Source: an optimization exercise on an open RTL-to-GDS flow (aim: small area). Production flows keep margins and buffers that such runs may drop.
Only simulation tests tie the RTL to the original design; equivalence was not proved.
The series may have gaps, and a smaller design here may also do less where the tests do not look.

==> run.sh <==
#!/bin/bash
# synth_recipe.tcl (not shown) runs the flow's synth.tcl, then flattens the netlist and writes it again
# the make line also repeats each setting of config.mk as NAME=value (left out here)
make -C /OpenROAD-flow-scripts/flow DESIGN_CONFIG=/design/flow/config.mk WORK_HOME=/design/flow/orfs CLKGATE_MAP_FILE= SYNTH_SCRIPT=/design/flow/synth_recipe.tcl finish
==> config.mk <==
export PLATFORM = sky130hd
export DESIGN_NAME = top
export DESIGN_NICKNAME = top
export VERILOG_FILES = /design/flow/design.v
export SDC_FILE = /design/flow/constraint.sdc
export NUM_CORES = 4
export LEC_CHECK = 0
export CAP_MARGIN = 20
export CORE_MARGIN = 2
export CORE_UTILIZATION = 40
export SLEW_MARGIN = 20
==> constraint.sdc <==
create_clock -name core_clock -period 20.0 [get_ports {clk}]
set_input_delay 4.0000 -clock core_clock [delete_from_list [all_inputs] [get_ports {clk}]]
set_output_delay 4.0000 -clock core_clock [all_outputs]
set_load 0.01 [all_outputs]
==> design.v <==
module uart_rx #(
  parameter NUM_SYNC_STAGE = 5,     
  parameter BAUDGEN_PERIOD = 1600   
)(
  input  logic       clk,       
  input  logic       reset_n,   
  input  logic       rx_in,     
  output logic       valid,     
  output logic [7:0] d_out,     
  output logic       f_error    
);
  localparam BAUDGEN_PERIOD_HALF = BAUDGEN_PERIOD / 2;
  logic [NUM_SYNC_STAGE-1:0] rx_buf;
  always_ff @(posedge clk)
    rx_buf <= {rx_buf[NUM_SYNC_STAGE-2:0], rx_in};
  logic rx_sync;
  assign rx_sync = rx_buf[NUM_SYNC_STAGE-1];
  logic baudgen_valid;
  logic [15:0] baudgen_t_count;
  logic [ 4:0] baudgen_b_count;
  logic baudgen_t_match, endofrx;
  assign baudgen_t_match = baudgen_t_count == BAUDGEN_PERIOD_HALF-1;
  assign endofrx = baudgen_valid & baudgen_b_count == 5'd19;
  always_ff @(posedge clk) begin
    if (~reset_n)
      baudgen_valid <= 1'b0;
    else if (endofrx)
      baudgen_valid <= 1'b0;
    else if (~baudgen_valid & ~rx_sync)
      baudgen_valid <= 1'b1;
    else
      baudgen_valid <= baudgen_valid;
  end
  always_ff @(posedge clk) begin
    if (baudgen_valid) begin
      if (baudgen_t_match)
        baudgen_t_count <= 16'd0;
      else
        baudgen_t_count <= baudgen_t_count + 16'd1;
    end
    else
      baudgen_t_count <= 16'd0;
  end
  always_ff @(posedge clk) begin
    if (baudgen_valid) begin
      if (baudgen_t_match)
        baudgen_b_count <= baudgen_b_count + 5'd1;
      else
        baudgen_b_count <= baudgen_b_count;
    end
    else
      baudgen_b_count <= 5'd0;
  end
  logic sample_tmg;
  assign sample_tmg = baudgen_t_match & ~baudgen_b_count[0];
  logic [8:0] d_shiftreg;   
  always_ff @(posedge clk) begin
    if (sample_tmg)
      d_shiftreg <= {rx_sync, d_shiftreg[8:1]};
    else
      d_shiftreg <= d_shiftreg;
  end
  always_ff @(posedge clk) begin
    if (~reset_n)
      d_out <= 8'd0;
    else if (endofrx)
      d_out <= d_shiftreg[7:0];
    else
      d_out <= d_out;
  end
  always_ff @(posedge clk) begin
    if (~reset_n)
      f_error <= 1'd0;
    else if (endofrx)
      f_error <= ~d_shiftreg[8];
    else
      f_error <= f_error;
  end
  always_ff @(posedge clk)
    valid <= endofrx;
endmodule
module midi_perser (
  input  logic        clk,
  input  logic        reset_n,
  input  logic [ 7:0] d_in,
  input  logic        d_valid,
  input  logic        f_error,
  output logic        v_valid,
  output logic [ 3:0] v_channel,
  output logic        v_note_off,
  output logic        v_note_on,
  output logic [ 6:0] v_note_num,
  output logic [ 6:0] v_note_velocity 
);
  typedef enum logic [2:0] {
    V_NOTE_OFF,
    V_NOTE_ON,
    V_KEY_PRESSURE,
    V_PARAMETER,
    V_PROGRAM,
    V_AFTER_TOUCH,
    V_PITCH_WHEEL
  } t_voice;
  t_voice voice_state;
  logic [1:0] voice_len, voice_len_max;
  logic [7:0] d_in_str;
  logic data_valid, is_data_byte, is_status_byte;
  assign data_valid = ~f_error & d_valid;
  assign is_data_byte = ~d_in_str[7];
  assign is_status_byte = d_in_str[7] & ~&d_in_str[6:4];   
  always_ff @(posedge clk) begin
    if (~reset_n)
      d_in_str <= 8'b0;
    else if (data_valid)
      d_in_str <= d_in;
  end
  logic [2:0] data_valid_p;
  always_ff @(posedge clk) begin
    if (~reset_n)
      data_valid_p <= 3'b0;
    else
      data_valid_p <= {data_valid_p[1:0], data_valid};
  end
  always_ff @(posedge clk) begin
    if (~reset_n)
      voice_state <= V_NOTE_OFF;
    else if (data_valid_p[0] & is_status_byte) begin
      voice_state <= t_voice'(d_in_str[6:4]);
    end
  end
  always_ff @(posedge clk) begin
    case (voice_state)
      V_NOTE_OFF     : voice_len_max <= 2'd2;
      V_NOTE_ON      : voice_len_max <= 2'd2;
      V_KEY_PRESSURE : voice_len_max <= 2'd2;
      V_PARAMETER    : voice_len_max <= 2'd2;
      V_PROGRAM      : voice_len_max <= 2'd1;
      V_AFTER_TOUCH  : voice_len_max <= 2'd1;
      V_PITCH_WHEEL  : voice_len_max <= 2'd2;
      default : voice_len_max <= 2'd1;
    endcase
  end
  always_ff @(posedge clk) begin
    if (~reset_n)
      voice_len <= 2'd0;
    else if (data_valid_p[0]) begin
      if (is_status_byte)
        voice_len <= 2'd0;
      else if (is_data_byte)
        voice_len <= (voice_len == voice_len_max) ? 2'd1 : voice_len + 2'd1;
    end
  end
  always_ff @(posedge clk) begin
    if (~reset_n)
      v_valid <= 1'b0;
    else if (data_valid_p[2]) begin
      if (voice_len == voice_len_max)
        v_valid <= 1'b1;
    end
    else
      v_valid <= 1'b0;
  end
  always_ff @(posedge clk) begin
    if (~reset_n)
      v_channel <= 4'd0;
    else if (data_valid_p[2] & is_status_byte)
      v_channel <= d_in_str[3:0];
  end
  always_ff @(posedge clk) begin
    if (~reset_n)
      v_note_off <= 1'b0;
    else if (data_valid_p[2] & is_status_byte)
      v_note_off <= voice_state == V_NOTE_OFF;
  end
  always_ff @(posedge clk) begin
    if (~reset_n)
      v_note_on <= 1'b0;
    else if (data_valid_p[2] & is_status_byte)
      v_note_on <= voice_state == V_NOTE_ON;
  end
  always_ff @(posedge clk) begin
    if (~reset_n)
      v_note_num <= 7'd0;
    else if (data_valid_p[2] & voice_len == 2'd1) begin
      if (voice_state == V_NOTE_OFF | voice_state == V_NOTE_ON)
        v_note_num <= d_in_str[6:0];
    end
  end
  always_ff @(posedge clk) begin
    if (~reset_n)
      v_note_velocity <= 7'd0;
    else if (data_valid_p[2] & voice_len == 2'd2) begin
      if (voice_state == V_NOTE_OFF | voice_state == V_NOTE_ON)
        v_note_velocity <= d_in_str[6:0];
    end
  end
endmodule
module ptcam #(
  parameter DWIDTH = 19,
  parameter MEMSIZE = 16
)(
  input  logic              clk,
  input  logic              reset_n,
  input  logic [AWIDTH-1:0] w_addr,
  input  logic [DWIDTH-1:0] w_din,
  input  logic [DWIDTH-1:0] w_mask,
  input  logic              w_en,
  input  logic [AWIDTH-1:0] r_addr,
  output logic [DWIDTH-1:0] r_dout,
  input  logic [DWIDTH-1:0] search_din,
  input  logic [DWIDTH-1:0] search_mask,
  input  logic              search_en,
  output logic              search_valid,
  output logic [DWIDTH-1:0] search_dout,
  output logic [AWIDTH-1:0] search_addr_out,
  output logic              search_notfound
);
  localparam AWIDTH = $clog2(MEMSIZE);
  integer i;
  logic [MEMSIZE-1:0][DWIDTH-1:0] mem;
  always_ff @(posedge clk) begin
    if (~reset_n) begin
      for (i=0; i<MEMSIZE; i=i+1)
        mem[i] <= 0;
    end
    else if (w_en)
      mem[w_addr] <= (w_din & w_mask) | (mem[w_addr] & ~w_mask);
  end
  always_ff @(posedge clk)
    r_dout <= mem[r_addr];
  logic [DWIDTH-1:0] search_din_str;
  logic [DWIDTH-1:0] search_mask_str;
  logic [AWIDTH-1:0] search_addr;
  logic search_busy;
  logic search_match, end_of_search;
  assign search_match = (mem[search_addr] & search_mask_str) == (search_din_str & search_mask_str);
  assign end_of_search = search_addr == MEMSIZE-1;
  always_ff @(posedge clk) begin
    if (~search_busy & search_en) begin
      search_din_str <= search_din;
      search_mask_str <= search_mask;
    end
  end
  always_ff @(posedge clk) begin
    if (~reset_n)
      search_busy <= 1'b0;
    else if (search_busy & (search_match | end_of_search))
      search_busy <= 1'b0;
    else if (~search_busy & search_en)
      search_busy <= 1'b1;
  end
  always_ff @(posedge clk) begin
    if (~reset_n)
      search_addr <= 0;
    else if (search_busy) begin
      if (search_match | end_of_search)
        search_addr <= 0;
      else
        search_addr <= search_addr + 1;
    end
  end
  always_ff @(posedge clk) begin
    if (~reset_n)
      search_dout <= 0;
    else if (search_match)
      search_dout <= mem[search_addr];
  end
  always_ff @(posedge clk) begin
    if (~reset_n)
      search_addr_out <= 0;
    else if (search_match)
      search_addr_out <= search_addr;
  end
  always_ff @(posedge clk) begin
    if (~reset_n)
      search_notfound <= 1'b0;
    else if (search_match)
      search_notfound <= 1'b0;
    else if (end_of_search)
      search_notfound <= 1'b1;
  end
  always_ff @(posedge clk)
    search_valid <= search_busy & (end_of_search | search_match);
endmodule
module poly2mono #(
  parameter MAX_VOICE = 16
)(
  input  logic       clk,
  input  logic       reset_n,
  output logic       ready,
  input  logic       valid_in,
  input  logic       note_on_in,
  input  logic [6:0] note_num_in,
  input  logic [6:0] velocity_in,
  output logic       note_on_out,
  output logic [6:0] note_num_out,
  output logic [6:0] velocity_out
);
  typedef enum logic [3:0] {
    S_IDLE,
    S_STORE_INPUT,
    S_SEARCH_SAME_NOTE,
    S_SEARCH_SAME_NOTE_WAIT,
    S_UPDATE_VELOCITY,
    S_SEARCH_NONACTIVE,
    S_SEARCH_NONACTIVE_WAIT,
    S_UPDATE_LIST,
    S_CLEAR_ACTIVE,
    S_CHECK_VOICES,
    S_SEARCH_LAST_VOICED,
    S_SEARCH_LAST_VOICED_WAIT,
    S_UPDATE_TO_LAST_VOICED,
    S_SEARCH_PRIORITY,
    S_SEARCH_PRIORITY_WAIT,
    S_UPDATE_PRIORITY
  } t_state;
  typedef enum logic [18:0] {
    M_ACTIVE = {1'b1, 18'b0},
    M_PRIORITY = {1'b0, ~4'b0, 14'b0},
    M_NOTENUM = {5'b0, ~7'b0, 7'b0},
    M_VELOCITY = {12'b0, ~7'b0}
  } t_mask;
  t_state state;
  logic note_on_str;
  logic [6:0] note_num_str, velocity_str;
  logic [3:0] w_addr, search_addr_out;
  logic [18:0] w_din, search_din, search_dout;
  logic [18:0] w_mask, search_mask;   
  logic w_en, search_en, search_valid, search_notfound;
  logic [3:0] search_addr_out_str;
  logic [18:0] search_dout_str;
  logic [4:0] voices;
  logic [3:0] pcount;
  ptcam ptcam_i (
    .r_addr (4'd0),
    .r_dout (),
    .*
  );
  always_ff @(posedge clk) begin
    if (~reset_n)
      state <= S_IDLE;
    else if (state == S_UPDATE_VELOCITY)
      state <= S_IDLE;
    else if (state == S_UPDATE_LIST)
      state <= S_IDLE;
    else if (state == S_UPDATE_TO_LAST_VOICED)
      state <= S_IDLE;
    else if (state == S_IDLE & valid_in)
      state <= S_STORE_INPUT;
    else if (state == S_STORE_INPUT)
      state <= S_SEARCH_SAME_NOTE;
    else if (state == S_SEARCH_SAME_NOTE)
      state <= S_SEARCH_SAME_NOTE_WAIT;
    else if (state == S_SEARCH_SAME_NOTE_WAIT & search_valid) begin
      if (note_on_str & |velocity_str)
        state <= search_notfound ? S_SEARCH_NONACTIVE : S_UPDATE_VELOCITY;
      else
        state <= search_notfound ? S_IDLE : S_CLEAR_ACTIVE;
    end
    else if (state == S_SEARCH_NONACTIVE)
      state <= S_SEARCH_NONACTIVE_WAIT;
    else if (state == S_SEARCH_NONACTIVE_WAIT & search_valid)
      state <= search_notfound ? S_IDLE : S_UPDATE_LIST;
    else if (state == S_CLEAR_ACTIVE)
      state <= S_CHECK_VOICES;
    else if (state == S_CHECK_VOICES) begin
      if (voices[3:0] == pcount)
        state <= S_SEARCH_LAST_VOICED;
      else if (|voices)
        state <= S_SEARCH_PRIORITY;
      else
        state <= S_IDLE;
    end
    else if (state == S_SEARCH_LAST_VOICED)
      state <= S_SEARCH_LAST_VOICED_WAIT;
    else if (state == S_SEARCH_LAST_VOICED_WAIT & search_valid)
      state <= S_UPDATE_TO_LAST_VOICED;
    else if (state == S_SEARCH_PRIORITY)
      state <= S_SEARCH_PRIORITY_WAIT;
    else if (state == S_SEARCH_PRIORITY_WAIT & search_valid)
      state <= S_UPDATE_PRIORITY;
    else if (state == S_UPDATE_PRIORITY)
      state <= (pcount == voices[3:0]) ? S_IDLE : S_SEARCH_PRIORITY;
  end
  always_ff @(posedge clk) begin
    if (state == S_IDLE & valid_in) begin
      note_on_str <= note_on_in;
      note_num_str <= note_num_in;
      velocity_str <= velocity_in;
    end
  end
  always_ff @(posedge clk) begin
    if (state == S_SEARCH_SAME_NOTE)
      search_din <= {1'b1, 4'b0, note_num_str, 7'b0};
    else if (state == S_SEARCH_NONACTIVE)
      search_din <= {1'b0, 4'b0, 7'b0, 7'b0};
    else if (state == S_SEARCH_LAST_VOICED)
      search_din <= {1'b1, pcount - 4'd1, 7'b0, 7'b0};
    else if (state == S_SEARCH_PRIORITY)
      search_din <= {1'b1, pcount, 7'b0, 7'b0};
  end
  always_ff @(posedge clk) begin
    if (state == S_SEARCH_SAME_NOTE)
      search_mask <= M_ACTIVE | M_NOTENUM;
    else if (state == S_SEARCH_NONACTIVE)
      search_mask <= M_ACTIVE;
    else if (state == S_SEARCH_LAST_VOICED)
      search_mask <= M_ACTIVE | M_PRIORITY;
    else if (state == S_SEARCH_PRIORITY)
      search_mask <= M_ACTIVE | M_PRIORITY;
  end
  always_ff @(posedge clk) begin
    if (state == S_SEARCH_SAME_NOTE)
      search_en <= 1'b1;
    else if (state == S_SEARCH_NONACTIVE)
      search_en <= 1'b1;
    else if (state == S_SEARCH_LAST_VOICED)
      search_en <= 1'b1;
    else if (state == S_SEARCH_PRIORITY)
      search_en <= 1'b1;
    else
      search_en <= 1'b0;
  end
  always_ff @(posedge clk) begin
    if (search_valid)
      search_addr_out_str <= search_addr_out;
  end
  always_ff @(posedge clk) begin
    if (search_valid)
      search_dout_str <= search_dout;
  end
  always_ff @(posedge clk) begin
    if (state == S_UPDATE_VELOCITY)
      w_addr <= search_addr_out_str;
    else if (state == S_UPDATE_LIST)
      w_addr <= search_addr_out_str;
    else if (state == S_CLEAR_ACTIVE)
      w_addr <= search_addr_out_str;
    else if (state == S_UPDATE_PRIORITY)
      w_addr <= search_addr_out_str;
  end
  always_ff @(posedge clk) begin
    if (state == S_UPDATE_VELOCITY)
      w_din <= {1'b0, 4'b0, 7'b0, velocity_str};
    else if (state == S_UPDATE_LIST)
      w_din <= {1'b1, voices[3:0], note_num_str, velocity_str};
    else if (state == S_CLEAR_ACTIVE)
      w_din <= {1'b0, 4'b0, 7'b0, 7'b0};
    else if (state == S_UPDATE_PRIORITY)
      w_din <= {1'b0, pcount - 4'd1, 7'b0, 7'b0};
  end
  always_ff @(posedge clk) begin
    if (state == S_UPDATE_VELOCITY)
      w_mask <= M_VELOCITY;
    else if (state == S_UPDATE_LIST)
      w_mask <= M_ACTIVE | M_PRIORITY | M_NOTENUM | M_VELOCITY;
    else if (state == S_CLEAR_ACTIVE)
      w_mask <= M_ACTIVE;
    else if (state == S_UPDATE_PRIORITY)
      w_mask <= M_PRIORITY;
  end
  always_ff @(posedge clk) begin
    if (state == S_UPDATE_VELOCITY)
      w_en <= 1'b1;
    else if (state == S_UPDATE_LIST)
      w_en <= 1'b1;
    else if (state == S_CLEAR_ACTIVE)
      w_en <= 1'b1;
    else if (state == S_UPDATE_PRIORITY)
      w_en <= 1'b1;
    else
      w_en <= 1'b0;
  end
  always @(posedge clk) begin
    if (~reset_n)
      voices <= 5'd0;
    else if (state == S_UPDATE_LIST)
      voices <= voices + 5'd1;
    else if (state == S_CLEAR_ACTIVE)
      voices <= voices - 5'd1;
  end
  always @(posedge clk) begin
    if (state == S_CLEAR_ACTIVE)
      pcount <= search_dout_str[17:14];
    else if (state == S_UPDATE_PRIORITY & pcount != voices[3:0])
      pcount <= pcount + 4'd1;
  end
  always @(posedge clk) begin
    if (~reset_n)
      note_on_out <= 1'b0;
    else if (state == S_STORE_INPUT & ~voices[4] & note_on_str & |velocity_str)
      note_on_out <= 1'b1;
    else if (state == S_CHECK_VOICES & ~|voices)
      note_on_out <= 1'b0;
  end
  always @(posedge clk) begin
    if (~reset_n)
      note_num_out <= 7'd0;
    else if (state == S_STORE_INPUT & ~voices[4] & note_on_str & |velocity_str)
      note_num_out <= note_num_str;
    else if (state == S_UPDATE_TO_LAST_VOICED)
      note_num_out <= search_dout_str[13:7];
  end
  always @(posedge clk) begin
    if (~reset_n)
      velocity_out <= 7'd0;
    else if (state == S_STORE_INPUT & ~voices[4] & note_on_str & |velocity_str)
      velocity_out <= velocity_str;
    else if (state == S_UPDATE_TO_LAST_VOICED)
      velocity_out <= search_dout_str[6:0];
  end
  assign ready = state == S_IDLE;
endmodule
module dsm #(
  parameter DEPTH = 8
)(
  input  logic             clk,
  input  logic             reset_n,
  input  logic             enable,
  input  logic [DEPTH-1:0] data_in,
  output logic             dsm_out_p,
  output logic             dsm_out_n
);
  logic [DEPTH-1:0] dse;
  logic [DEPTH  :0] add;
  assign add = data_in + dse;
  always_ff @(posedge clk) begin
    if (~reset_n)
      dse <= 0;
    else if (enable)
      dse <= add[DEPTH-1:0];
  end
  always_ff @(posedge clk) begin
    dsm_out_p <=  add[DEPTH];
    dsm_out_n <= ~add[DEPTH];
  end
endmodule
module top (
  input  logic clk,   
  input  logic reset_n_in,
  input  logic midi_in,
  output logic note_cv_p,
  output logic note_cv_n
);
  logic [9:0] reset_n_buf;
  always_ff @(posedge clk)
    reset_n_buf <= {reset_n_buf[8:0], reset_n_in};
  logic reset_n;
  always_ff @(posedge clk)
    reset_n <= &reset_n_buf;
  logic [5:0] dsm_enable_count;
  logic dsm_enable_count_match;
  assign dsm_enable_count_match = dsm_enable_count == 6'd49;   
  always_ff @(posedge clk) begin
    if (~reset_n)
      dsm_enable_count <= 6'd0;
    else if (dsm_enable_count_match)
      dsm_enable_count <= 6'd0;
    else
      dsm_enable_count <= dsm_enable_count + 6'd1;
  end
  logic dsm_enable;
  always_ff @(posedge clk)
    dsm_enable <= dsm_enable_count_match;
  logic rx_valid, rx_f_error;
  logic [7:0] rx_data;
  uart_rx uart_rx_i (
    .rx_in   (midi_in   ),
    .valid   (rx_valid  ),
    .d_out   (rx_data   ),
    .f_error (rx_f_error),
    .*
  );
  logic v_valid, v_note_off, v_note_on;
  logic [3:0] v_channel;
  logic [6:0] v_note_num;
  logic [6:0] v_note_velocity;
  midi_perser midi_perser_i (
    .d_in    (rx_data   ),
    .d_valid (rx_valid  ),
    .f_error (rx_f_error),
    .*
  );
  logic [6:0] note_num_out_mono;
  poly2mono poly2mono_i (
    .ready (),
    .valid_in (v_valid & (v_note_off | v_note_on)),
    .note_on_in (v_note_on),
    .note_num_in (v_note_num),
    .velocity_in (v_note_velocity),
    .note_on_out (),
    .note_num_out (note_num_out_mono),
    .velocity_out (),
    .*
  );
  logic [6:0] note_num_wrap;
  always_ff @(posedge clk) begin
    if (note_num_out_mono >= 7'd60)
      note_num_wrap <= 7'd59;
    else
      note_num_wrap <= note_num_out_mono;
  end
  dsm #(
    .DEPTH   (6)
  ) dsm_i (
    .enable   (dsm_enable          ),
    .data_in  (note_num_wrap[5:0]),
    .dsm_out_p(note_cv_p           ),
    .dsm_out_n(note_cv_n           ),
    .*
  );
endmodule
==> flow_summary.toml, run 1 <==
[status]
outcome = "no timing/DRC/antenna violations"

[setup_path]
cp_max_fo = 1
slowest_delay_ps = 530
critPathArrivalTime_ps = 1400
path_class = "reg2out"
critical_path.top_delay_family = "buffers and inverters"
critPathSlowestCell = "clkdlybuf4s50_1"

[timing]
hold_viol = 0
setup_slack_ps = 14600
setup_tns_ps = 0
tightest_slew_ps = 1200
finalHoldWorstSlack_ps = 322.1
finClkSkew_ps = 24.45
drv_slew = 0
relSlewSlack_pct = 20.01

[yosys]
synth_nets = 1944
synth_edf_count = 68
ys.flop_type = "dfxtp_1"
syn_inst = 1917
synth-seq-area-share_pct = 47.75
synthTopCellsByArea = "dfxtp_1, mux4_2, edfxtp_1"

[placed_design]
post-place-ws_ps = 15170
place_inst = 2412
dp_hpwl_um = 31350
routabilityCongestion = 0.8290
portBuffers = 4

[floorplanning]
die_area_sq_um = 49880
core-area_sq_um = 47650
die_w_um = 223.3
rows = 80

[clock_network]
numCtsBuffers = 46
cts.reportedPaths.clkPinSlew_ps = 60
htreeDepth = 2
cts_num_sinks = 425
insertion_delay_ps = 580
clockRootBuffer = "clkbuf_16"

[cells_and_area]
nets = 1872
nFillCells = 4463
antenna_cells = 0
signal_buffers = 33
final_area_sq_um = 21210
final_cell_mix = "nor2_1, dfxtp_1, a21oi_1"
stdcell_count = 2497
final_util_pct = 44.51
nFlopsAndLatches = 425
largest_cell_class = "multi-input gates"

[global_route]
grt_pass1_wl_um = 79530
grt_pass1_vias = 13806
grt_max_degree = 107

[routing]
postRouteAntennaNets = 0
route.detailed.drc = 0
run 1: final timing paths:
check        cells past startpoint                             from                                   endpoint
max                              1          dsm_i.dsm_out_p$_DFF_P_                                  note_cv_p
min reg2reg                      0      uart_rx_i.rx_buf[3]$_DFF_P_                uart_rx_i.rx_buf[4]$_DFF_P_
min                              0      uart_rx_i.rx_buf[3]$_DFF_P_                uart_rx_i.rx_buf[4]$_DFF_P_
max reg2reg                      8  poly2mono_i.w_addr[0]$_DFFE_PP_  poly2mono_i.ptcam_i.mem[242]$_SDFFE_PN0P_
run 1: sequential cells by signal (all words and copies together) (netlist names), 6 cells and up:
signal	count
dsm_enable_count	6
dsm_i.dse	6
midi_perser_i.d_in_str	8
midi_perser_i.v_note_num	7
midi_perser_i.v_note_velocity	7
note_num_wrap	6
poly2mono_i.note_num_out	7
poly2mono_i.note_num_str	7
poly2mono_i.ptcam_i.mem	192
poly2mono_i.ptcam_i.search_din_str	12
poly2mono_i.ptcam_i.search_dout	11
poly2mono_i.search_din	12
poly2mono_i.search_dout_str	11
poly2mono_i.velocity_str	7
poly2mono_i.w_din	11
reset_n_buf	10
uart_rx_i.baudgen_t_count	16
uart_rx_i.d_out	8
uart_rx_i.d_shiftreg	9
Fig. 1: run 1, gate-type map
Scale: 1.5 px per um.
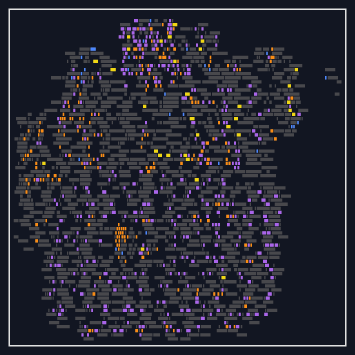
- purple: inverting AOI/OAI gates (cells 370; most used a21oi_1)
- orange: NAND gates (cells 193; most used nand2_1)
- blue: inverters (cells 27; most used inv_1)
- yellow: AND-OR and OR-AND gates (cells 32; most used a21o_1)

Fig. 2: run 1, routing congestion
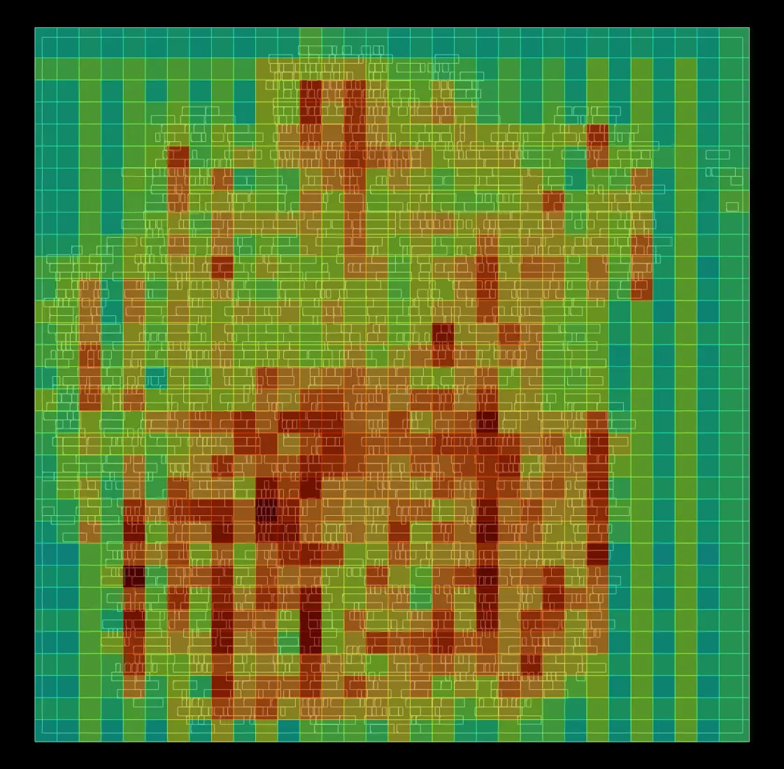
grt met1 use: 26.86%
GRT Total Usage: 20.43%
WL/cell: 20.34 um
GR Util met3: 4.649%
M2 GR Usage: 32.10%

Fig. 3: run 1, the metal 2 layer
Scale: 1.5 px per um. Cells faint in the background.
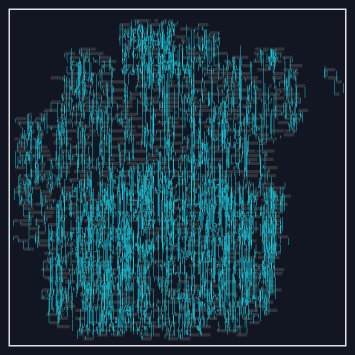
- share of all routed wire: 45%
- main direction: vertical
- longest straight run: 109 um
- nets with wire on the layer: 1488
WL final: 50800 um
via count: 14.45k

--- run 2 (changed files replaced; the others as in run 1) ---
==> design.v <==
module top (
  input  logic clk,   
  input  logic reset_n_in,
  input  logic midi_in,
  output logic note_cv_p,
  output logic note_cv_n
);
  logic [3:0] rc;       
  logic       rn;       
  logic       rn_d;     
  wire        rc_full = rc[3] & rc[1];
  always_ff @(posedge clk) begin
    if (~reset_n_in)
      rc <= 4'd0;
    else if (~rc_full)
      rc <= rc + 4'd1;
    rn   <= rc_full;
    rn_d <= rn;
  end
  logic [4:0] rxb;
  always_ff @(posedge clk)
    rxb <= {rxb[3:0], midi_in};
  wire rxs = rxb[4];
  logic [9:0] t;        
  logic [4:0] b;        
  wire idle   = b[4] & b[2];
  wire tmatch = t[9] & t[8] & t[4] & t[3] & t[2] & t[1] & t[0];   
  wire eor    = b[4] & b[1] & b[0];                                
  wire b18    = b[4] & b[1] & ~b[0];                               
  always_ff @(posedge clk) begin
    if (idle | tmatch)
      t <= 10'd0;
    else
      t <= t + 10'd1;
  end
  always_ff @(posedge clk) begin
    if (~rn | eor)
      b <= 5'd20;
    else if (idle)
      b <= rxs ? 5'd20 : 5'd0;
    else if (tmatch)
      b <= b + 5'd1;
  end
  logic [7:0] sr;
  always_ff @(posedge clk)
    if (tmatch & ~b[0])
      sr <= {rxs, sr[7:1]};
  wire ok = rn & tmatch & b18 & rxs;    
  logic [1:0] kind, len;
  logic [6:0] n;
  wire is_data = ~sr[7];
  wire is_stat = sr[7] & ~&sr[6:4];
  wire [1:0] kind_new = {~|sr[6:5], ~|sr[6:5] ? sr[4] : (sr[6] & ~sr[5])};
  wire [1:0] maxl = (kind == 2'b01) ? 2'd1 : 2'd2;
  wire [1:0] nlen = is_stat ? 2'd0 : is_data ? ((len == maxl) ? 2'd1 : len + 2'd1) : len;
  wire ev    = kind[1] & (nlen == maxl);
  wire is_on = kind[0] & (|sr[6:0]);
  always_ff @(posedge clk) begin
    if (~rn) begin
      kind <= 2'b00;
      len  <= 2'd0;
    end
    else if (ok) begin
      if (is_stat)
        kind <= kind_new;
      len <= nlen;
    end
  end
  always_ff @(posedge clk)
    if (ok & kind[1] & (nlen == 2'd1))
      n <= sr[6:0];
  logic [3:0]  ph;                  
  logic [15:0][10:0] ring;          
  logic [4:0]  k;                   
  wire [6:0] hn = ring[15][10:4];
  wire [3:0] hd = ring[15][3:0];
  wire kz   = (k == 5'd0);
  wire k1   = (k == 5'd1);
  wire full = k[4];
  wire act  = (hd != 4'hf) | full;
  wire neq  = (hn == n);
  wire nmatch = act & neq;
  wire newest = act & (hd == 4'd0);
  wire second = act & (hd == 4'd1);
  localparam logic [2:0] S_IDLE = 3'd0, S_ARM = 3'd1, S_F = 3'd2, S_R1 = 3'd3,
                         S_R2 = 3'd4, S_WT = 3'd5, S_P1 = 3'd6, S_P2 = 3'd7;
  logic [2:0] st;
  logic [3:0] tm;
  logic       op;                   
  logic       hit;                  
  logic [3:0] a1, a2;               
  logic [6:0] o2;                   
  logic       held;
  logic [3:0] q;                    
  wire ph15 = &ph;
  wire teq  = (tm == ((st == S_R1) ? a1 : a2));
  wire go   = op ? (~held & ~full) : held;
  always_ff @(posedge clk) begin
    if (~rn)
      st <= S_IDLE;
    else begin
      case (st)
        S_IDLE: if (ok & ev) st <= S_ARM;
        S_ARM:  if (eor) st <= S_F;
        S_F:    if (&tm) st <= (~op & hit & ~kz) ? S_R1 : S_WT;
        S_R1:   if (teq) st <= S_R2;
        S_R2:   if (teq) st <= S_WT;
        S_WT:   if (ph15) st <= S_P1;
        S_P1:   if (ph15) st <= go ? S_P2 : S_IDLE;
        default: if (ph15) st <= S_IDLE;
      endcase
    end
  end
  always_ff @(posedge clk) begin
    if ((st == S_ARM) | ((st == S_R1) & teq))
      tm <= 4'd0;
    else
      tm <= tm + 4'd1;
  end
  always_ff @(posedge clk)
    if (st == S_IDLE)
      op <= is_on;
  always_ff @(posedge clk) begin
    if (newest) begin
      hit <= neq;
      a1  <= ph;
    end
    if (second | (newest & k1)) begin
      a2 <= ph | {4{~second}};
      o2 <= hn;
    end
  end
  wire p2     = (st == S_P2);
  wire ins_w  = p2 & op & ~act & ~held;
  wire del_c  = p2 & ~op & nmatch;
  wire del_d  = p2 & ~op & act & (hd > q);
  wire inc    = p2 & op & act;
  always_ff @(posedge clk) begin
    if (st == S_P1) begin
      if (nmatch)
        q <= hd;
      held <= nmatch | (held & (ph != 4'd0));
    end
    else if (ins_w)
      held <= 1'b1;
  end
  logic [3:0] nd;
  always_comb begin
    if (ins_w)
      nd = 4'd0;
    else if (kz | del_c)
      nd = 4'hf;
    else if (inc)
      nd = hd + 4'd1;
    else if (del_d)
      nd = hd - 4'd1;
    else
      nd = hd;
  end
  always_ff @(posedge clk) begin
    ph <= ph + 4'd1;
    ring <= {ring[14:0], {ins_w ? n : hn, nd}};
  end
  always_ff @(posedge clk) begin
    if (~rn)
      k <= 5'd0;
    else if (ins_w)
      k <= k + 5'd1;
    else if (p2 & ~op & ph15)
      k <= k - 5'd1;
  end
  wire fire = ((st == S_F) & (tm == 4'd6) & op & ~full) | ((st == S_R2) & teq);
  wire [6:0] src = (st == S_F) ? n : o2;
  wire ge60 = src[6] | (&src[5:2]);
  logic [5:0] w;
  always_ff @(posedge clk) begin
    if (~rn_d)
      w <= 6'd0;
    else if (fire)
      w <= {src[5:3] | {3{ge60}}, src[2] & ~ge60, src[1:0] | {2{ge60}}};
  end
  logic [5:0] dc;
  logic       den;
  wire        dm = dc[5] & dc[4] & dc[0];    
  always_ff @(posedge clk) begin
    if (~rn | dm)
      dc <= 6'd0;
    else
      dc <= dc + 6'd1;
    den <= dm;
  end
  logic [5:0] dse;
  wire  [6:0] add = {1'b0, w} + {1'b0, dse};
  always_ff @(posedge clk) begin
    if (~rn)
      dse <= 6'd0;
    else if (den)
      dse <= add[5:0];
    note_cv_p <= add[6];
  end
  assign note_cv_n = ~note_cv_p;
endmodule
Fig. 4: run 2, routing congestion
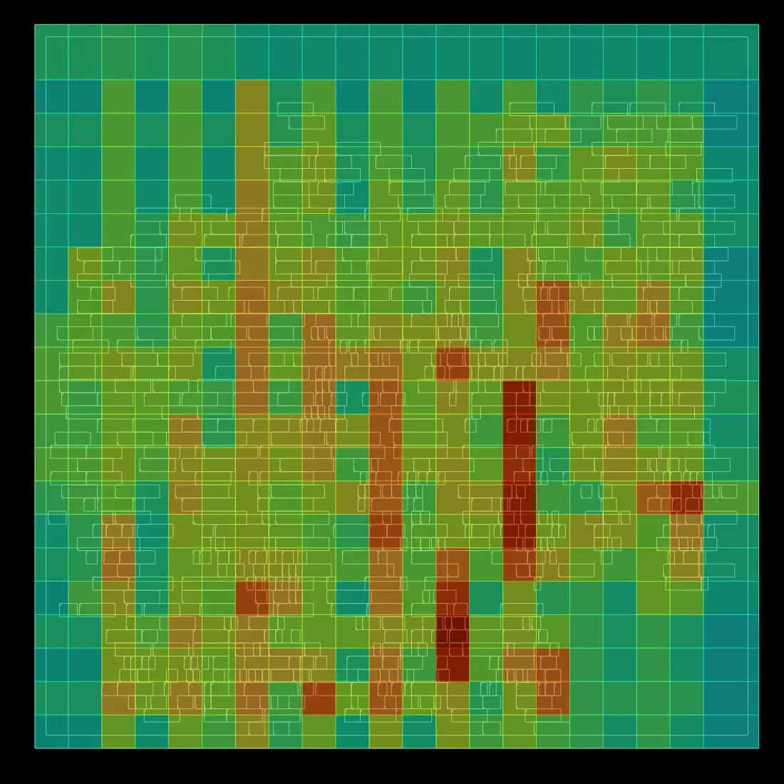
GR Util met3: 2.622%
grt met1 use: 16.03%
GRT Total Usage: 12.04%
Core Util, Final: 46.43%

Fig. 5: run 2, the metal 2 layer
Scale: 2 px per um. Cells faint in the background.
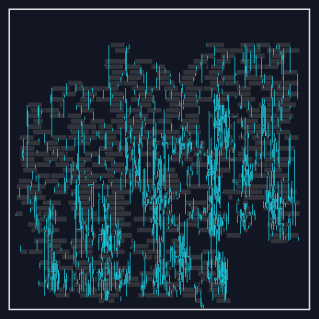
- nets with wire on the layer: 629
- share of all routed wire: 45%
- main direction: vertical

==> run 2 against run 1 <==
  * Highest routed layer unchanged
  * Worst setup slack better by 20 ps
  * Critical path type unchanged
  * Area after synthesis is 56% lower
  * Clock-buffer cell count fell by 28
  * Register-to-register slack improved by 1900 ps
==> flow_summary.toml, run 2 <==
[placed_design]
routabilityCongestion = 0.7775
post-place-ws_ps = 15140
dp_hpwl_um = 8347

[cells_and_area]
final_area_sq_um = 9698
largest_cell_class = "sequential cells"
antenna_cells = 0
nets = 727
signal_buffers = 5
stdcell_count = 992
final_cell_mix = "dfxtp_1, nand2_1, nor2_1"
reg.largest.list = "ring (176), t (10), sr (8)"

[timing]
relSlewSlack_pct = 39.02
finalHoldWorstSlack_ps = 323.3
hold_viol = 0
drv_slew = 0

[clock_network]
htreeDepth = 1
insertion_delay_ps = 520
numCtsBuffers = 27
clockRootBuffer = "clkbuf_16"
cts.reportedPaths.clkPinSlew_ps = 60

[status]
outcome = "no timing/DRC/antenna violations"

[yosys]
synth-seq-area-share_pct = 70.40
synth_nets = 709
synthTopCellsByArea = "dfxtp_1, edfxtp_1, ha_1"

[routing]
routedWlPerCell_um = 13.01
dr_total_vias = 4651
route.detailed.drc = 0

[global_route]
met2_usage_pct = 19.40
grt_max_degree = 23
grt_pass1_vias = 4800

[floorplanning]
die_area_sq_um = 22330
core-area_sq_um = 20890

[setup_path]
crit_start = "note_cv_p$_DFF_P_"
path_class = "reg2out"
critPathArrivalTime_ps = 1380
slowest_delay_ps = 520

[worst_hold_path]
min_path_cells = 0
Fig. 6: run 2, sequential cells coloured by netlist name
Scale: 3 px per um.
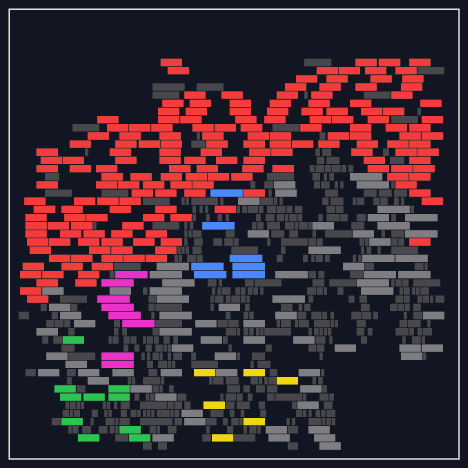
- yellow: dse (placed flops 6; where bottom middle)
- green: t (placed flops 10; where bottom left)
- magenta: sr (placed flops 8)
- red: ring (placed flops 176)
- blue: o2 (placed flops 7; where middle)

==> run 2: worst max path at each step <==
stage | endpoint
floorplan | note_cv_n
global placement | note_cv_n
detailed placement | note_cv_n
CTS | note_cv_n
global route | note_cv_n
finish | note_cv_n
==> run 2: worst register-to-register path, delay by kind of cell, from the launching register on <==
kind | cells | cell delay (ps)
AOI/OAI and AO/OA | 4 | 1300
and+or+nand+nor | 1 | 310
DFF | 1 | 770
==> run 2: kinds of logic (layout without fill, tap and decap cells) <==
| group | Yosys count | count (layout) |
|---|---|---|
| flip-flops | 279 | 279 |
| XOR/XNOR | 34 | 34 |
| adder cells (fa/ha/maj) | 26 | 26 |
| buffers and inverters | 40 | 77 |
| AO/OA/AOI/OAI | 84 | 84 |
| AND/OR/NAND/NOR | 206 | 206 |
| multiplexers | 11 | 11 |
--- run 3 (diff from run 2) ---
--- a/design.v
+++ b/design.v
@@ -94,7 +94,8 @@
   logic [3:0] q;                    
   wire ph15 = &ph;
   wire teq  = (tm == ((st == S_R1) ? a1 : a2));
-  wire go   = op ? (~held & ~full) : held;
+  wire held_p1 = nmatch | (held & (ph != 4'd0));
+  wire go   = op ? (~held_p1 & ~full) : held_p1;
   always_ff @(posedge clk) begin
     if (~rn)
       st <= S_IDLE;
@@ -139,7 +140,7 @@
     if (st == S_P1) begin
       if (nmatch)
         q <= hd;
-      held <= nmatch | (held & (ph != 4'd0));
+      held <= held_p1;
     end
     else if (ins_w)
       held <= 1'b1;
Fig. 7: run 3, sequential cells coloured by netlist name
Scale: 3 px per um.
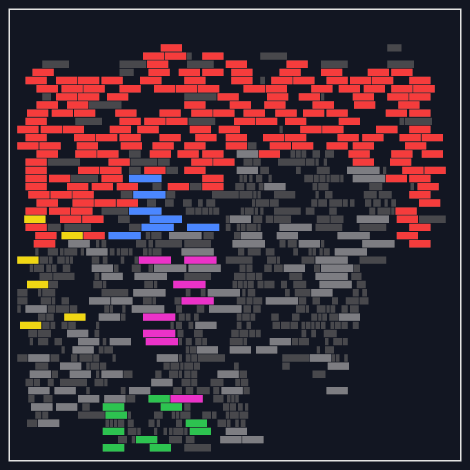
- yellow: dse (placed flops 6; where left middle)
- red: ring (placed flops 176)
- blue: o2 (placed flops 7)
- magenta: sr (placed flops 8)
- green: t (placed flops 10)
- not coloured: 72

Fig. 8: run 3, met1 routing
Scale: 4 px per um. Supply wires on this layer in grey.
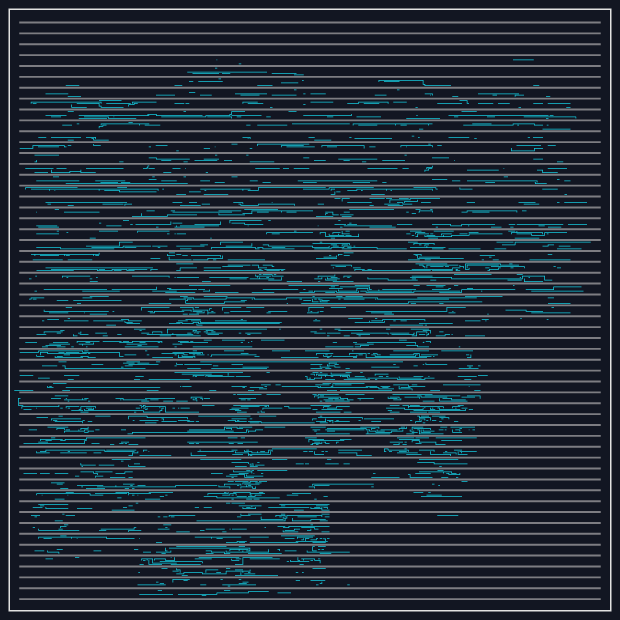
- longest straight run: 50.6 um
- share of all routed wire: 48%
- main direction: horizontal
- wire length on this layer: 6410 um
grt met1 use: 15.94%
WL final: 13280 um
via count: 4675

==> run 3 against run 2 <==
  * Still clean on timing, DRC and antenna
  * Non-clock buffer count is 1 higher
  * Sequential share of layout area is 1.0 points lower
  * Utilization is 0.62 points higher
  * Hold slack worse by 2.6 ps
  * Highest routed layer unchanged
==> flow_summary.toml, run 3 <==
[setup_path]
rr_worst_depth = 6
reg2reg_to = "w[1]$_SDFFE_PN0P_"
crit_end = "note_cv_n"
crit_start = "note_cv_p$_DFF_P_"
cp_max_fo = 2
cp_num_cells = 2
critPathSlowestCell = "clkdlybuf4s50_1"
slowest_delay_ps = 520
path_class = "reg2out"
r2r-start = "st[0]$_SDFFE_PN0P_"

[worst_hold_path]
hp-start = "ring[118]$_DFF_P_"
min_path_cells = 0

[timing]
finClkSkew_ps = 21.82
drv_slew = 0
relSlewSlack_pct = 30.86
hold_viol = 0
finalHoldWorstSlack_ps = 320.7
rsz0062_at_grt = "no"

[cells_and_area]
largest_reg_flops = 176
reg.largest.list = "ring (176), t (10), sr (8)"
nFillCells = 1906
final_cell_mix = "dfxtp_1, nor2_1, edfxtp_1"
nets = 715
largest-register = "ring"
antenna_cells = 0

[global_route]
grt_use_total_pct = 12.18
use_met3_pct = 2.561
met2_usage_pct = 20.05
grt_pass1_wl_um = 22470
grt_max_degree = 19
grt_pass1_vias = 4711

[yosys]
synthTopCellsByArea = "dfxtp_1, edfxtp_1, ha_1"
synth-seq-area-share_pct = 69.86
syn_inst = 664
synth_edf_count = 37

[status]
outcome = "no timing/DRC/antenna violations"

[routing]
routedWlPerCell_um = 13.53
route.detailed.drc = 0

[clock_network]
insertion_delay_ps = 540
numCtsBuffers = 27
htreeDepth = 1
cts.reportedPaths.clkPinSlew_ps = 60
cts_num_sinks = 279

[placed_design]
portBuffers = 4
dp_hpwl_um = 8650
routabilityCongestion = 0.7856

[floorplanning]
core-area_sq_um = 20960
die_area_sq_um = 22500
die_w_um = 150.0
Fig. 9: run 3, gate-type map
Scale: 2 px per um.
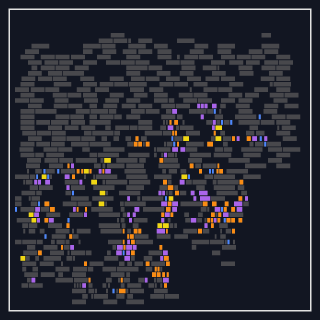
- purple: inverting AOI/OAI gates (cells 70; most used a21oi_1)
- yellow: AND-OR and OR-AND gates (cells 16; most used a21o_1)
- blue: inverters (cells 26; most used inv_1)
- orange: NAND gates (cells 84; most used nand2_1)

-- run 3: per-stage QoR --
stage / setup slack, ps / utilization, % / instances / instance area [sq um]
2_1_floorplan: 15560 / - / 664 / 8526
3_3_place_gp: 15130 / 42.32 / 932 / 8867
3_5_place_dp: 15150 / 42.32 / 932 / 8867
4_1_cts: 14550 / 46.98 / 982 / 9846
5_1_grt: 14540 / 47.04 / 982 / 9858
6_report: 14580 / 47.04 / 982 / 9858
-- run 3: cell type report --
| class | count | area share, % |
|---|---|---|
| Clock buffer | 35 | 8.009 |
| Clock inverter | 15 | 1.916 |
| Inverter | 26 | 0.9900 |
| Multi-Input combinational cell | 346 | 24.62 |
| Sequential cell | 279 | 60.41 |
| Tap cell | 275 | 3.490 |
| Timing Repair Buffer | 6 | 0.5584 |
-- run 3: cell families (layout without fill, tap and decap cells) --
family / count (synthesis) / after routing / share of synthesized area, %
flops: 279 / 279 / 69.86
simple gates: 179 / 179 / 11.27
compound gates: 86 / 86 / 7.103
buf+inv: 39 / 82 / 1.820
xor+xnor: 37 / 37 / 3.801
fa+ha+maj: 26 / 26 / 3.904
mux: 18 / 18 / 2.245
--- run 4 (diff from run 3) ---
--- a/design.v
+++ b/design.v
@@ -7,7 +7,6 @@
 );
   logic [3:0] rc;       
   logic       rn;       
-  logic       rn_d;     
   wire        rc_full = rc[3] & rc[1];
   always_ff @(posedge clk) begin
     if (~reset_n_in)
@@ -15,7 +14,6 @@
     else if (~rc_full)
       rc <= rc + 4'd1;
     rn   <= rc_full;
-    rn_d <= rn;
   end
   logic [4:0] rxb;
   always_ff @(posedge clk)
@@ -24,14 +22,14 @@
   logic [9:0] t;        
   logic [4:0] b;        
   wire idle   = b[4] & b[2];
-  wire tmatch = t[9] & t[8] & t[4] & t[3] & t[2] & t[1] & t[0];   
+  wire tmatch = (t == 10'b0100011001);
   wire eor    = b[4] & b[1] & b[0];                                
   wire b18    = b[4] & b[1] & ~b[0];                               
   always_ff @(posedge clk) begin
     if (idle | tmatch)
       t <= 10'd0;
     else
-      t <= t + 10'd1;
+      t <= {t[8:0], ~(t[9] ^ t[6])};
   end
   always_ff @(posedge clk) begin
     if (~rn | eor)
@@ -43,7 +41,7 @@
   end
   logic [7:0] sr;
   always_ff @(posedge clk)
-    if (tmatch & ~b[0])
+    if (tmatch & ~b[0] & ~b18)
       sr <= {rxs, sr[7:1]};
   wire ok = rn & tmatch & b18 & rxs;    
   logic [1:0] kind, len;
@@ -86,12 +84,12 @@
                          S_R2 = 3'd4, S_WT = 3'd5, S_P1 = 3'd6, S_P2 = 3'd7;
   logic [2:0] st;
   logic [3:0] tm;
-  logic       op;                   
+  wire        op = is_on;           
   logic       hit;                  
   logic [3:0] a1, a2;               
   logic [6:0] o2;                   
-  logic       held;
-  logic [3:0] q;                    
+  wire        held = hit;           
+  wire  [3:0] q = a2;
   wire ph15 = &ph;
   wire teq  = (tm == ((st == S_R1) ? a1 : a2));
   wire held_p1 = nmatch | (held & (ph != 4'd0));
@@ -118,32 +116,31 @@
     else
       tm <= tm + 4'd1;
   end
-  always_ff @(posedge clk)
-    if (st == S_IDLE)
-      op <= is_on;
-  always_ff @(posedge clk) begin
-    if (newest) begin
-      hit <= neq;
-      a1  <= ph;
-    end
-    if (second | (newest & k1)) begin
-      a2 <= ph | {4{~second}};
-      o2 <= hn;
-    end
-  end
   wire p2     = (st == S_P2);
   wire ins_w  = p2 & op & ~act & ~held;
   wire del_c  = p2 & ~op & nmatch;
   wire del_d  = p2 & ~op & act & (hd > q);
   wire inc    = p2 & op & act;
   always_ff @(posedge clk) begin
+    if (newest)
+      a1 <= ph;
+    if (second | (newest & k1))
+      o2 <= hn;
     if (st == S_P1) begin
+      hit <= held_p1;
       if (nmatch)
-        q <= hd;
-      held <= held_p1;
+        a2 <= hd;
     end
-    else if (ins_w)
-      held <= 1'b1;
+    else if (st == S_P2) begin
+      if (ins_w)
+        hit <= 1'b1;
+    end
+    else begin
+      if (newest)
+        hit <= neq;
+      if (second | (newest & k1))
+        a2 <= ph | {4{~second}};
+    end
   end
   logic [3:0] nd;
   always_comb begin
@@ -175,20 +172,19 @@
   wire ge60 = src[6] | (&src[5:2]);
   logic [5:0] w;
   always_ff @(posedge clk) begin
-    if (~rn_d)
+    if (~rn)
       w <= 6'd0;
     else if (fire)
       w <= {src[5:3] | {3{ge60}}, src[2] & ~ge60, src[1:0] | {2{ge60}}};
   end
   logic [5:0] dc;
-  logic       den;
-  wire        dm = dc[5] & dc[4] & dc[0];    
+  wire        dm  = (dc == 6'b001001);
+  wire        den = (dc == 6'd0);
   always_ff @(posedge clk) begin
     if (~rn | dm)
       dc <= 6'd0;
     else
-      dc <= dc + 6'd1;
-    den <= dm;
+      dc <= {dc[4:0], ~(dc[5] ^ dc[4])};
   end
   logic [5:0] dse;
   wire  [6:0] add = {1'b0, w} + {1'b0, dse};
--- a/config.mk
+++ b/config.mk
@@ -7,5 +7,8 @@
 export LEC_CHECK = 0
 export CAP_MARGIN = 20
 export CORE_MARGIN = 2
-export CORE_UTILIZATION = 40
+export CORE_UTILIZATION = 65
+export CTS_BUF_LIST = sky130_fd_sc_hd__clkbuf_8
+export CTS_CLUSTER_DIAMETER = 50
+export CTS_CLUSTER_SIZE = 22
 export SLEW_MARGIN = 20
Fig. 10: run 4, met1 routing
Scale: 6 px per um. Supply wires on this layer in grey.
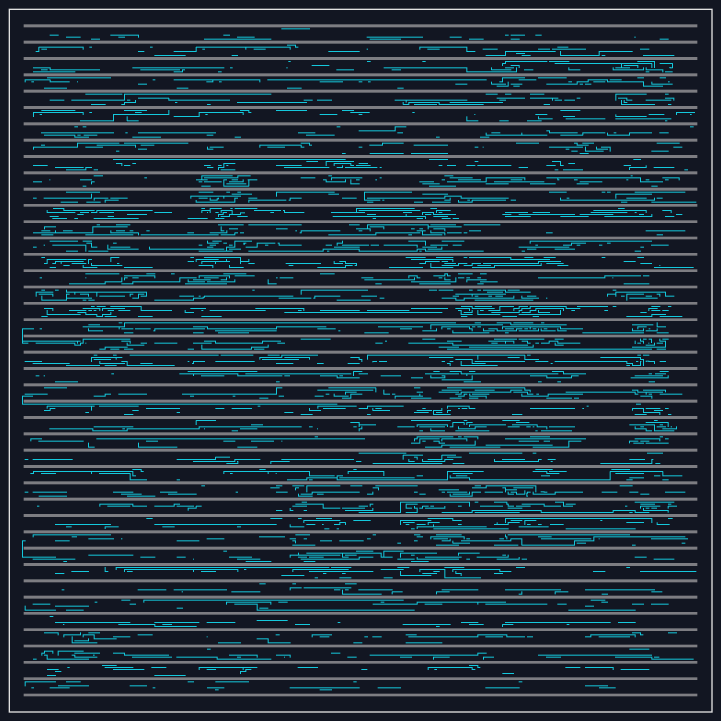
- nets with wire on the layer: 685
- main direction: horizontal
- longest straight run: 55.2 um
- wire length on this layer: 5950 um
- share of all routed wire: 49%
grt met1 use: 26.11%
WL final: 12150 um

Fig. 11: run 4, gate-type map
Scale: 3 px per um.
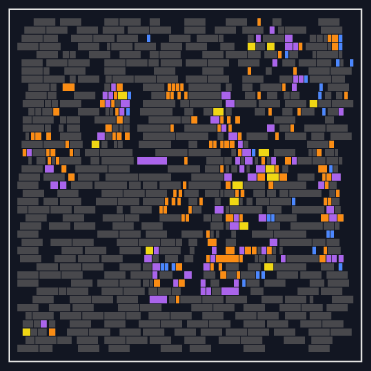
- purple: inverting AOI/OAI gates (cells 69; most used a21oi_1)
- yellow: AND-OR and OR-AND gates (cells 15)
- blue: inverters (cells 27; most used inv_1)
- orange: NAND gates (cells 117; most used nand2_1)

==> run 4 against run 3 <==
  * Register-to-register slack worse by 270 ps
  * Final cell count is 12% lower
  * Design area fell by 10%
  * Largest cell class unchanged
  * Clock skew down 5.2 ps
==> flow_summary.toml, run 4 <==
[yosys]
syn_inst = 675
synth_fa_ha_area_share_pct = 3.867
synth_edf_count = 31
synth_xor_area_share_pct = 2.749
synthTopCellsByArea = "dfxtp_1, edfxtp_1, ha_1"
muxShareOfSynthArea_pct = 1.224
yosys.area_share.simple_pct = 13.64
synth_top_family_by_area = "simple AND/OR/NAND/NOR gates"
synth_nets = 703
ys.flop_type = "dfxtp_1"
synth_compound_area_share_pct = 7.311

[setup_path]
crit_end = "note_cv_n"
reg2reg_to = "k[4]$_SDFFE_PN0P_"
slowest_delay_ps = 520
critical_path.top_delay_family = "buffers and inverters"
r2r-start = "sr[5]$_DFFE_PP_"
crit_start = "note_cv_p$_DFF_P_"
critPathArrivalTime_ps = 1410
rr_worst_depth = 7
cp_max_fo = 2

[timing]
setup_tns_ps = 0
relSlewSlack_pct = 51.99
rsz0062_at_grt = "no"
hold_viol = 0
finalHoldWorstSlack_ps = 335.4
tightest_slew_ps = 715.4
finClkSkew_ps = 16.61
drv_slew = 0

[cells_and_area]
antenna_cells = 0
stdcell_count = 868
nets = 714
final_util_pct = 70.92
largest_reg_flops = 176
reg.largest.list = "ring (176), t (10), sr (8)"

[floorplanning]
die_area_sq_um = 13660
core-area_sq_um = 12520
rows = 41
dieHeight_um = 116.9

[global_route]
grt_use_total_pct = 18.37
use_met3_pct = 3.502
grt_pass1_wl_um = 20170
grt_pass1_vias = 4359
grt_max_degree = 38

[clock_network]
cts.reportedPaths.clkPinSlew_ps = 110
cts_num_sinks = 271
clockRootBuffer = "clkbuf_8"
numCtsBuffers = 19

[placed_design]
place_inst = 837
portBuffers = 4
routabilityCongestion = 0.7856
post-place-ws_ps = 15130

[status]
outcome = "no timing/DRC/antenna violations"

[routing]
route.detailed.drc = 0
Fig. 12: run 4, the metal 2 layer
Scale: 3 px per um. Cells faint in the background.
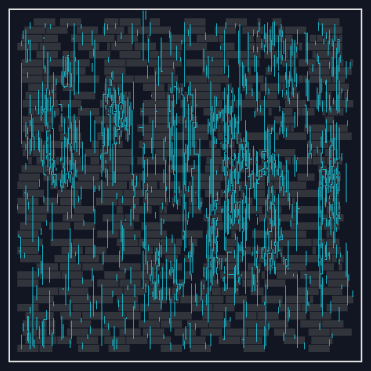
- longest straight run: 45.4 um
- nets with wire on the layer: 599
- wire length on this layer: 5490 um
via count: 4589
M2 GR Usage: 29.21%

run 4: changes by cell type after synthesis, moves of 4 or more:
cell      delta
edfxtp_1     -6
and2_1      +13
nand2_1     +49
xnor2_1     -11
clkbuf_1     +7
nand3_1      -4
and3_1       +5
nand2b_1    -11
nor2_1      -14
mux2_2       -8
run 4: worst min path at each step:
stage	endpoint	slack, ps	start	depth (start not counted)
after floorplan	ring[100]$_DFF_P_	310	ring[89]$_DFF_P_	0
after global placement	ring[102]$_DFF_P_	310	ring[91]$_DFF_P_	0
after detailed placement	ring[118]$_DFF_P_	310	ring[107]$_DFF_P_	0
after CTS	ring[169]$_DFF_P_	330	ring[158]$_DFF_P_	0
after global routing	ring[90]$_DFF_P_	340	ring[79]$_DFF_P_	0
final	ring[66]$_DFF_P_	340	ring[55]$_DFF_P_	0
run 4: layout make-up:
| class | count | area share [%] |
|---|---|---|
| inverters | 27 | 1.142 |
| flip-flops and latches | 271 | 64.61 |
| repair buffers | 6 | 0.6202 |
| clock buffers | 19 | 2.946 |
| clock inverters | 12 | 1.268 |
| well taps | 172 | 2.424 |
| multi-input cells | 361 | 26.99 |
--- run 5 (diff from run 4) ---
--- a/config.mk
+++ b/config.mk
@@ -7,8 +7,8 @@
 export LEC_CHECK = 0
 export CAP_MARGIN = 20
 export CORE_MARGIN = 2
-export CORE_UTILIZATION = 65
+export CORE_UTILIZATION = 40
 export CTS_BUF_LIST = sky130_fd_sc_hd__clkbuf_8
-export CTS_CLUSTER_DIAMETER = 50
-export CTS_CLUSTER_SIZE = 22
+export CTS_CLUSTER_DIAMETER = 60
+export CTS_CLUSTER_SIZE = 20
 export SLEW_MARGIN = 20
Fig. 13: run 5, routing congestion
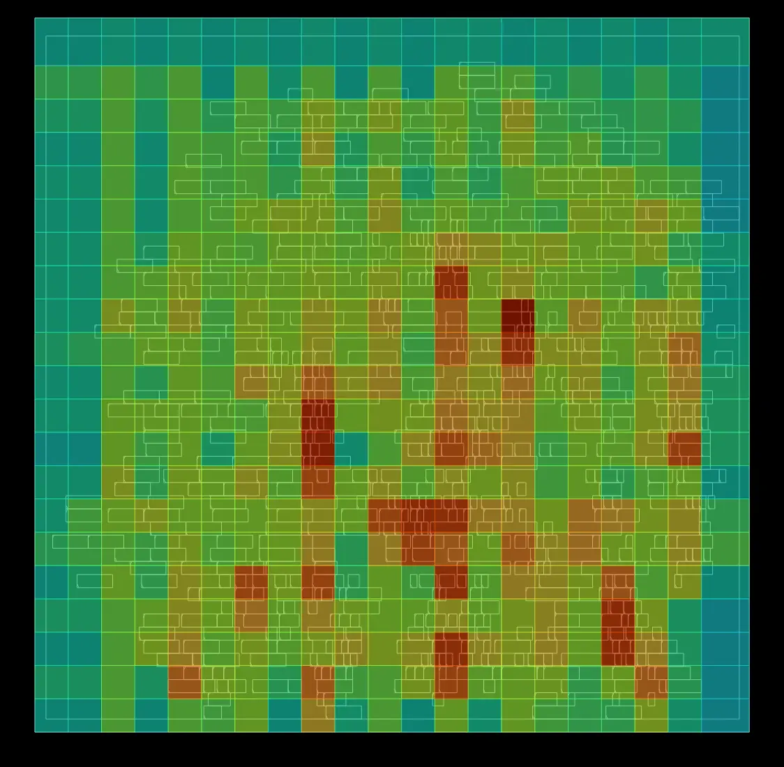
GR Util met3: 2.716%
grt met1 use: 16.22%
busiest grt layer: met2
M2 GR Usage: 20.67%

Fig. 14: run 5, met1 routing
Scale: 4 px per um. Supply wires on this layer in grey.
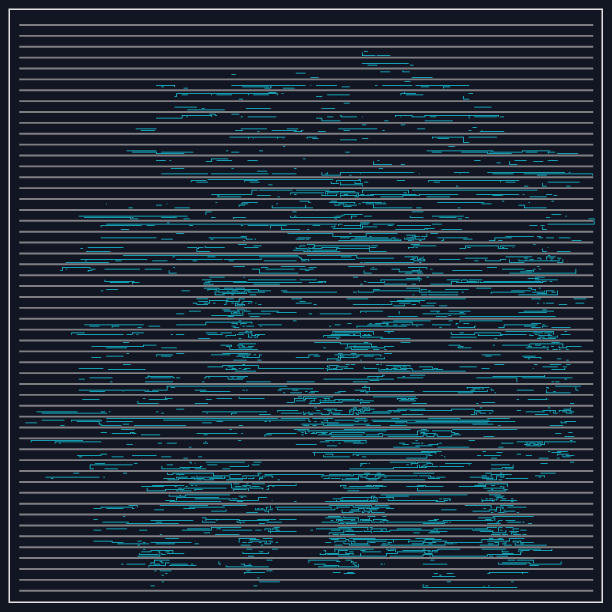
- wire length on this layer: 6390 um
- nets with wire on the layer: 680
- longest straight run: 57.5 um
via count: 4574
WL final: 13310 um

==> run 5 against run 4 <==
  * Die area is 60% higher
  * Hold slack worse by 4.7 ps
  * Utilization is 27 points lower
  * Register-to-register slack worse by 130 ps
  * Via count is 0.33% lower
  * Area after synthesis stayed put
  * Worst setup slack worse by 7.8 ps
  * Critical path depth stayed put
  * Routed wire length is 9.5% higher
  * Synthesized cell count stayed put
  * Fmax is 0.14% lower
==> flow_summary.toml, run 5 <==
[status]
outcome = "no timing/DRC/antenna violations"

[cells_and_area]
reg.largest.list = "ring (176), t (10), sr (8)"
nFillCells = 1859
nets = 713
multi_input_cells = 361
buffer_area_share_pct = 0.6142
largest-register = "ring"
antenna_cells = 0
signal_buffers = 6
nFlopsAndLatches = 271
inv_count = 27
final_cell_mix = "dfxtp_1, nand2_1, nor2_1"
clkCellAreaFrac_pct = 3.769

[setup_path]
critPathArrivalTime_ps = 1420
critical_path.top_delay_family = "buffers and inverters"
slowest_delay_ps = 520
cp_max_fo = 2

[timing]
finClkSkew_ps = 14.40
drv_slew = 0
setup_slack_ps = 14580
tightest_slew_ps = 858.6
hold_viol = 0

[global_route]
grt_pass1_vias = 4646
grt_max_degree = 38
grt_use_total_pct = 12.42

[yosys]
synth_edf_count = 31
syn_inst = 675
synthTopCellsByArea = "dfxtp_1, edfxtp_1, ha_1"
synth-seq-area-share_pct = 69.24

[floorplanning]
die_area_sq_um = 21870
core-area_sq_um = 20300
die_w_um = 147.9
dieHeight_um = 147.9
rows = 52

[placed_design]
dp_hpwl_um = 9080
routabilityCongestion = 0.8815
post-place-ws_ps = 15120

[clock_network]
numCtsBuffers = 18
clockRootBuffer = "clkbuf_8"
cts.reportedPaths.clkPinSlew_ps = 110
cts_num_sinks = 271

[routing]
route.detailed.drc = 0
routedWlPerCell_um = 13.82
postRouteAntennaNets = 0
Fig. 15: run 5, sequential cells coloured by netlist name
Scale: 3 px per um.
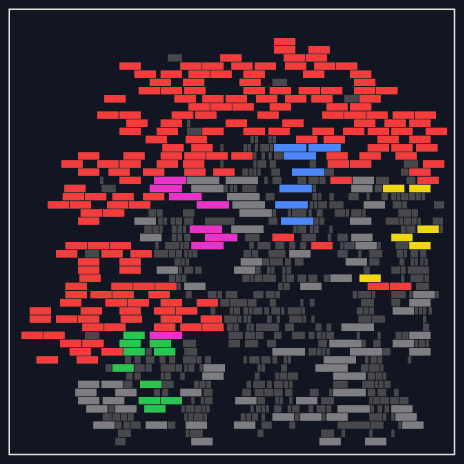
- green: t (placed flops 10)
- blue: o2 (placed flops 7)
- red: ring (placed flops 176)
- magenta: sr (placed flops 8; where middle)
- yellow: dse (placed flops 6; where right middle)
- not coloured: 64
Core Util, Final: 44.16%
Reg area: 5736 sq um
Seq area share: 63.99%

run 5: path summary, 6_finish.rpt:
check | start | to | slack [ps] | depth (start not counted)
worst max-delay path | note_cv_p$_DFF_P_ | note_cv_n | 14580 | 2
worst min-delay path | ring[124]$_DFF_P_ | ring[135]$_DFF_P_ | 330 | 0
worst max register to register | st[0]$_SDFFE_PN0P_ | st[0]$_SDFFE_PN0P_ | 17170 | 7
worst min register to register | ring[124]$_DFF_P_ | ring[135]$_DFF_P_ | 330 | 0
run 5: cell families after synthesis:
logic type / share of synthesized area (%)
buffers and inverters: 1.964
and+or+nand+nor: 13.64
DFF: 69.24
muxes: 1.224
AOI/OAI and AO/OA: 7.312
adders and majority gates: 3.867
xor gates and xnor gates: 2.749
run 5: through the flow:
step           util, %  cell area [sq um]  hold slack, ps
2_1_floorplan        -               8283           309.6
3_3_place_gp     42.47               8621           310.4
3_5_place_dp     42.49               8626           312.1
4_1_cts          44.16               8964           328.7
5_1_grt          44.16               8964           340.4
6_report         44.16               8964           330.7
--- run 6 (diff from run 5) ---
--- a/design.v
+++ b/design.v
@@ -91,7 +91,7 @@
   wire        held = hit;           
   wire  [3:0] q = a2;
   wire ph15 = &ph;
-  wire teq  = (tm == ((st == S_R1) ? a1 : a2));
+  wire tend = &tm;
   wire held_p1 = nmatch | (held & (ph != 4'd0));
   wire go   = op ? (~held_p1 & ~full) : held_p1;
   always_ff @(posedge clk) begin
@@ -101,9 +101,9 @@
       case (st)
         S_IDLE: if (ok & ev) st <= S_ARM;
         S_ARM:  if (eor) st <= S_F;
-        S_F:    if (&tm) st <= (~op & hit & ~kz) ? S_R1 : S_WT;
-        S_R1:   if (teq) st <= S_R2;
-        S_R2:   if (teq) st <= S_WT;
+        S_F:    if (tend) st <= (~op & hit & ~kz) ? S_R1 : S_WT;
+        S_R1:   if (tend) st <= S_R2;
+        S_R2:   if (tend) st <= S_WT;
         S_WT:   if (ph15) st <= S_P1;
         S_P1:   if (ph15) st <= go ? S_P2 : S_IDLE;
         default: if (ph15) st <= S_IDLE;
@@ -111,8 +111,10 @@
     end
   end
   always_ff @(posedge clk) begin
-    if ((st == S_ARM) | ((st == S_R1) & teq))
+    if (st == S_ARM)
       tm <= 4'd0;
+    else if (tend & ((st == S_F) | (st == S_R1)))
+      tm <= ~((st == S_F) ? a1 : a2);
     else
       tm <= tm + 4'd1;
   end
@@ -167,7 +169,7 @@
     else if (p2 & ~op & ph15)
       k <= k - 5'd1;
   end
-  wire fire = ((st == S_F) & (tm == 4'd6) & op & ~full) | ((st == S_R2) & teq);
+  wire fire = ((st == S_F) & (tm == 4'd6) & op & ~full) | ((st == S_R2) & tend);
   wire [6:0] src = (st == S_F) ? n : o2;
   wire ge60 = src[6] | (&src[5:2]);
   logic [5:0] w;
Fig. 16: run 6, gate-type map
Scale: 2 px per um.
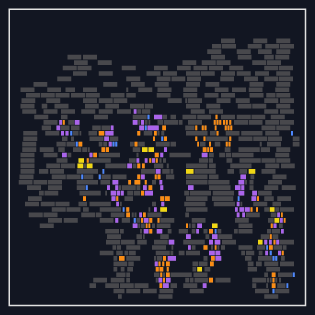
- yellow: AND-OR and OR-AND gates (cells 13; most used o22a_1)
- blue: inverters (cells 23; most used inv_1)
- purple: inverting AOI/OAI gates (cells 86; most used o21ai_0)
- orange: NAND gates (cells 96; most used nand2_1)

Fig. 17: run 6, met1 routing
Scale: 4 px per um. Supply wires on this layer in grey.
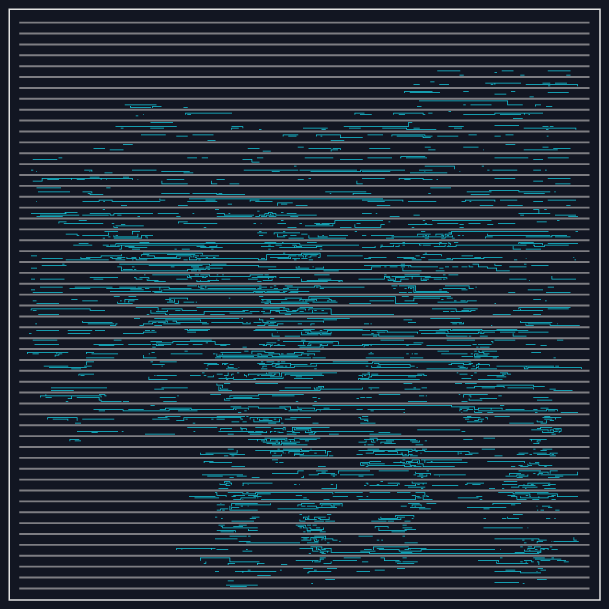
- nets with wire on the layer: 668
- main direction: horizontal
WL final: 12800 um
via count: 4611
grt met1 use: 16.19%

==> run 6 against run 5 <==
  * Highest routed layer unchanged
  * Via count rose by 0.81%
  * First-iteration DRC count rose by 14%
  * Routed wire length fell by 3.9%
  * Design area fell by 0.50%
  * Utilization rose by 0.062 points
  * Non-clock buffer count fell by 2
  * Sequential share of layout area rose by 0.34 points
  * Area after synthesis fell by 0.80%
  * Die area fell by 0.78%
  * Fmax barely moved
==> flow_summary.toml, run 6 <==
[cells_and_area]
largest-register = "ring"
stdcell_count = 952
antenna_cells = 0
final_area_sq_um = 8919

[setup_path]
r2r-start = "ring[166]$_DFF_P_"
cp_max_fo = 2
slowest_delay_ps = 520
critPathSlowestCell = "clkdlybuf4s50_1"

[placed_design]
routabilityCongestion = 0.8032
portBuffers = 4
post-place-ws_ps = 15140
place_inst = 918
dp_hpwl_um = 8551

[global_route]
grt_pass1_vias = 4648
grt_pass1_wl_um = 22040

[clock_network]
htreeDepth = 1
insertion_delay_ps = 540
cts.reportedPaths.clkPinSlew_ps = 110

[timing]
tightest_slew_ps = 1047
relSlewSlack_pct = 30.06
rsz0062_at_grt = "no"
setup_tns_ps = 0

[status]
outcome = "no timing/DRC/antenna violations"

[floorplanning]
dieHeight_um = 147.3
die_area_sq_um = 21700
rows = 52

[yosys]
syn_inst = 660
ys.flop_type = "dfxtp_1"
synthTopCellsByArea = "dfxtp_1, edfxtp_1, ha_1"

[routing]
route.detailed.drc = 0
Fig. 18: run 6, routing congestion
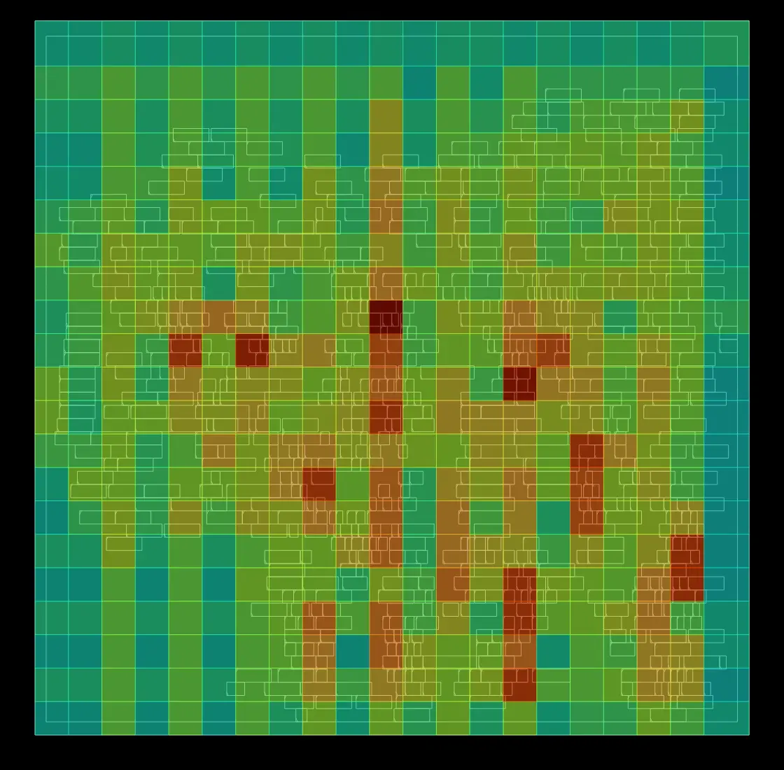
Core Util, Final: 44.22%
GR Util met3: 2.609%
WL/cell: 13.44 um
GRT Total Usage: 12.25%

run 6: changes by cell type after synthesis, moves of 4 or more:
cell,change
and3_1,+5
nand3_1,+4
a21oi_1,-4
nand2_1,-22
inv_1,-4
a21boi_1,+4
o21ai_0,+9
run 6: layout make-up:
cell class,instances,area (sq um)
inverters,23,86.33
flip-flops and latches,271,5737
clock buffers,21,289.0
fillers,1878,11250
clock inverters,13,103.9
repair buffers,4,40.04
well taps,270,337.8
multi-input cells,350,2325
run 6: logic make-up after synthesis:
logic type      after synthesis  share of synthesized area, %
flops                       271                         69.80
simple gates                194                         12.36
compound gates               99                         8.406
buf+inv                      39                         1.964
fa+ha+maj                    25                         3.898
xor+xnor                     24                         2.558
mux                           8                         1.005
run 6: path summary, 6_finish.rpt:
check,end,slack (ps),cells past startpoint
setup reg to reg,a2[0]$_DFFE_PP_,17370,6
hold / removal,ring[59]$_DFF_P_,310,0
hold reg to reg,ring[59]$_DFF_P_,310,0
setup / recovery,note_cv_n,14580,2
run 6: per-layer routing:
metal  wire length (um)  track usage (%)  part of all wire (%)
met1               6167            16.19                    48
met2               5901            20.00                    46
met3                363            2.609                   2.8
met4                365            4.375                   2.9
met5                  0                0                     0
--- run 7 (diff from run 6) ---
==> flow/run.sh (new file) <==
#!/bin/bash
set -euo pipefail
export CTS_ARGS="-sink_clustering_enable -repair_clock_nets -dont_use_dummy_load -buf_list sky130_fd_sc_hd__clkbuf_8 -sink_clustering_size 20 -sink_clustering_max_diameter 60"
bash standard.sh > standard.log 2>&1
==> standard.sh (new file) <==
#!/bin/bash
# synth_recipe.tcl (not shown) runs the flow's synth.tcl, then flattens the netlist and writes it again
# the make line also repeats each setting of config.mk as NAME=value (left out here)
make -C /OpenROAD-flow-scripts/flow DESIGN_CONFIG=/design/flow/config.mk WORK_HOME=/design/flow/orfs CLKGATE_MAP_FILE= SYNTH_SCRIPT=/design/flow/synth_recipe.tcl "${@:-finish}"
removed: run.sh
Fig. 19: run 7, sequential cells coloured by netlist name
Scale: 3 px per um.
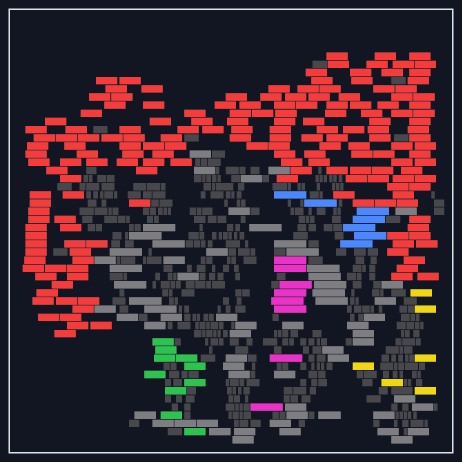
- yellow: dse (placed flops 6; where bottom right)
- red: ring (placed flops 176)
- blue: o2 (placed flops 7; where right middle)
- green: t (placed flops 10)
- magenta: sr (placed flops 8)
- not coloured: 64
Core Util, Final: 43.64%
Seq area share: 65.18%
Reg area: 5737 sq um

Fig. 20: run 7, the metal 2 layer
Scale: 2 px per um. Cells faint in the background.
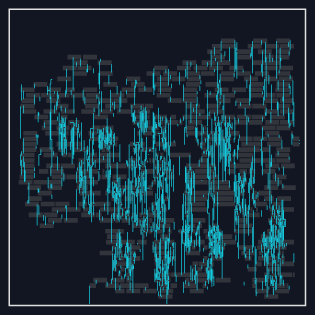
- wire length on this layer: 5920 um
- main direction: vertical
- nets with wire on the layer: 603
- share of all routed wire: 47%

==> run 7 against run 6 <==
  * Worst setup slack improved by 1.4 ps
  * Area after synthesis unchanged
  * Clock-buffer cell count decreased by 1
  * Final cell count decreased by 1.5%
  * Non-clock buffer count unchanged
  * Design area decreased by 1.3%
  * Critical path depth unchanged
  * Sequential share of layout area increased by 0.86 points
  * Critical path type unchanged
==> flow_summary.toml, run 7 <==
[cells_and_area]
reg.largest.list = "ring (176), t (10), sr (8)"
largest-register = "ring"
antenna_cells = 0
largest_reg_flops = 176

[global_route]
grt_pass1_vias = 4624
met2_usage_pct = 19.88
grt_util_met1_pct = 16.03
grt_max_degree = 34
grt_use_total_pct = 12.17

[setup_path]
r2r-start = "sr[4]$_DFFE_PP_"
critPathArrivalTime_ps = 1420
cp_num_cells = 2
cp_max_fo = 2
slowest_delay_ps = 520
rr_worst_depth = 6
crit_start = "note_cv_p$_DFF_P_"
crit_end = "note_cv_n"
critical_path.top_delay_family = "buffers and inverters"

[timing]
drv_slew = 0
finalHoldWorstSlack_ps = 291.1
setup_tns_ps = 0

[placed_design]
routabilityCongestion = 0.8032
place_inst = 918
post-place-ws_ps = 15140

[status]
outcome = "no timing/DRC/antenna violations"

[worst_hold_path]
min_to = "ring[167]$_DFF_P_"

[floorplanning]
dieHeight_um = 147.3
die_area_sq_um = 21700
die_w_um = 147.3

[yosys]
synth_nets = 688
syn_inst = 660

[routing]
dr_total_vias = 4568

[clock_network]
numCtsBuffers = 20
Fig. 21: run 7, gate-type map
Scale: 2 px per um.
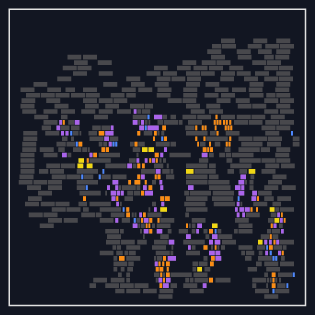
- purple: inverting AOI/OAI gates (cells 86; most used o21ai_0)
- orange: NAND gates (cells 96; most used nand2_1)
- blue: inverters (cells 23; most used inv_1)
- yellow: AND-OR and OR-AND gates (cells 13; most used o22a_1)
fraction of area in multi-input gates: 26.41%
most common cell after layout, fill and taps aside: dfxtp_1
final non-filler cell total: 938

==> run 7: cell counts after synthesis <==
Identical to the previous run, type by type.
==> run 7: logic make-up (layout without fill, tap and decap cells) <==
group | after synthesis | count (layout) | synth area share [%]
compound gates | 99 | 99 | 8.406
xor+xnor | 24 | 24 | 2.558
buf+inv | 39 | 47 | 1.964
flops | 271 | 271 | 69.80
mux | 8 | 8 | 1.005
fa+ha+maj | 25 | 25 | 3.898
simple gates | 194 | 194 | 12.36
==> run 7: final cells by class <==
| class | count | area, sq um |
|---|---|---|
| fill | 1882 | 11370 |
| clock buffer | 20 | 275.3 |
| multi-input combinational | 350 | 2325 |
| inverter | 23 | 86.33 |
| timing repair buffer | 4 | 40.04 |
| tap | 270 | 337.8 |
| sequential | 271 | 5737 |
==> run 7: routing by layer <==
metal	vias up	wire length (um)
met3	21	386
met4	0	326
met5	-	0
met2	53	5915
li1	2290	-
met1	2204	6082
==> run 7: through the flow <==
stage          utilization [%]  cell area [sq um]
2_1_floorplan                -               8217
3_3_place_gp             42.24               8519
3_5_place_dp             42.24               8519
4_1_cts                  43.60               8795
5_1_grt                  43.64               8801
6_report                 43.64               8801
--- run 8 (diff from run 7) ---
--- a/design.v
+++ b/design.v
@@ -40,9 +40,7 @@
       b <= b + 5'd1;
   end
   logic [7:0] sr;
-  always_ff @(posedge clk)
-    if (tmatch & ~b[0] & ~b18)
-      sr <= {rxs, sr[7:1]};
+  wire shift = tmatch & ~b[0] & ~b18;
   wire ok = rn & tmatch & b18 & rxs;    
   logic [1:0] kind, len;
   logic [6:0] n;
@@ -84,9 +82,10 @@
                          S_R2 = 3'd4, S_WT = 3'd5, S_P1 = 3'd6, S_P2 = 3'd7;
   logic [2:0] st;
   logic [3:0] tm;
-  wire        op = is_on;           
+  logic       op;                   
   logic       hit;                  
-  logic [3:0] a1, a2;               
+  wire  [3:0] a1 = sr[3:0];         
+  wire  [3:0] a2 = sr[7:4];
   logic [6:0] o2;                   
   wire        held = hit;           
   wire  [3:0] q = a2;
@@ -94,21 +93,14 @@
   wire tend = &tm;
   wire held_p1 = nmatch | (held & (ph != 4'd0));
   wire go   = op ? (~held_p1 & ~full) : held_p1;
-  always_ff @(posedge clk) begin
-    if (~rn)
+  wire adv = (st == S_IDLE) ? (ok & ev) :
+             (st == S_ARM)  ? eor :
+             ((st == S_F) | (st == S_R1) | (st == S_R2)) ? tend : ph15;
+  always_ff @(posedge clk) begin
+    if (~rn | (adv & (st == S_P1) & ~go))
       st <= S_IDLE;
-    else begin
-      case (st)
-        S_IDLE: if (ok & ev) st <= S_ARM;
-        S_ARM:  if (eor) st <= S_F;
-        S_F:    if (tend) st <= (~op & hit & ~kz) ? S_R1 : S_WT;
-        S_R1:   if (tend) st <= S_R2;
-        S_R2:   if (tend) st <= S_WT;
-        S_WT:   if (ph15) st <= S_P1;
-        S_P1:   if (ph15) st <= go ? S_P2 : S_IDLE;
-        default: if (ph15) st <= S_IDLE;
-      endcase
-    end
+    else if (adv)
+      st <= st + 3'd1;
   end
   always_ff @(posedge clk) begin
     if (st == S_ARM)
@@ -124,24 +116,35 @@
   wire del_d  = p2 & ~op & act & (hd > q);
   wire inc    = p2 & op & act;
   always_ff @(posedge clk) begin
-    if (newest)
-      a1 <= ph;
+    if (ok)
+      op <= is_on;
     if (second | (newest & k1))
       o2 <= hn;
-    if (st == S_P1) begin
+    if (st == S_P1)
       hit <= held_p1;
-      if (nmatch)
-        a2 <= hd;
-    end
     else if (st == S_P2) begin
       if (ins_w)
         hit <= 1'b1;
     end
+    else if (newest)
+      hit <= neq;
+  end
+  always_ff @(posedge clk) begin
+    if (st == S_IDLE) begin
+      if (shift)
+        sr <= {rxs, sr[7:1]};
+    end
     else begin
       if (newest)
-        hit <= neq;
-      if (second | (newest & k1))
-        a2 <= ph | {4{~second}};
+        sr[3:0] <= ph;
+      if (st == S_P1) begin
+        if (nmatch)
+          sr[7:4] <= hd;
+      end
+      else if (st != S_P2) begin
+        if (second | (newest & k1))
+          sr[7:4] <= ph | {4{~second}};
+      end
     end
   end
   logic [3:0] nd;
@@ -169,7 +172,7 @@
     else if (p2 & ~op & ph15)
       k <= k - 5'd1;
   end
-  wire fire = ((st == S_F) & (tm == 4'd6) & op & ~full) | ((st == S_R2) & tend);
+  wire fire = ((st == S_F) & (tm == 4'd6) & op & ~full) | ((st == S_R2) & tend & ~op & hit & ~kz);
   wire [6:0] src = (st == S_F) ? n : o2;
   wire ge60 = src[6] | (&src[5:2]);
   logic [5:0] w;
==> flow/run.sh (replaced) <==
#!/bin/bash
set -euo pipefail
export CTS_ARGS="-sink_clustering_enable -repair_clock_nets -dont_use_dummy_load -buf_list {sky130_fd_sc_hd__clkbuf_4 sky130_fd_sc_hd__clkbuf_8} -sink_clustering_size 20 -sink_clustering_max_diameter 60"
bash standard.sh > standard.log 2>&1
Fig. 22: run 8, routing congestion
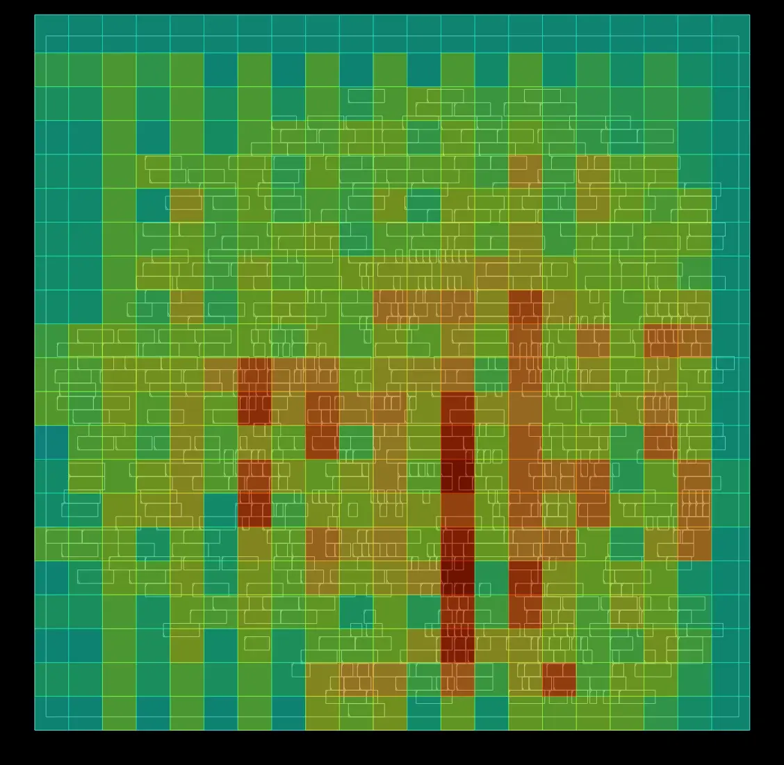
Core Util, Final: 43.92%
GR Util met3: 2.414%
M2 GR Usage: 20.17%

Fig. 23: run 8, sequential cells coloured by netlist name
Scale: 3 px per um.
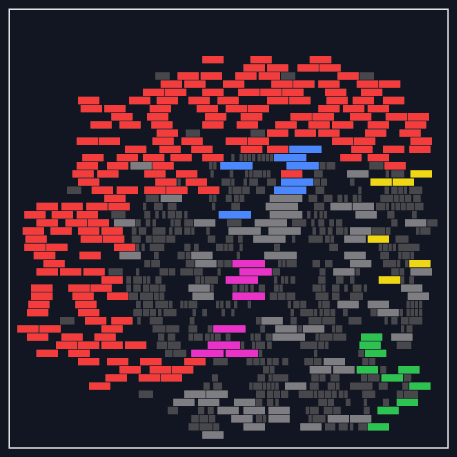
- red: ring (placed flops 176)
- blue: o2 (placed flops 7)
- magenta: sr (placed flops 8)
- yellow: dse (placed flops 6; where right middle)
- green: t (placed flops 10; where bottom right)
- not coloured: 57
Reg area: 5525 sq um
Seq area share: 64.21%

==> run 8 against run 7 <==
  * Area after synthesis down 2.2%
  * Final cell count unchanged
  * Clock skew down 33 ps
  * Utilization up 0.29 points
  * Highest routed layer unchanged
  * Hold slack about the same
  * Still clean
==> flow_summary.toml, run 8 <==
[placed_design]
routabilityCongestion = 0.8245

[global_route]
grt_pass1_vias = 4493
grt_max_degree = 21
grt_pass1_wl_um = 22140

[cells_and_area]
stdcell_count = 938
final_common_cell = "dfxtp_1"
reg.largest.list = "ring (176), t (10), sr (8)"
clkbuf_count = 18
nets = 709
nFillCells = 1835
signal_buffers = 4

[routing]
postRouteAntennaNets = 0
totalWireLength_um = 13030
routedWlPerCell_um = 13.89

[timing]
setup_slack_ps = 14600
finalHoldWorstSlack_ps = 290.8
rsz0062_at_grt = "no"

[status]
outcome = "no timing/DRC/antenna violations"

[clock_network]
cts.reportedPaths.clkPinSlew_ps = 110
insertion_delay_ps = 520
clockRootBuffer = "clkbuf_8"

[setup_path]
cp_max_fo = 2
reg2reg_to = "n[0]$_DFFE_PP_"
critPathSlowestCell = "clkdlybuf4s50_1"

[yosys]
ys.flop_type = "dfxtp_1"
synthTopCellsByArea = "dfxtp_1, edfxtp_1, ha_1"

[floorplanning]
die_w_um = 145.8
Fig. 24: run 8, met1 routing
Scale: 4 px per um. Supply wires on this layer in grey.
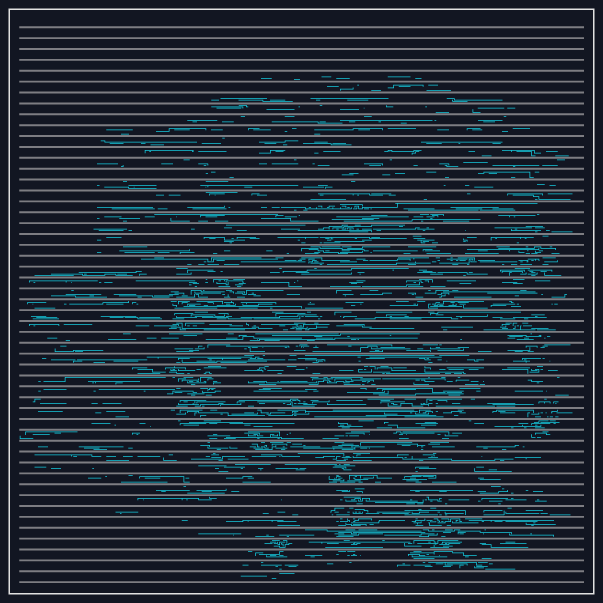
- nets with wire on the layer: 673
- share of all routed wire: 48%
- longest straight run: 35.4 um
- wire length on this layer: 6280 um
- main direction: horizontal

## run 8: cell types whose count changed in the layout (fill, tap and decap cells not counted), sizes merged, moves of 5 or more
cell / before / now
edfxtp: 31 / 24
o21ai: 23 / 17
o31ai: 1 / 6
a21oi: 18 / 23
nand2: 52 / 72
nand3: 20 / 15
nor3: 8 / 3
and3: 18 / 3
a21boi: 6 / 1
ha: 24 / 30
## run 8: kinds of logic (layout without fill, tap and decap cells)
family / Yosys count / count (layout) / share of synthesized area (%)
adder cells (fa/ha/maj): 31 / 31 / 4.919
multiplexers: 3 / 3 / 0.3736
AO/OA/AOI/OAI: 100 / 100 / 8.468
XOR/XNOR: 24 / 24 / 2.615
buffers and inverters: 41 / 49 / 1.915
AND/OR/NAND/NOR: 202 / 202 / 12.97
flip-flops: 264 / 264 / 68.74
## run 8: worst reg2reg max path, stage by stage, from the launching register on
cell     delay, ps
dfxtp_1        750
nand4_1        260
nor4_4         570
nand2_1        120
a21oi_1        580
## run 8: metal layers
layer,GRT usage (%),vias to the layer above,share of wire (%)
met5,0,-,0
met1,16.97,2220,48
li1,-,2284,-
met3,2.414,29,3.7
met4,3.922,0,2.8
met2,20.17,67,45
--- run 9 (diff from run 8) ---
==> flow/run.sh (replaced) <==
#!/bin/bash
set -euo pipefail
export CTS_ARGS="-sink_clustering_enable -repair_clock_nets -dont_use_dummy_load -buf_list sky130_fd_sc_hd__clkbuf_16 -sink_clustering_size 40 -sink_clustering_max_diameter 60"
bash standard.sh > standard.log 2>&1
Fig. 25: run 9, routing congestion
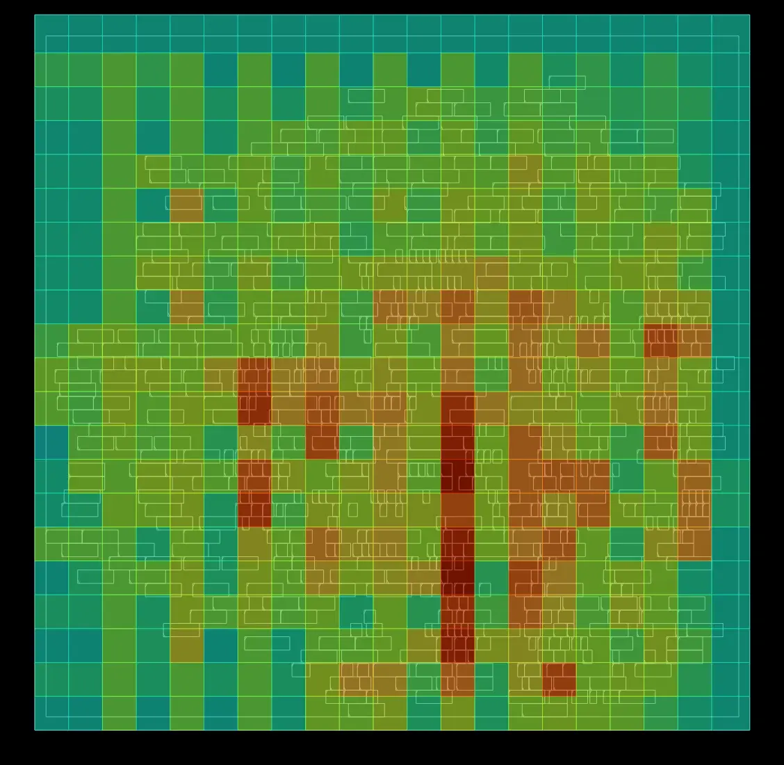
GRT Total Usage: 12.40%
WL/cell: 13.87 um
M2 GR Usage: 20.14%

Fig. 26: run 9, sequential cells coloured by netlist name
Scale: 3 px per um.
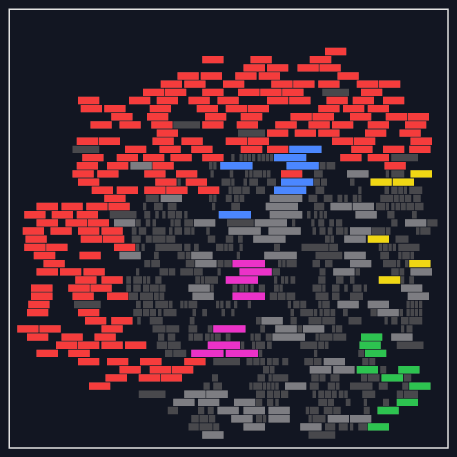
- yellow: dse (placed flops 6; where right middle)
- red: ring (placed flops 176)
- magenta: sr (placed flops 8)
- blue: o2 (placed flops 7)
- green: t (placed flops 10; where bottom right)

==> run 9 against run 8 <==
  * Critical path depth is the same
  * Critical path type unchanged
  * Synthesized cell count is the same
  * Non-clock buffer count is the same
  * Via count shrank 0.72%
  * Utilization grew 0.65 points
  * Routed wire length shrank 0.46%
  * Largest cell class unchanged
==> flow_summary.toml, run 9 <==
[status]
outcome = "no timing/DRC/antenna violations"

[timing]
drv_slew = 0
setup_tns_ps = 0
finalHoldWorstSlack_ps = 268.4
hold_viol = 0
setup_slack_ps = 14660
relSlewSlack_pct = 41.80

[worst_hold_path]
min_path_cells = 0
hp-start = "ring[9]$_DFF_P_"

[floorplanning]
core-area_sq_um = 19590
die_w_um = 145.8
die_area_sq_um = 21240
rows = 51

[cells_and_area]
antenna_cells = 0
reg.largest.list = "ring (176), t (10), sr (8)"
nFillCells = 1816
final_common_cell = "dfxtp_1"
seq_area_sq_um = 5525
final_area_sq_um = 8732
largest_reg_flops = 176
stdcell_count = 935

[yosys]
synth_edf_count = 24
syn_inst = 665

[placed_design]
postPlaceCellArea_sq_um = 8357
portBuffers = 4
post-place-ws_ps = 15150
dp_hpwl_um = 8940

[setup_path]
reg2reg_to = "n[2]$_DFFE_PP_"
crit_start = "note_cv_p$_DFF_P_"
rr_worst_depth = 4
path_class = "reg2out"
crit_end = "note_cv_n"

[routing]
dr_wl_met2_um = 5894
dr_total_vias = 4567
maxUsedRoutingLayer = "met4"
wl_met1_um = 6344
route.met3.wl_um = 438
route.detailed.drc = 0

[clock_network]
cts.reportedPaths.clkPinSlew_ps = 120
insertion_delay_ps = 500
cts_num_sinks = 264
clockRootBuffer = "clkbuf_16"

[global_route]
grt_max_degree = 39
grt_util_met1_pct = 16.83
use_met3_pct = 2.320

[power]
Fig. 27: run 9, the metal 2 layer
Scale: 2 px per um. Cells faint in the background.
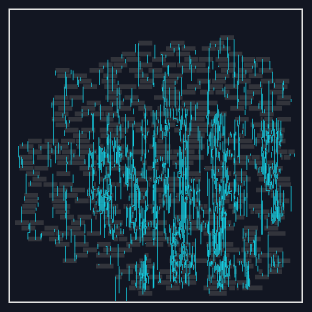
- share of all routed wire: 45%
- longest straight run: 56.8 um
- wire length on this layer: 5890 um
- main direction: vertical
- nets with wire on the layer: 616

-- run 9: kinds of logic after synthesis --
| group | synth area share, % |
|---|---|
| AND/OR/NAND/NOR | 12.97 |
| buffers and inverters | 1.915 |
| flip-flops | 68.74 |
| XOR/XNOR | 2.615 |
| AO/OA/AOI/OAI | 8.468 |
| adder cells (fa/ha/maj) | 4.919 |
| multiplexers | 0.3736 |
-- run 9: critical path, cell delays in order (launching register included) --
cell and delay, ps:
dfxtp_1 310, inv_1 40, clkdlybuf4s50_1 520
-- run 9: cell type report --
| type | count | share of cell area, % |
|---|---|---|
| Tap cell | 265 | 3.797 |
| Timing Repair Buffer | 4 | 0.4585 |
| Sequential cell | 264 | 63.28 |
| Inverter | 27 | 1.161 |
| Clock buffer | 15 | 4.299 |
| Multi-Input combinational cell | 360 | 27.01 |
--- run 10 (diff from run 9) ---
==> flow/run.sh (replaced) <==
#!/bin/bash
set -euo pipefail
export CTS_ARGS="-sink_clustering_enable -repair_clock_nets -dont_use_dummy_load -buf_list sky130_fd_sc_hd__clkbuf_8 -sink_clustering_size 22 -sink_clustering_max_diameter 50"
bash standard.sh > standard.log 2>&1
Fig. 28: run 10, met1 routing
Scale: 4 px per um. Supply wires on this layer in grey.
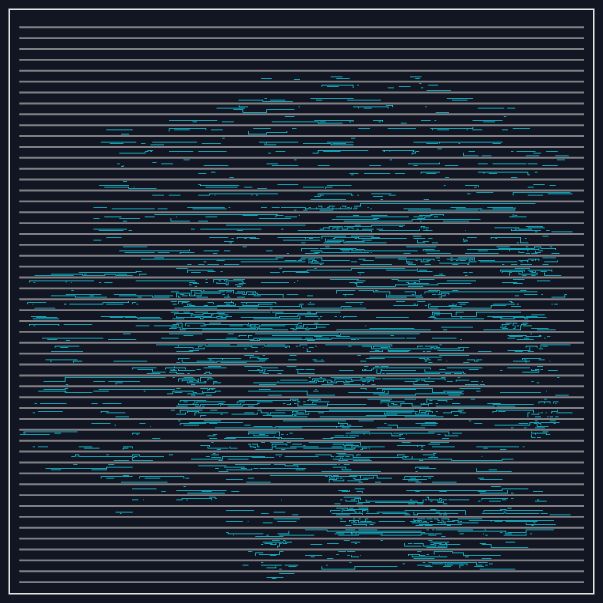
- main direction: horizontal
- longest straight run: 43.7 um

Fig. 29: run 10, sequential cells coloured by netlist name
Scale: 3 px per um.
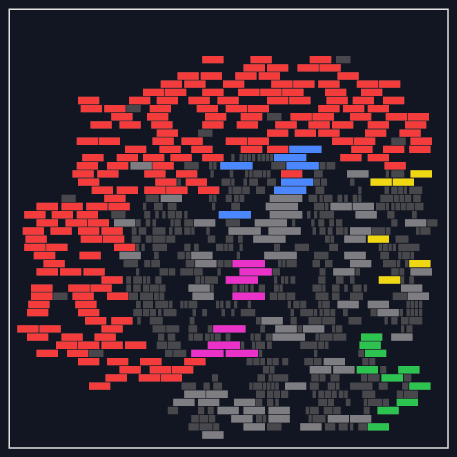
- yellow: dse (placed flops 6; where right middle)
- blue: o2 (placed flops 7)
- red: ring (placed flops 176)
- magenta: sr (placed flops 8)
- green: t (placed flops 10; where bottom right)
- not coloured: 57

==> run 10 against run 9 <==
  * Die area unchanged
  * Highest routed layer unchanged
  * Clock-buffer cell count increased by 7
  * Design area shrank 0.83%
==> flow_summary.toml, run 10 <==
[status]
outcome = "no timing/DRC/antenna violations"

[timing]
hold_viol = 0
setup_slack_ps = 14560
tightest_slew_ps = 907.1

[routing]
dr_total_vias = 4611

[cells_and_area]
multi_input_area_sq_um = 2359
largest_cell_class = "sequential cells"
antenna_cells = 0
inv_count = 27
final_cell_mix = "dfxtp_1, nand2_1, nor2_1"
nets = 713
buffer_area_share_pct = 0.4624

[yosys]
synth_top_family_by_area = "simple AND/OR/NAND/NOR gates"
syn_inst = 665
muxShareOfSynthArea_pct = 0.3736
synthTopCellsByArea = "dfxtp_1, edfxtp_1, ha_1"

[clock_network]
insertion_delay_ps = 550
numCtsBuffers = 22

[floorplanning]
dieHeight_um = 145.8
die_w_um = 145.8

[global_route]
grt_pass1_wl_um = 22070
grt_pass1_vias = 4500
grt_use_total_pct = 12.44

[placed_design]
post-place-ws_ps = 15150
Fig. 30: run 10, routing congestion
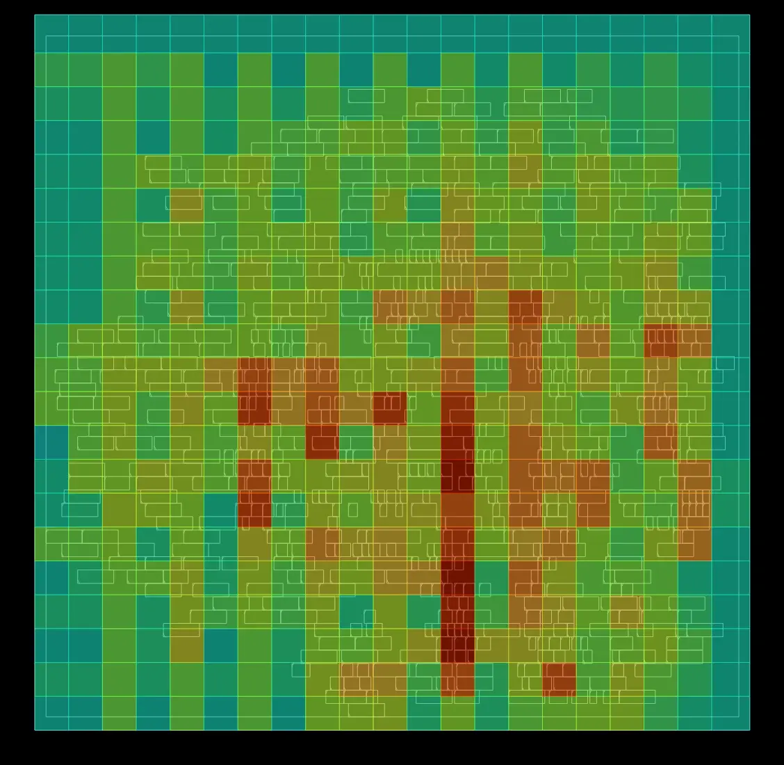
WL/cell: 13.81 um
grt met1 use: 16.81%
M2 GR Usage: 20.05%

-- run 10: logic make-up after synthesis --
family / Yosys count
AOI/OAI and AO/OA: 100
xor gates and xnor gates: 24
adders and majority gates: 31
buffers and inverters: 41
DFF: 264
muxes: 3
and+or+nand+nor: 202
-- run 10: worst paths after layout --
kind / startpoint / endpoint / slack, ps / cells after the start
worst max-delay path: note_cv_p$_DFF_P_ / note_cv_n / 14560 / 2
worst min register to register: ring[101]$_DFF_P_ / ring[112]$_DFF_P_ / 300 / 0
worst max register to register: rn$_DFF_P_ / n[5]$_DFFE_PP_ / 17360 / 4
worst min-delay path: ring[101]$_DFF_P_ / ring[112]$_DFF_P_ / 300 / 0
-- run 10: metrics by stage --
step / cells / area [sq um]
finish: 942 / 8660
global route: 942 / 8660
CTS: 942 / 8660
detailed placement: 920 / 8357
global placement: 920 / 8357
floorplan: 665 / 8038
-- run 10: worst max-delay path: stages, from the launching register on --
cell	delay, ps
dfxtp_1	320
inv_1	40
clkdlybuf4s50_1	520
-- run 10: metal layers --
layer	routed length (um)	up-vias
li1	-	2293
met5	0	-
met3	550	25
met1	6235	2218
met2	5906	75
met4	313	0
--- run 11 (diff from run 10) ---
==> flow/run.sh (replaced) <==
#!/bin/bash
set -euo pipefail
export CTS_ARGS="-sink_clustering_enable -repair_clock_nets -dont_use_dummy_load -buf_list sky130_fd_sc_hd__clkbuf_8 -sink_clustering_size 21 -sink_clustering_max_diameter 70"
bash standard.sh > standard.log 2>&1
Fig. 31: run 11, the metal 2 layer
Scale: 2 px per um. Cells faint in the background.
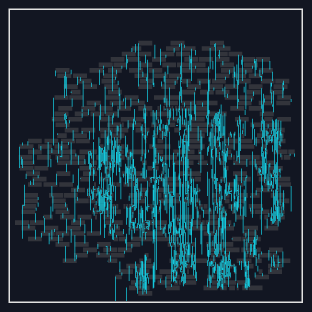
- longest straight run: 56.8 um
- main direction: vertical
- share of all routed wire: 46%
- wire length on this layer: 5940 um
WL final: 12910 um
via count: 4565
M2 GR Usage: 20.09%

Fig. 32: run 11, gate-type map
Scale: 2 px per um.
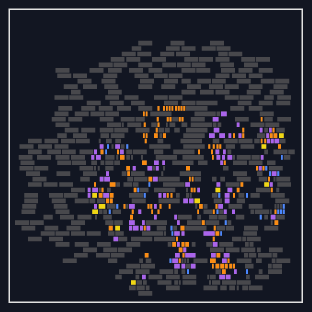
- blue: inverters (cells 27; most used inv_1)
- yellow: AND-OR and OR-AND gates (cells 10; most used a21o_1)
- orange: NAND gates (cells 111; most used nand2_1)
- purple: inverting AOI/OAI gates (cells 90; most used a21oi_1)
final non-filler cell total: 937
fraction of area in multi-input gates: 27.45%

==> run 11 against run 10 <==
  * First-iteration DRC count increased by 11%
  * Global-route usage decreased by 0.054 points
  * Utilization decreased by 0.35 points
  * Critical path depth unchanged
  * Clock-buffer cell count decreased by 5
  * Routed wire length decreased by 0.71%
  * Still clean
  * Fmax increased by 1.3%
  * Critical endpoint unchanged
  * Flip-flop and latch count unchanged
==> flow_summary.toml, run 11 <==
[floorplanning]
rows = 51
die_area_sq_um = 21240
core-area_sq_um = 19590
die_w_um = 145.8
dieHeight_um = 145.8

[yosys]
synth_xor_area_share_pct = 2.615
muxShareOfSynthArea_pct = 0.3736
synth_nets = 699
synth_top_family_by_area = "simple AND/OR/NAND/NOR gates"
synth_edf_count = 24
syn_inst = 665

[cells_and_area]
largest-register = "ring"
final_cell_mix = "dfxtp_1, nand2_1, nor2_1"
final_area_sq_um = 8591
nets = 708
antenna_cells = 0
largest_reg_flops = 176
final_common_cell = "dfxtp_1"

[clock_network]
numCtsBuffers = 17
insertion_delay_ps = 510
cts_num_sinks = 264
cts.reportedPaths.clkPinSlew_ps = 120
clockRootBuffer = "clkbuf_8"

[routing]
routedWlPerCell_um = 13.78
postRouteAntennaNets = 0

[timing]
setup_slack_ps = 14630
finClkSkew_ps = 27.36
finalHoldWorstSlack_ps = 305.4
relSlewSlack_pct = 40.42
setup_tns_ps = 0
rsz0062_at_grt = "no"
drv_slew = 0
hold_viol = 0

[global_route]
grt_pass1_vias = 4465
grt_max_degree = 22
grt_use_total_pct = 12.39
grt_pass1_wl_um = 21980

[setup_path]
critPathSlowestCell = "clkdlybuf4s50_1"
slowest_delay_ps = 520
crit_start = "note_cv_p$_DFF_P_"
cp_max_fo = 2
crit_chain = "inv_1, clkdlybuf4s50_1"
path_class = "reg2out"
critPathArrivalTime_ps = 1370
critical_path.top_delay_family = "buffers and inverters"

[placed_design]
portBuffers = 4
postPlaceCellArea_sq_um = 8357
dp_hpwl_um = 8940
post-place-ws_ps = 15150

[status]
outcome = "no timing/DRC/antenna violations"
Fig. 33: run 11, met1 routing
Scale: 4 px per um. Supply wires on this layer in grey.
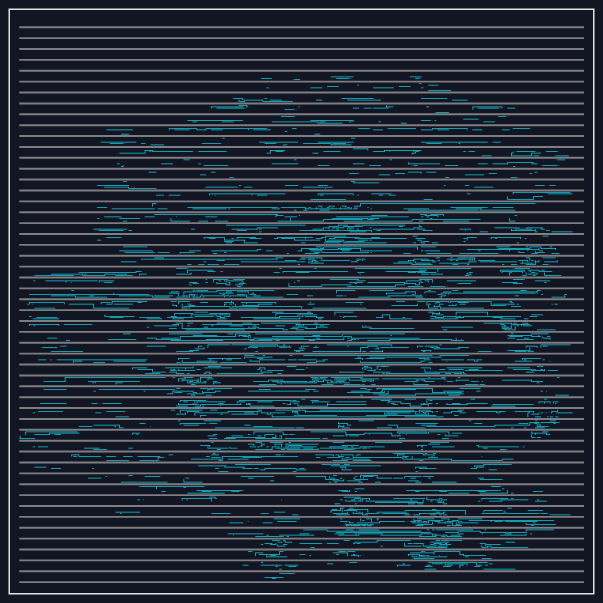
- share of all routed wire: 48%
- longest straight run: 43.7 um
- nets with wire on the layer: 674
- wire length on this layer: 6230 um
- main direction: horizontal

run 11: final cells by class:
| class | instances | area, sq um |
|---|---|---|
| inverter | 27 | 101.3 |
| multi-input combinational | 360 | 2359 |
| tap | 265 | 331.6 |
| fill | 1830 | 11000 |
| sequential | 264 | 5525 |
| clock buffer | 17 | 234.0 |
| timing repair buffer | 4 | 40.04 |
run 11: stage by stage:
step | util [%] | instances
floorplan | - | 665
global placement | 42.66 | 920
detailed placement | 42.66 | 920
CTS | 43.85 | 937
global route | 43.85 | 937
finish | 43.85 | 937
run 11: final timing paths:
path,to,slack [ps],depth (start not counted)
min reg2reg,rxb[2]$_DFF_P_,310,0
min,rxb[2]$_DFF_P_,310,0
max,note_cv_n,14630,2
max reg2reg,n[2]$_DFFE_PP_,17340,4
run 11: metal layers:
| metal | track usage (%) | wire [um] | vias to the layer above |
|---|---|---|---|
| met1 | 16.81 | 6234 | 2196 |
| met3 | 2.414 | 458 | 24 |
| met2 | 20.09 | 5937 | 62 |
| met4 | 3.824 | 283 | 0 |
| met5 | 0 | 0 | - |
| li1 | - | - | 2283 |
--- run 12 (diff from run 11) ---
==> flow/run.sh (replaced) <==
#!/bin/bash
set -euo pipefail
export CTS_ARGS="-sink_clustering_enable -repair_clock_nets -dont_use_dummy_load -buf_list sky130_fd_sc_hd__clkbuf_8 -sink_clustering_size 20 -sink_clustering_max_diameter 80"
bash standard.sh > standard.log 2>&1
Fig. 34: run 12, gate-type map
Scale: 2 px per um.
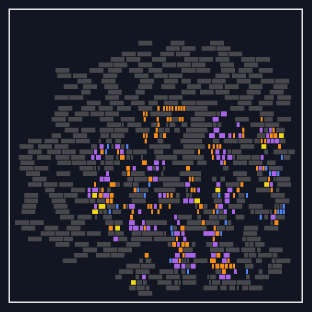
- blue: inverters (cells 27; most used inv_1)
- orange: NAND gates (cells 111; most used nand2_1)
- purple: inverting AOI/OAI gates (cells 90; most used a21oi_1)
- yellow: AND-OR and OR-AND gates (cells 10; most used a21o_1)

Fig. 35: run 12, sequential cells coloured by netlist name
Scale: 3 px per um.
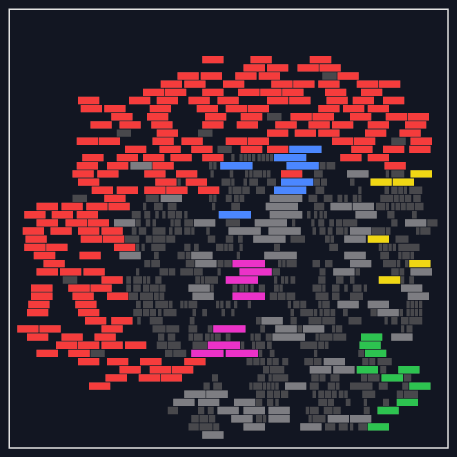
- magenta: sr (placed flops 8)
- red: ring (placed flops 176)
- yellow: dse (placed flops 6; where right middle)
- blue: o2 (placed flops 7)
- green: t (placed flops 10; where bottom right)
- not coloured: 57
Seq area share: 64.32%
Core Util, Final: 43.85%

==> run 12 against run 11 <==
  * Routed wire length up 0.56%
  * Sequential share of layout area unchanged
  * Utilization unchanged
  * Largest cell class unchanged
  * Still clean
  * Synthesized cell count unchanged
  * Die area unchanged
==> flow_summary.toml, run 12 <==
[placed_design]
portBuffers = 4
dp_hpwl_um = 8940

[cells_and_area]
antenna_cells = 0
inv_count = 27
final_area_sq_um = 8591
reg.largest.list = "ring (176), t (10), sr (8)"
largest_cell_class = "sequential cells"
multi_input_cells = 360
stdcell_count = 937
nets = 708
nFlopsAndLatches = 264
clkCellAreaFrac_pct = 2.724
buffer_area_share_pct = 0.4661
multi_input_area_share_pct = 27.45

[global_route]
grt_max_degree = 21
grt_pass1_wl_um = 22040

[floorplanning]
core-area_sq_um = 19590
die_area_sq_um = 21240
nWellTaps = 265
rows = 51
die_w_um = 145.8
dieHeight_um = 145.8

[timing]
finClkSkew_ps = 60.25
relSlewSlack_pct = 39.23
finalHoldWorstSlack_ps = 275.3

[clock_network]
clockRootBuffer = "clkbuf_8"
numCtsBuffers = 17
insertion_delay_ps = 510
cts_num_sinks = 264

[yosys]
synth_fa_ha_area_share_pct = 4.919
ys.flop_type = "dfxtp_1"
muxShareOfSynthArea_pct = 0.3736
synth_xor_area_share_pct = 2.615
synth_nets = 699

[setup_path]
critPathSlowestCell = "clkdlybuf4s50_1"
critPathArrivalTime_ps = 1410
crit_start = "note_cv_p$_DFF_P_"
r2r-start = "rn$_DFF_P_"

[status]
outcome = "no timing/DRC/antenna violations"

[routing]
routedWlPerCell_um = 13.86
postRouteAntennaNets = 0

[worst_hold_path]
hp-start = "ring[102]$_DFF_P_"
Fig. 36: run 12, the metal 2 layer
Scale: 2 px per um. Cells faint in the background.
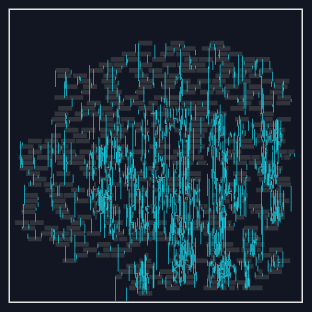
- longest straight run: 40.5 um
- main direction: vertical
- nets with wire on the layer: 615
- share of all routed wire: 46%
- wire length on this layer: 5990 um
via count: 4573
WL final: 12990 um
M2 GR Usage: 20.33%

run 12: cell counts after synthesis:
No cell type changed its count.
run 12: worst min-delay path by stage:
stage	endpoint	depth (start not counted)	slack [ps]
3_5_place_dp	ring[56]$_DFF_P_	0	310
3_3_place_gp	rxb[3]$_DFF_P_	0	310
6_report	ring[113]$_DFF_P_	0	280
2_1_floorplan	ring[100]$_DFF_P_	0	310
5_1_grt	ring[144]$_DFF_P_	0	290
4_1_cts	ring[113]$_DFF_P_	0	280
run 12: worst max-delay path: cells and delay by family, from the launching register on:
kind | cells | cell delay, ps
buffers and inverters | 2 | 560
flip-flops | 1 | 330
run 12: per-layer routing:
layer | global-route usage, % | part of all wire, % | vias up
met5 | 0 | 0 | -
met4 | 3.873 | 1.8 | 0
met3 | 2.476 | 3.6 | 15
met2 | 20.33 | 46 | 58
met1 | 16.65 | 48 | 2220
li1 | - | - | 2280
--- run 13 (diff from run 12) ---
==> flow/run.sh (replaced) <==
#!/bin/bash
set -euo pipefail
export CTS_ARGS="-sink_clustering_enable -repair_clock_nets -dont_use_dummy_load -buf_list sky130_fd_sc_hd__clkbuf_8 -sink_clustering_size 20 -sink_clustering_max_diameter 60"
bash standard.sh > standard.log 2>&1
Fig. 37: run 13, gate-type map
Scale: 2 px per um.
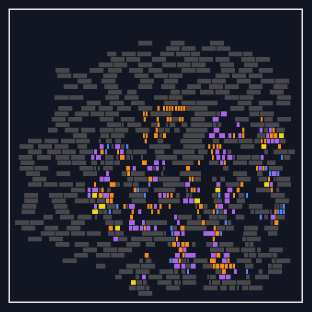
- orange: NAND gates (cells 111; most used nand2_1)
- purple: inverting AOI/OAI gates (cells 90; most used a21oi_1)
- yellow: AND-OR and OR-AND gates (cells 10; most used a21o_1)
- blue: inverters (cells 27; most used inv_1)
final non-filler cell total: 938
fraction of area in multi-input gates: 27.41%

==> run 13 against run 12 <==
  * Final cell count up 0.11%
  * Hold slack gained 15 ps
  * Fmax up 0.24%
  * Via count rose by 0.59%
  * Utilization is 0.070 points higher
  * Largest cell class unchanged
==> flow_summary.toml, run 13 <==
[global_route]
grt_pass1_vias = 4493
grt_max_degree = 21
busiest_layer = "met2"
grt_use_total_pct = 12.48
use_met3_pct = 2.414
grt_pass1_wl_um = 22140

[setup_path]
r2r-start = "rn$_DFF_P_"
critical_path.top_delay_family = "buffers and inverters"
critPathSlowestCell = "clkdlybuf4s50_1"
cp_num_cells = 2
crit_chain = "inv_1, clkdlybuf4s50_1"
rrSetupSlack_ps = 17340

[timing]
finClkSkew_ps = 36.35
hold_viol = 0
relSlewSlack_pct = 39.44
setup_tns_ps = 0

[routing]
routedWlPerCell_um = 13.89
route.detailed.drc = 0
dr_wl_met2_um = 5901
postRouteAntennaNets = 0

[floorplanning]
die_w_um = 145.8
dieHeight_um = 145.8
rows = 51

[clock_network]
cts_num_sinks = 264
clockRootBuffer = "clkbuf_8"
insertion_delay_ps = 520
htreeDepth = 1
numCtsBuffers = 18

[yosys]
synth-seq-area-share_pct = 68.74
synth_nets = 699
syn_inst = 665
synthTopCellsByArea = "dfxtp_1, edfxtp_1, ha_1"
synth_edf_count = 24
ys.flop_type = "dfxtp_1"

[cells_and_area]
nFillCells = 1835
antenna_cells = 0
largest_reg_flops = 176
final_common_cell = "dfxtp_1"

[placed_design]
dp_hpwl_um = 8940

[status]
outcome = "no timing/DRC/antenna violations"
Fig. 38: run 13, the metal 2 layer
Scale: 2 px per um. Cells faint in the background.
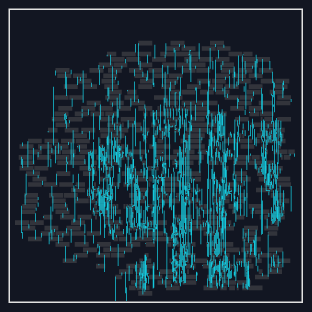
- nets with wire on the layer: 619
- wire length on this layer: 5900 um
- longest straight run: 56.8 um
- share of all routed wire: 45%
- main direction: vertical
M2 GR Usage: 20.17%
via count: 4600
WL final: 13030 um

[run 13: changes by cell type in the layout (fill, tap and decap cells not counted)]
cell      delta
clkbuf_8     +1
[run 13: cell families (layout without fill, tap and decap cells)]
| logic type | Yosys count | after routing | synth area share, % |
|---|---|---|---|
| flip-flops | 264 | 264 | 68.74 |
| AND/OR/NAND/NOR | 202 | 202 | 12.97 |
| AO/OA/AOI/OAI | 100 | 100 | 8.468 |
| buffers and inverters | 41 | 49 | 1.915 |
| adder cells (fa/ha/maj) | 31 | 31 | 4.919 |
| XOR/XNOR | 24 | 24 | 2.615 |
| multiplexers | 3 | 3 | 0.3736 |
[run 13: metrics by stage]
stage	worst slack, ps	utilization (%)	instance area, sq um	std cells	hold slack (ps)
after detailed placement	15150	42.66	8357	920	312.1
after CTS	14570	43.92	8605	938	294.9
after global placement	15140	42.66	8357	920	309.9
final	14600	43.92	8605	938	290.8
after floorplan	15560	-	8038	665	309.6
after global routing	14540	43.92	8605	938	299.6
[run 13: layout make-up]
type	instances	area (sq um)	share of cell area, %
inverter	27	101.3	1.178
tap	265	331.6	3.853
sequential	264	5525	64.21
clock buffer	18	247.7	2.879
multi-input combinational	360	2359	27.41
timing repair buffer	4	40.04	0.4653
## Run 14: large edit since run 13, in outline
design.v: 204 -> 201 lines; modules unchanged: 0
  top: edited, 204 -> 201 lines
Fig. 39: run 14, routing congestion
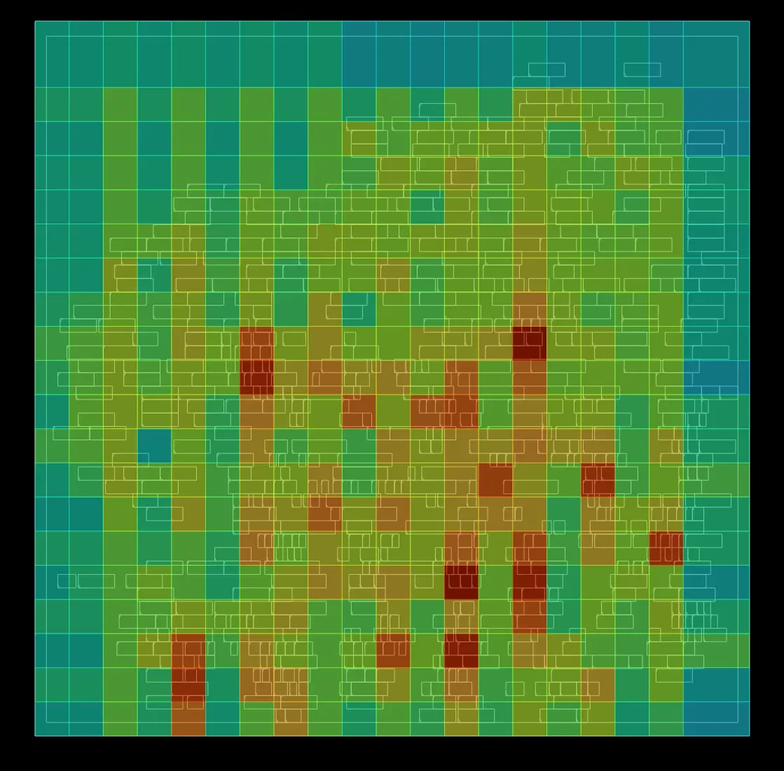
WL/cell: 13.53 um
M2 GR Usage: 19.43%
grt met1 use: 16.56%
Core Util, Final: 43.65%

Fig. 40: run 14, met1 routing
Scale: 4 px per um. Supply wires on this layer in grey.
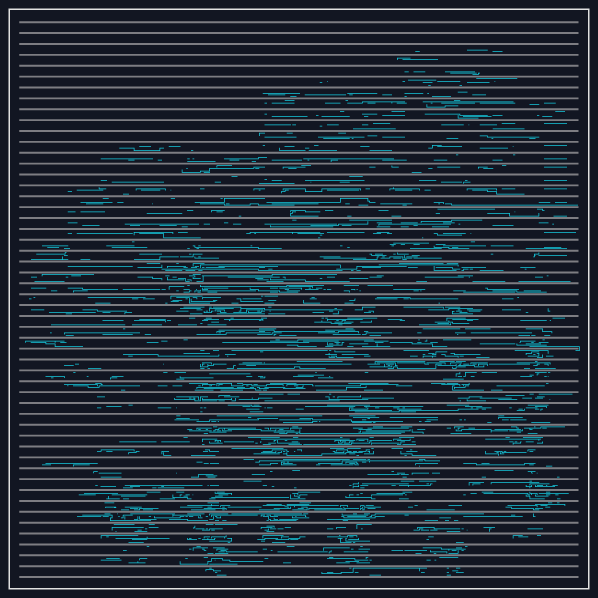
- main direction: horizontal
- longest straight run: 35.0 um

==> run 14 against run 13 <==
  * Routed wire length is 6.7% lower
  * Die area is 1.7% lower
  * Synthesized cell count is 6.0% lower
  * Via count is 8.9% lower
  * Largest cell class unchanged
  * Highest routed layer unchanged
==> flow_summary.toml, run 14 <==
[setup_path]
rrSetupSlack_ps = 17030
cp_max_fo = 2
r2r-start = "t[5]$_SDFF_PP0_"
rr_worst_depth = 5

[floorplanning]
die_w_um = 144.5
core-area_sq_um = 19400

[timing]
hold_viol = 0
tightest_slew_ps = 1056
rsz0062_at_grt = "no"

[placed_design]
place_inst = 880
dp_hpwl_um = 8064
routabilityCongestion = 0.8324

[yosys]
syn_inst = 625

[clock_network]
htreeDepth = 1
clockRootBuffer = "clkbuf_8"

[global_route]
use_met3_pct = 2.649

[worst_hold_path]
hp-start = "ring[90]$_DFF_P_"
min_to = "ring[101]$_DFF_P_"
min_path_cells = 0

[status]
outcome = "no timing/DRC/antenna violations"

[cells_and_area]
final_common_cell = "dfxtp_1"
largest_reg_flops = 176

[routing]
dr_total_vias = 4191
Fig. 41: run 14, sequential cells coloured by netlist name
Scale: 3 px per um.
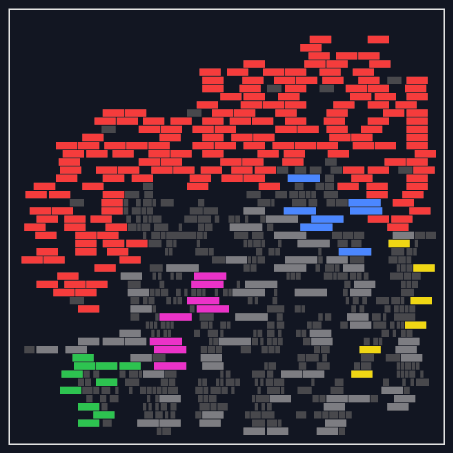
- red: ring (placed flops 176)
- magenta: sr (placed flops 8)
- blue: o2 (placed flops 7; where right middle)
- yellow: dse (placed flops 6)
- green: t (placed flops 10; where bottom left)
- not coloured: 57

run 14: cell types whose count changed after synthesis, sizes merged, moves of 7 or more:
cell | previous run | this run
mux2 | 0 | 7
mux2i | 3 | 14
nand2 | 72 | 47
nor2 | 33 | 21
nor2b | 8 | 16
o21ai | 17 | 30
xnor2 | 15 | 8
run 14: routing by layer:
metal | routed length, um | up-vias
met5 | 0 | -
met4 | 352 | 0
met3 | 452 | 27
met2 | 5360 | 60
met1 | 6001 | 1976
li1 | - | 2128
run 14: kinds of logic after synthesis:
| family | share of synthesized area (%) |
|---|---|
| buffers and inverters | 2.139 |
| adder cells (fa/ha/maj) | 4.216 |
| XOR/XNOR | 2.552 |
| multiplexers | 2.773 |
| flip-flops | 70.36 |
| AND/OR/NAND/NOR | 10.68 |
| AO/OA/AOI/OAI | 7.275 |
run 14: critical path, delay by kind of cell (launching register included):
kind,cells,cell delay [ps]
buf+inv,2,570
flops,1,320
run 14: cell type report:
cell class / count / area share, %
flip-flops and latches: 264 / 65.60
multi-input cells: 319 / 25.64
well taps: 265 / 3.915
clock buffers: 19 / 3.088
inverters: 27 / 1.197
repair buffers: 5 / 0.5615

==> layout pictures side by side <==
The metal 2 layer.
Scale: 2 px per um. Cells faint in the background.
picture 1
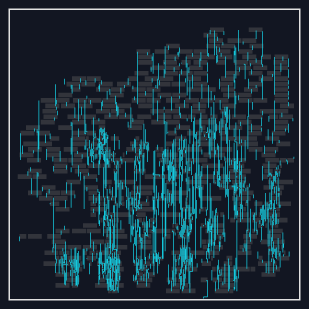
picture 2
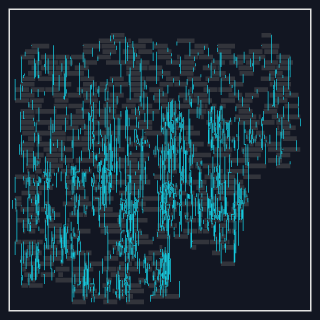
picture 3
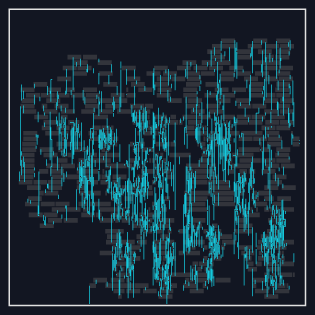
picture 4
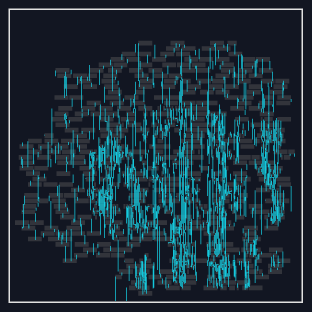
For run 10, see picture 4.
For run 3, see picture 2.
For run 14, see picture 1.
For run 6, see picture 3.

Key to picture 3:
- wire length on this layer: 5900 um
- main direction: vertical
- longest straight run: 43.5 um
- nets with wire on the layer: 602


## Gallery

Met1 routing.
(a)
Scale: 4 px per um. Supply wires on this layer in grey.
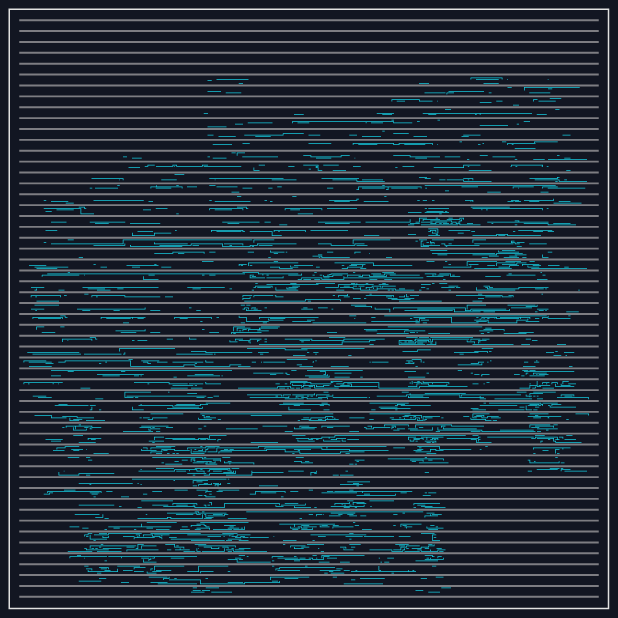
(b)
Scale: 4 px per um. Supply wires on this layer in grey.
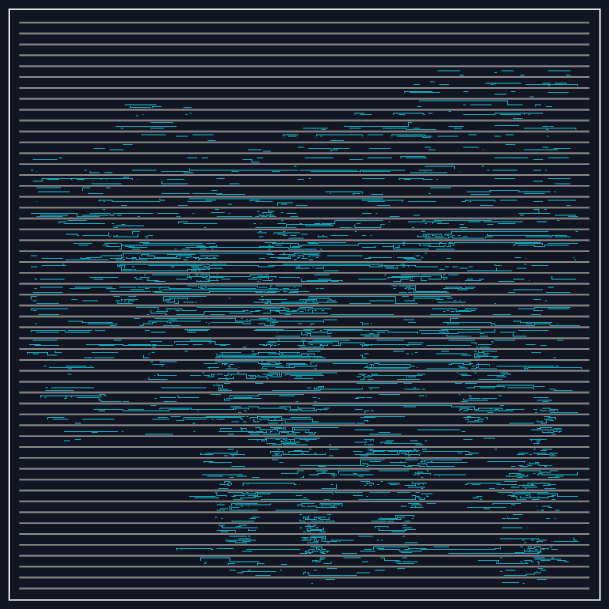
(c)
Scale: 4 px per um. Supply wires on this layer in grey.
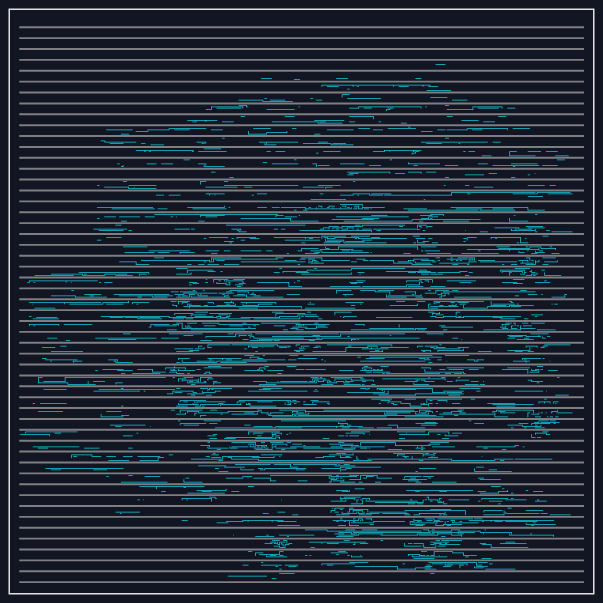
(d)
Scale: 3 px per um. Supply wires on this layer in grey.
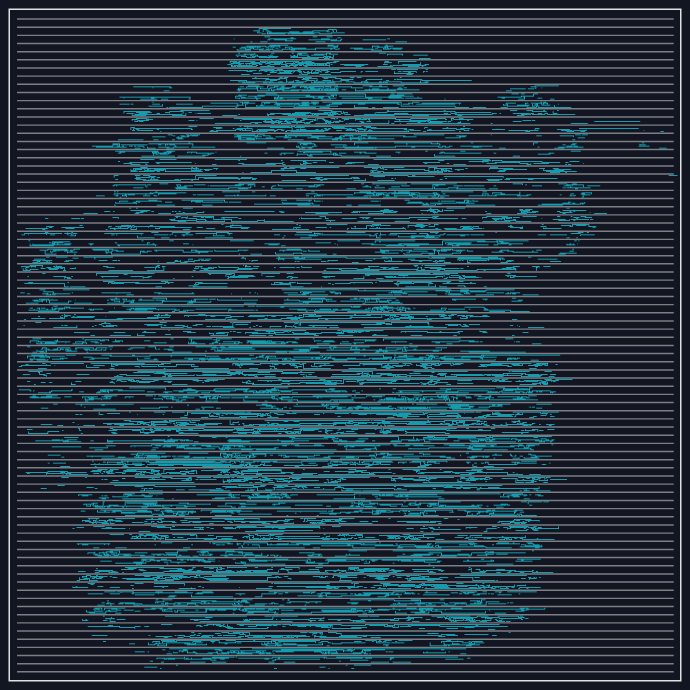
- (b) = run 7
- (c) = run 9
- (d) = run 1
- (a) = run 2

Key to (a):
- nets with wire on the layer: 701
- main direction: horizontal
- longest straight run: 49.3 um

re-timing with driven ports:
The results above use ideal ports. As a check the final layouts listed here were re-extracted and re-timed, cells and wires unchanged.
Step 1 (the two cells are an assumption about what drives the block):
set clk [get_ports {clk}]
set_driving_cell -lib_cell sky130_fd_sc_hd__clkbuf_16 $clk
set_driving_cell -lib_cell sky130_fd_sc_hd__buf_2 [delete_from_list [all_inputs] $clk]
Step 2, shift: input delay + t, output delay - t, t = (earliest + latest rising clock arrival at the registers) / 2. This alone moves slack from input paths to output paths.
Slacks: no drivers / after step 1 / after step 2; pairs: no drivers / after step 1.
run | t (ns) | setup WS [ns] | clock arrival spread, ns
run 1 | 0.628 | 14.596 / 14.540 / 15.168 | 0.025 / 0.026
run 2 | 0.560 | 14.616 / 14.571 / 15.132 | 0.013 / 0.013
run 3 | 0.574 | 14.581 / 14.537 / 15.111 | 0.024 / 0.024
run 4 | 0.542 | 14.591 / 14.555 / 15.096 | 0.017 / 0.017
run 5 | 0.548 | 14.583 / 14.544 / 15.091 | 0.016 / 0.015
run 6 | 0.559 | 14.581 / 14.541 / 15.100 | 0.037 / 0.037
run 7 | 0.538 | 14.582 / 14.542 / 15.080 | 0.070 / 0.070
run 8 | 0.538 | 14.600 / 14.563 / 15.101 | 0.037 / 0.037
run 9 | 0.510 | 14.659 / 14.617 / 15.128 | 0.057 / 0.057
run 10 | 0.559 | 14.564 / 14.527 / 15.087 | 0.059 / 0.059
run 11 | 0.537 | 14.632 / 14.595 / 15.132 | 0.028 / 0.028
run 12 | 0.524 | 14.587 / 14.551 / 15.075 | 0.067 / 0.067
run 13 | 0.538 | 14.600 / 14.563 / 15.101 | 0.037 / 0.037
run 14 | 0.534 | 14.590 / 14.552 / 15.086 | 0.076 / 0.075
After both steps setup and hold are still met in every run listed.
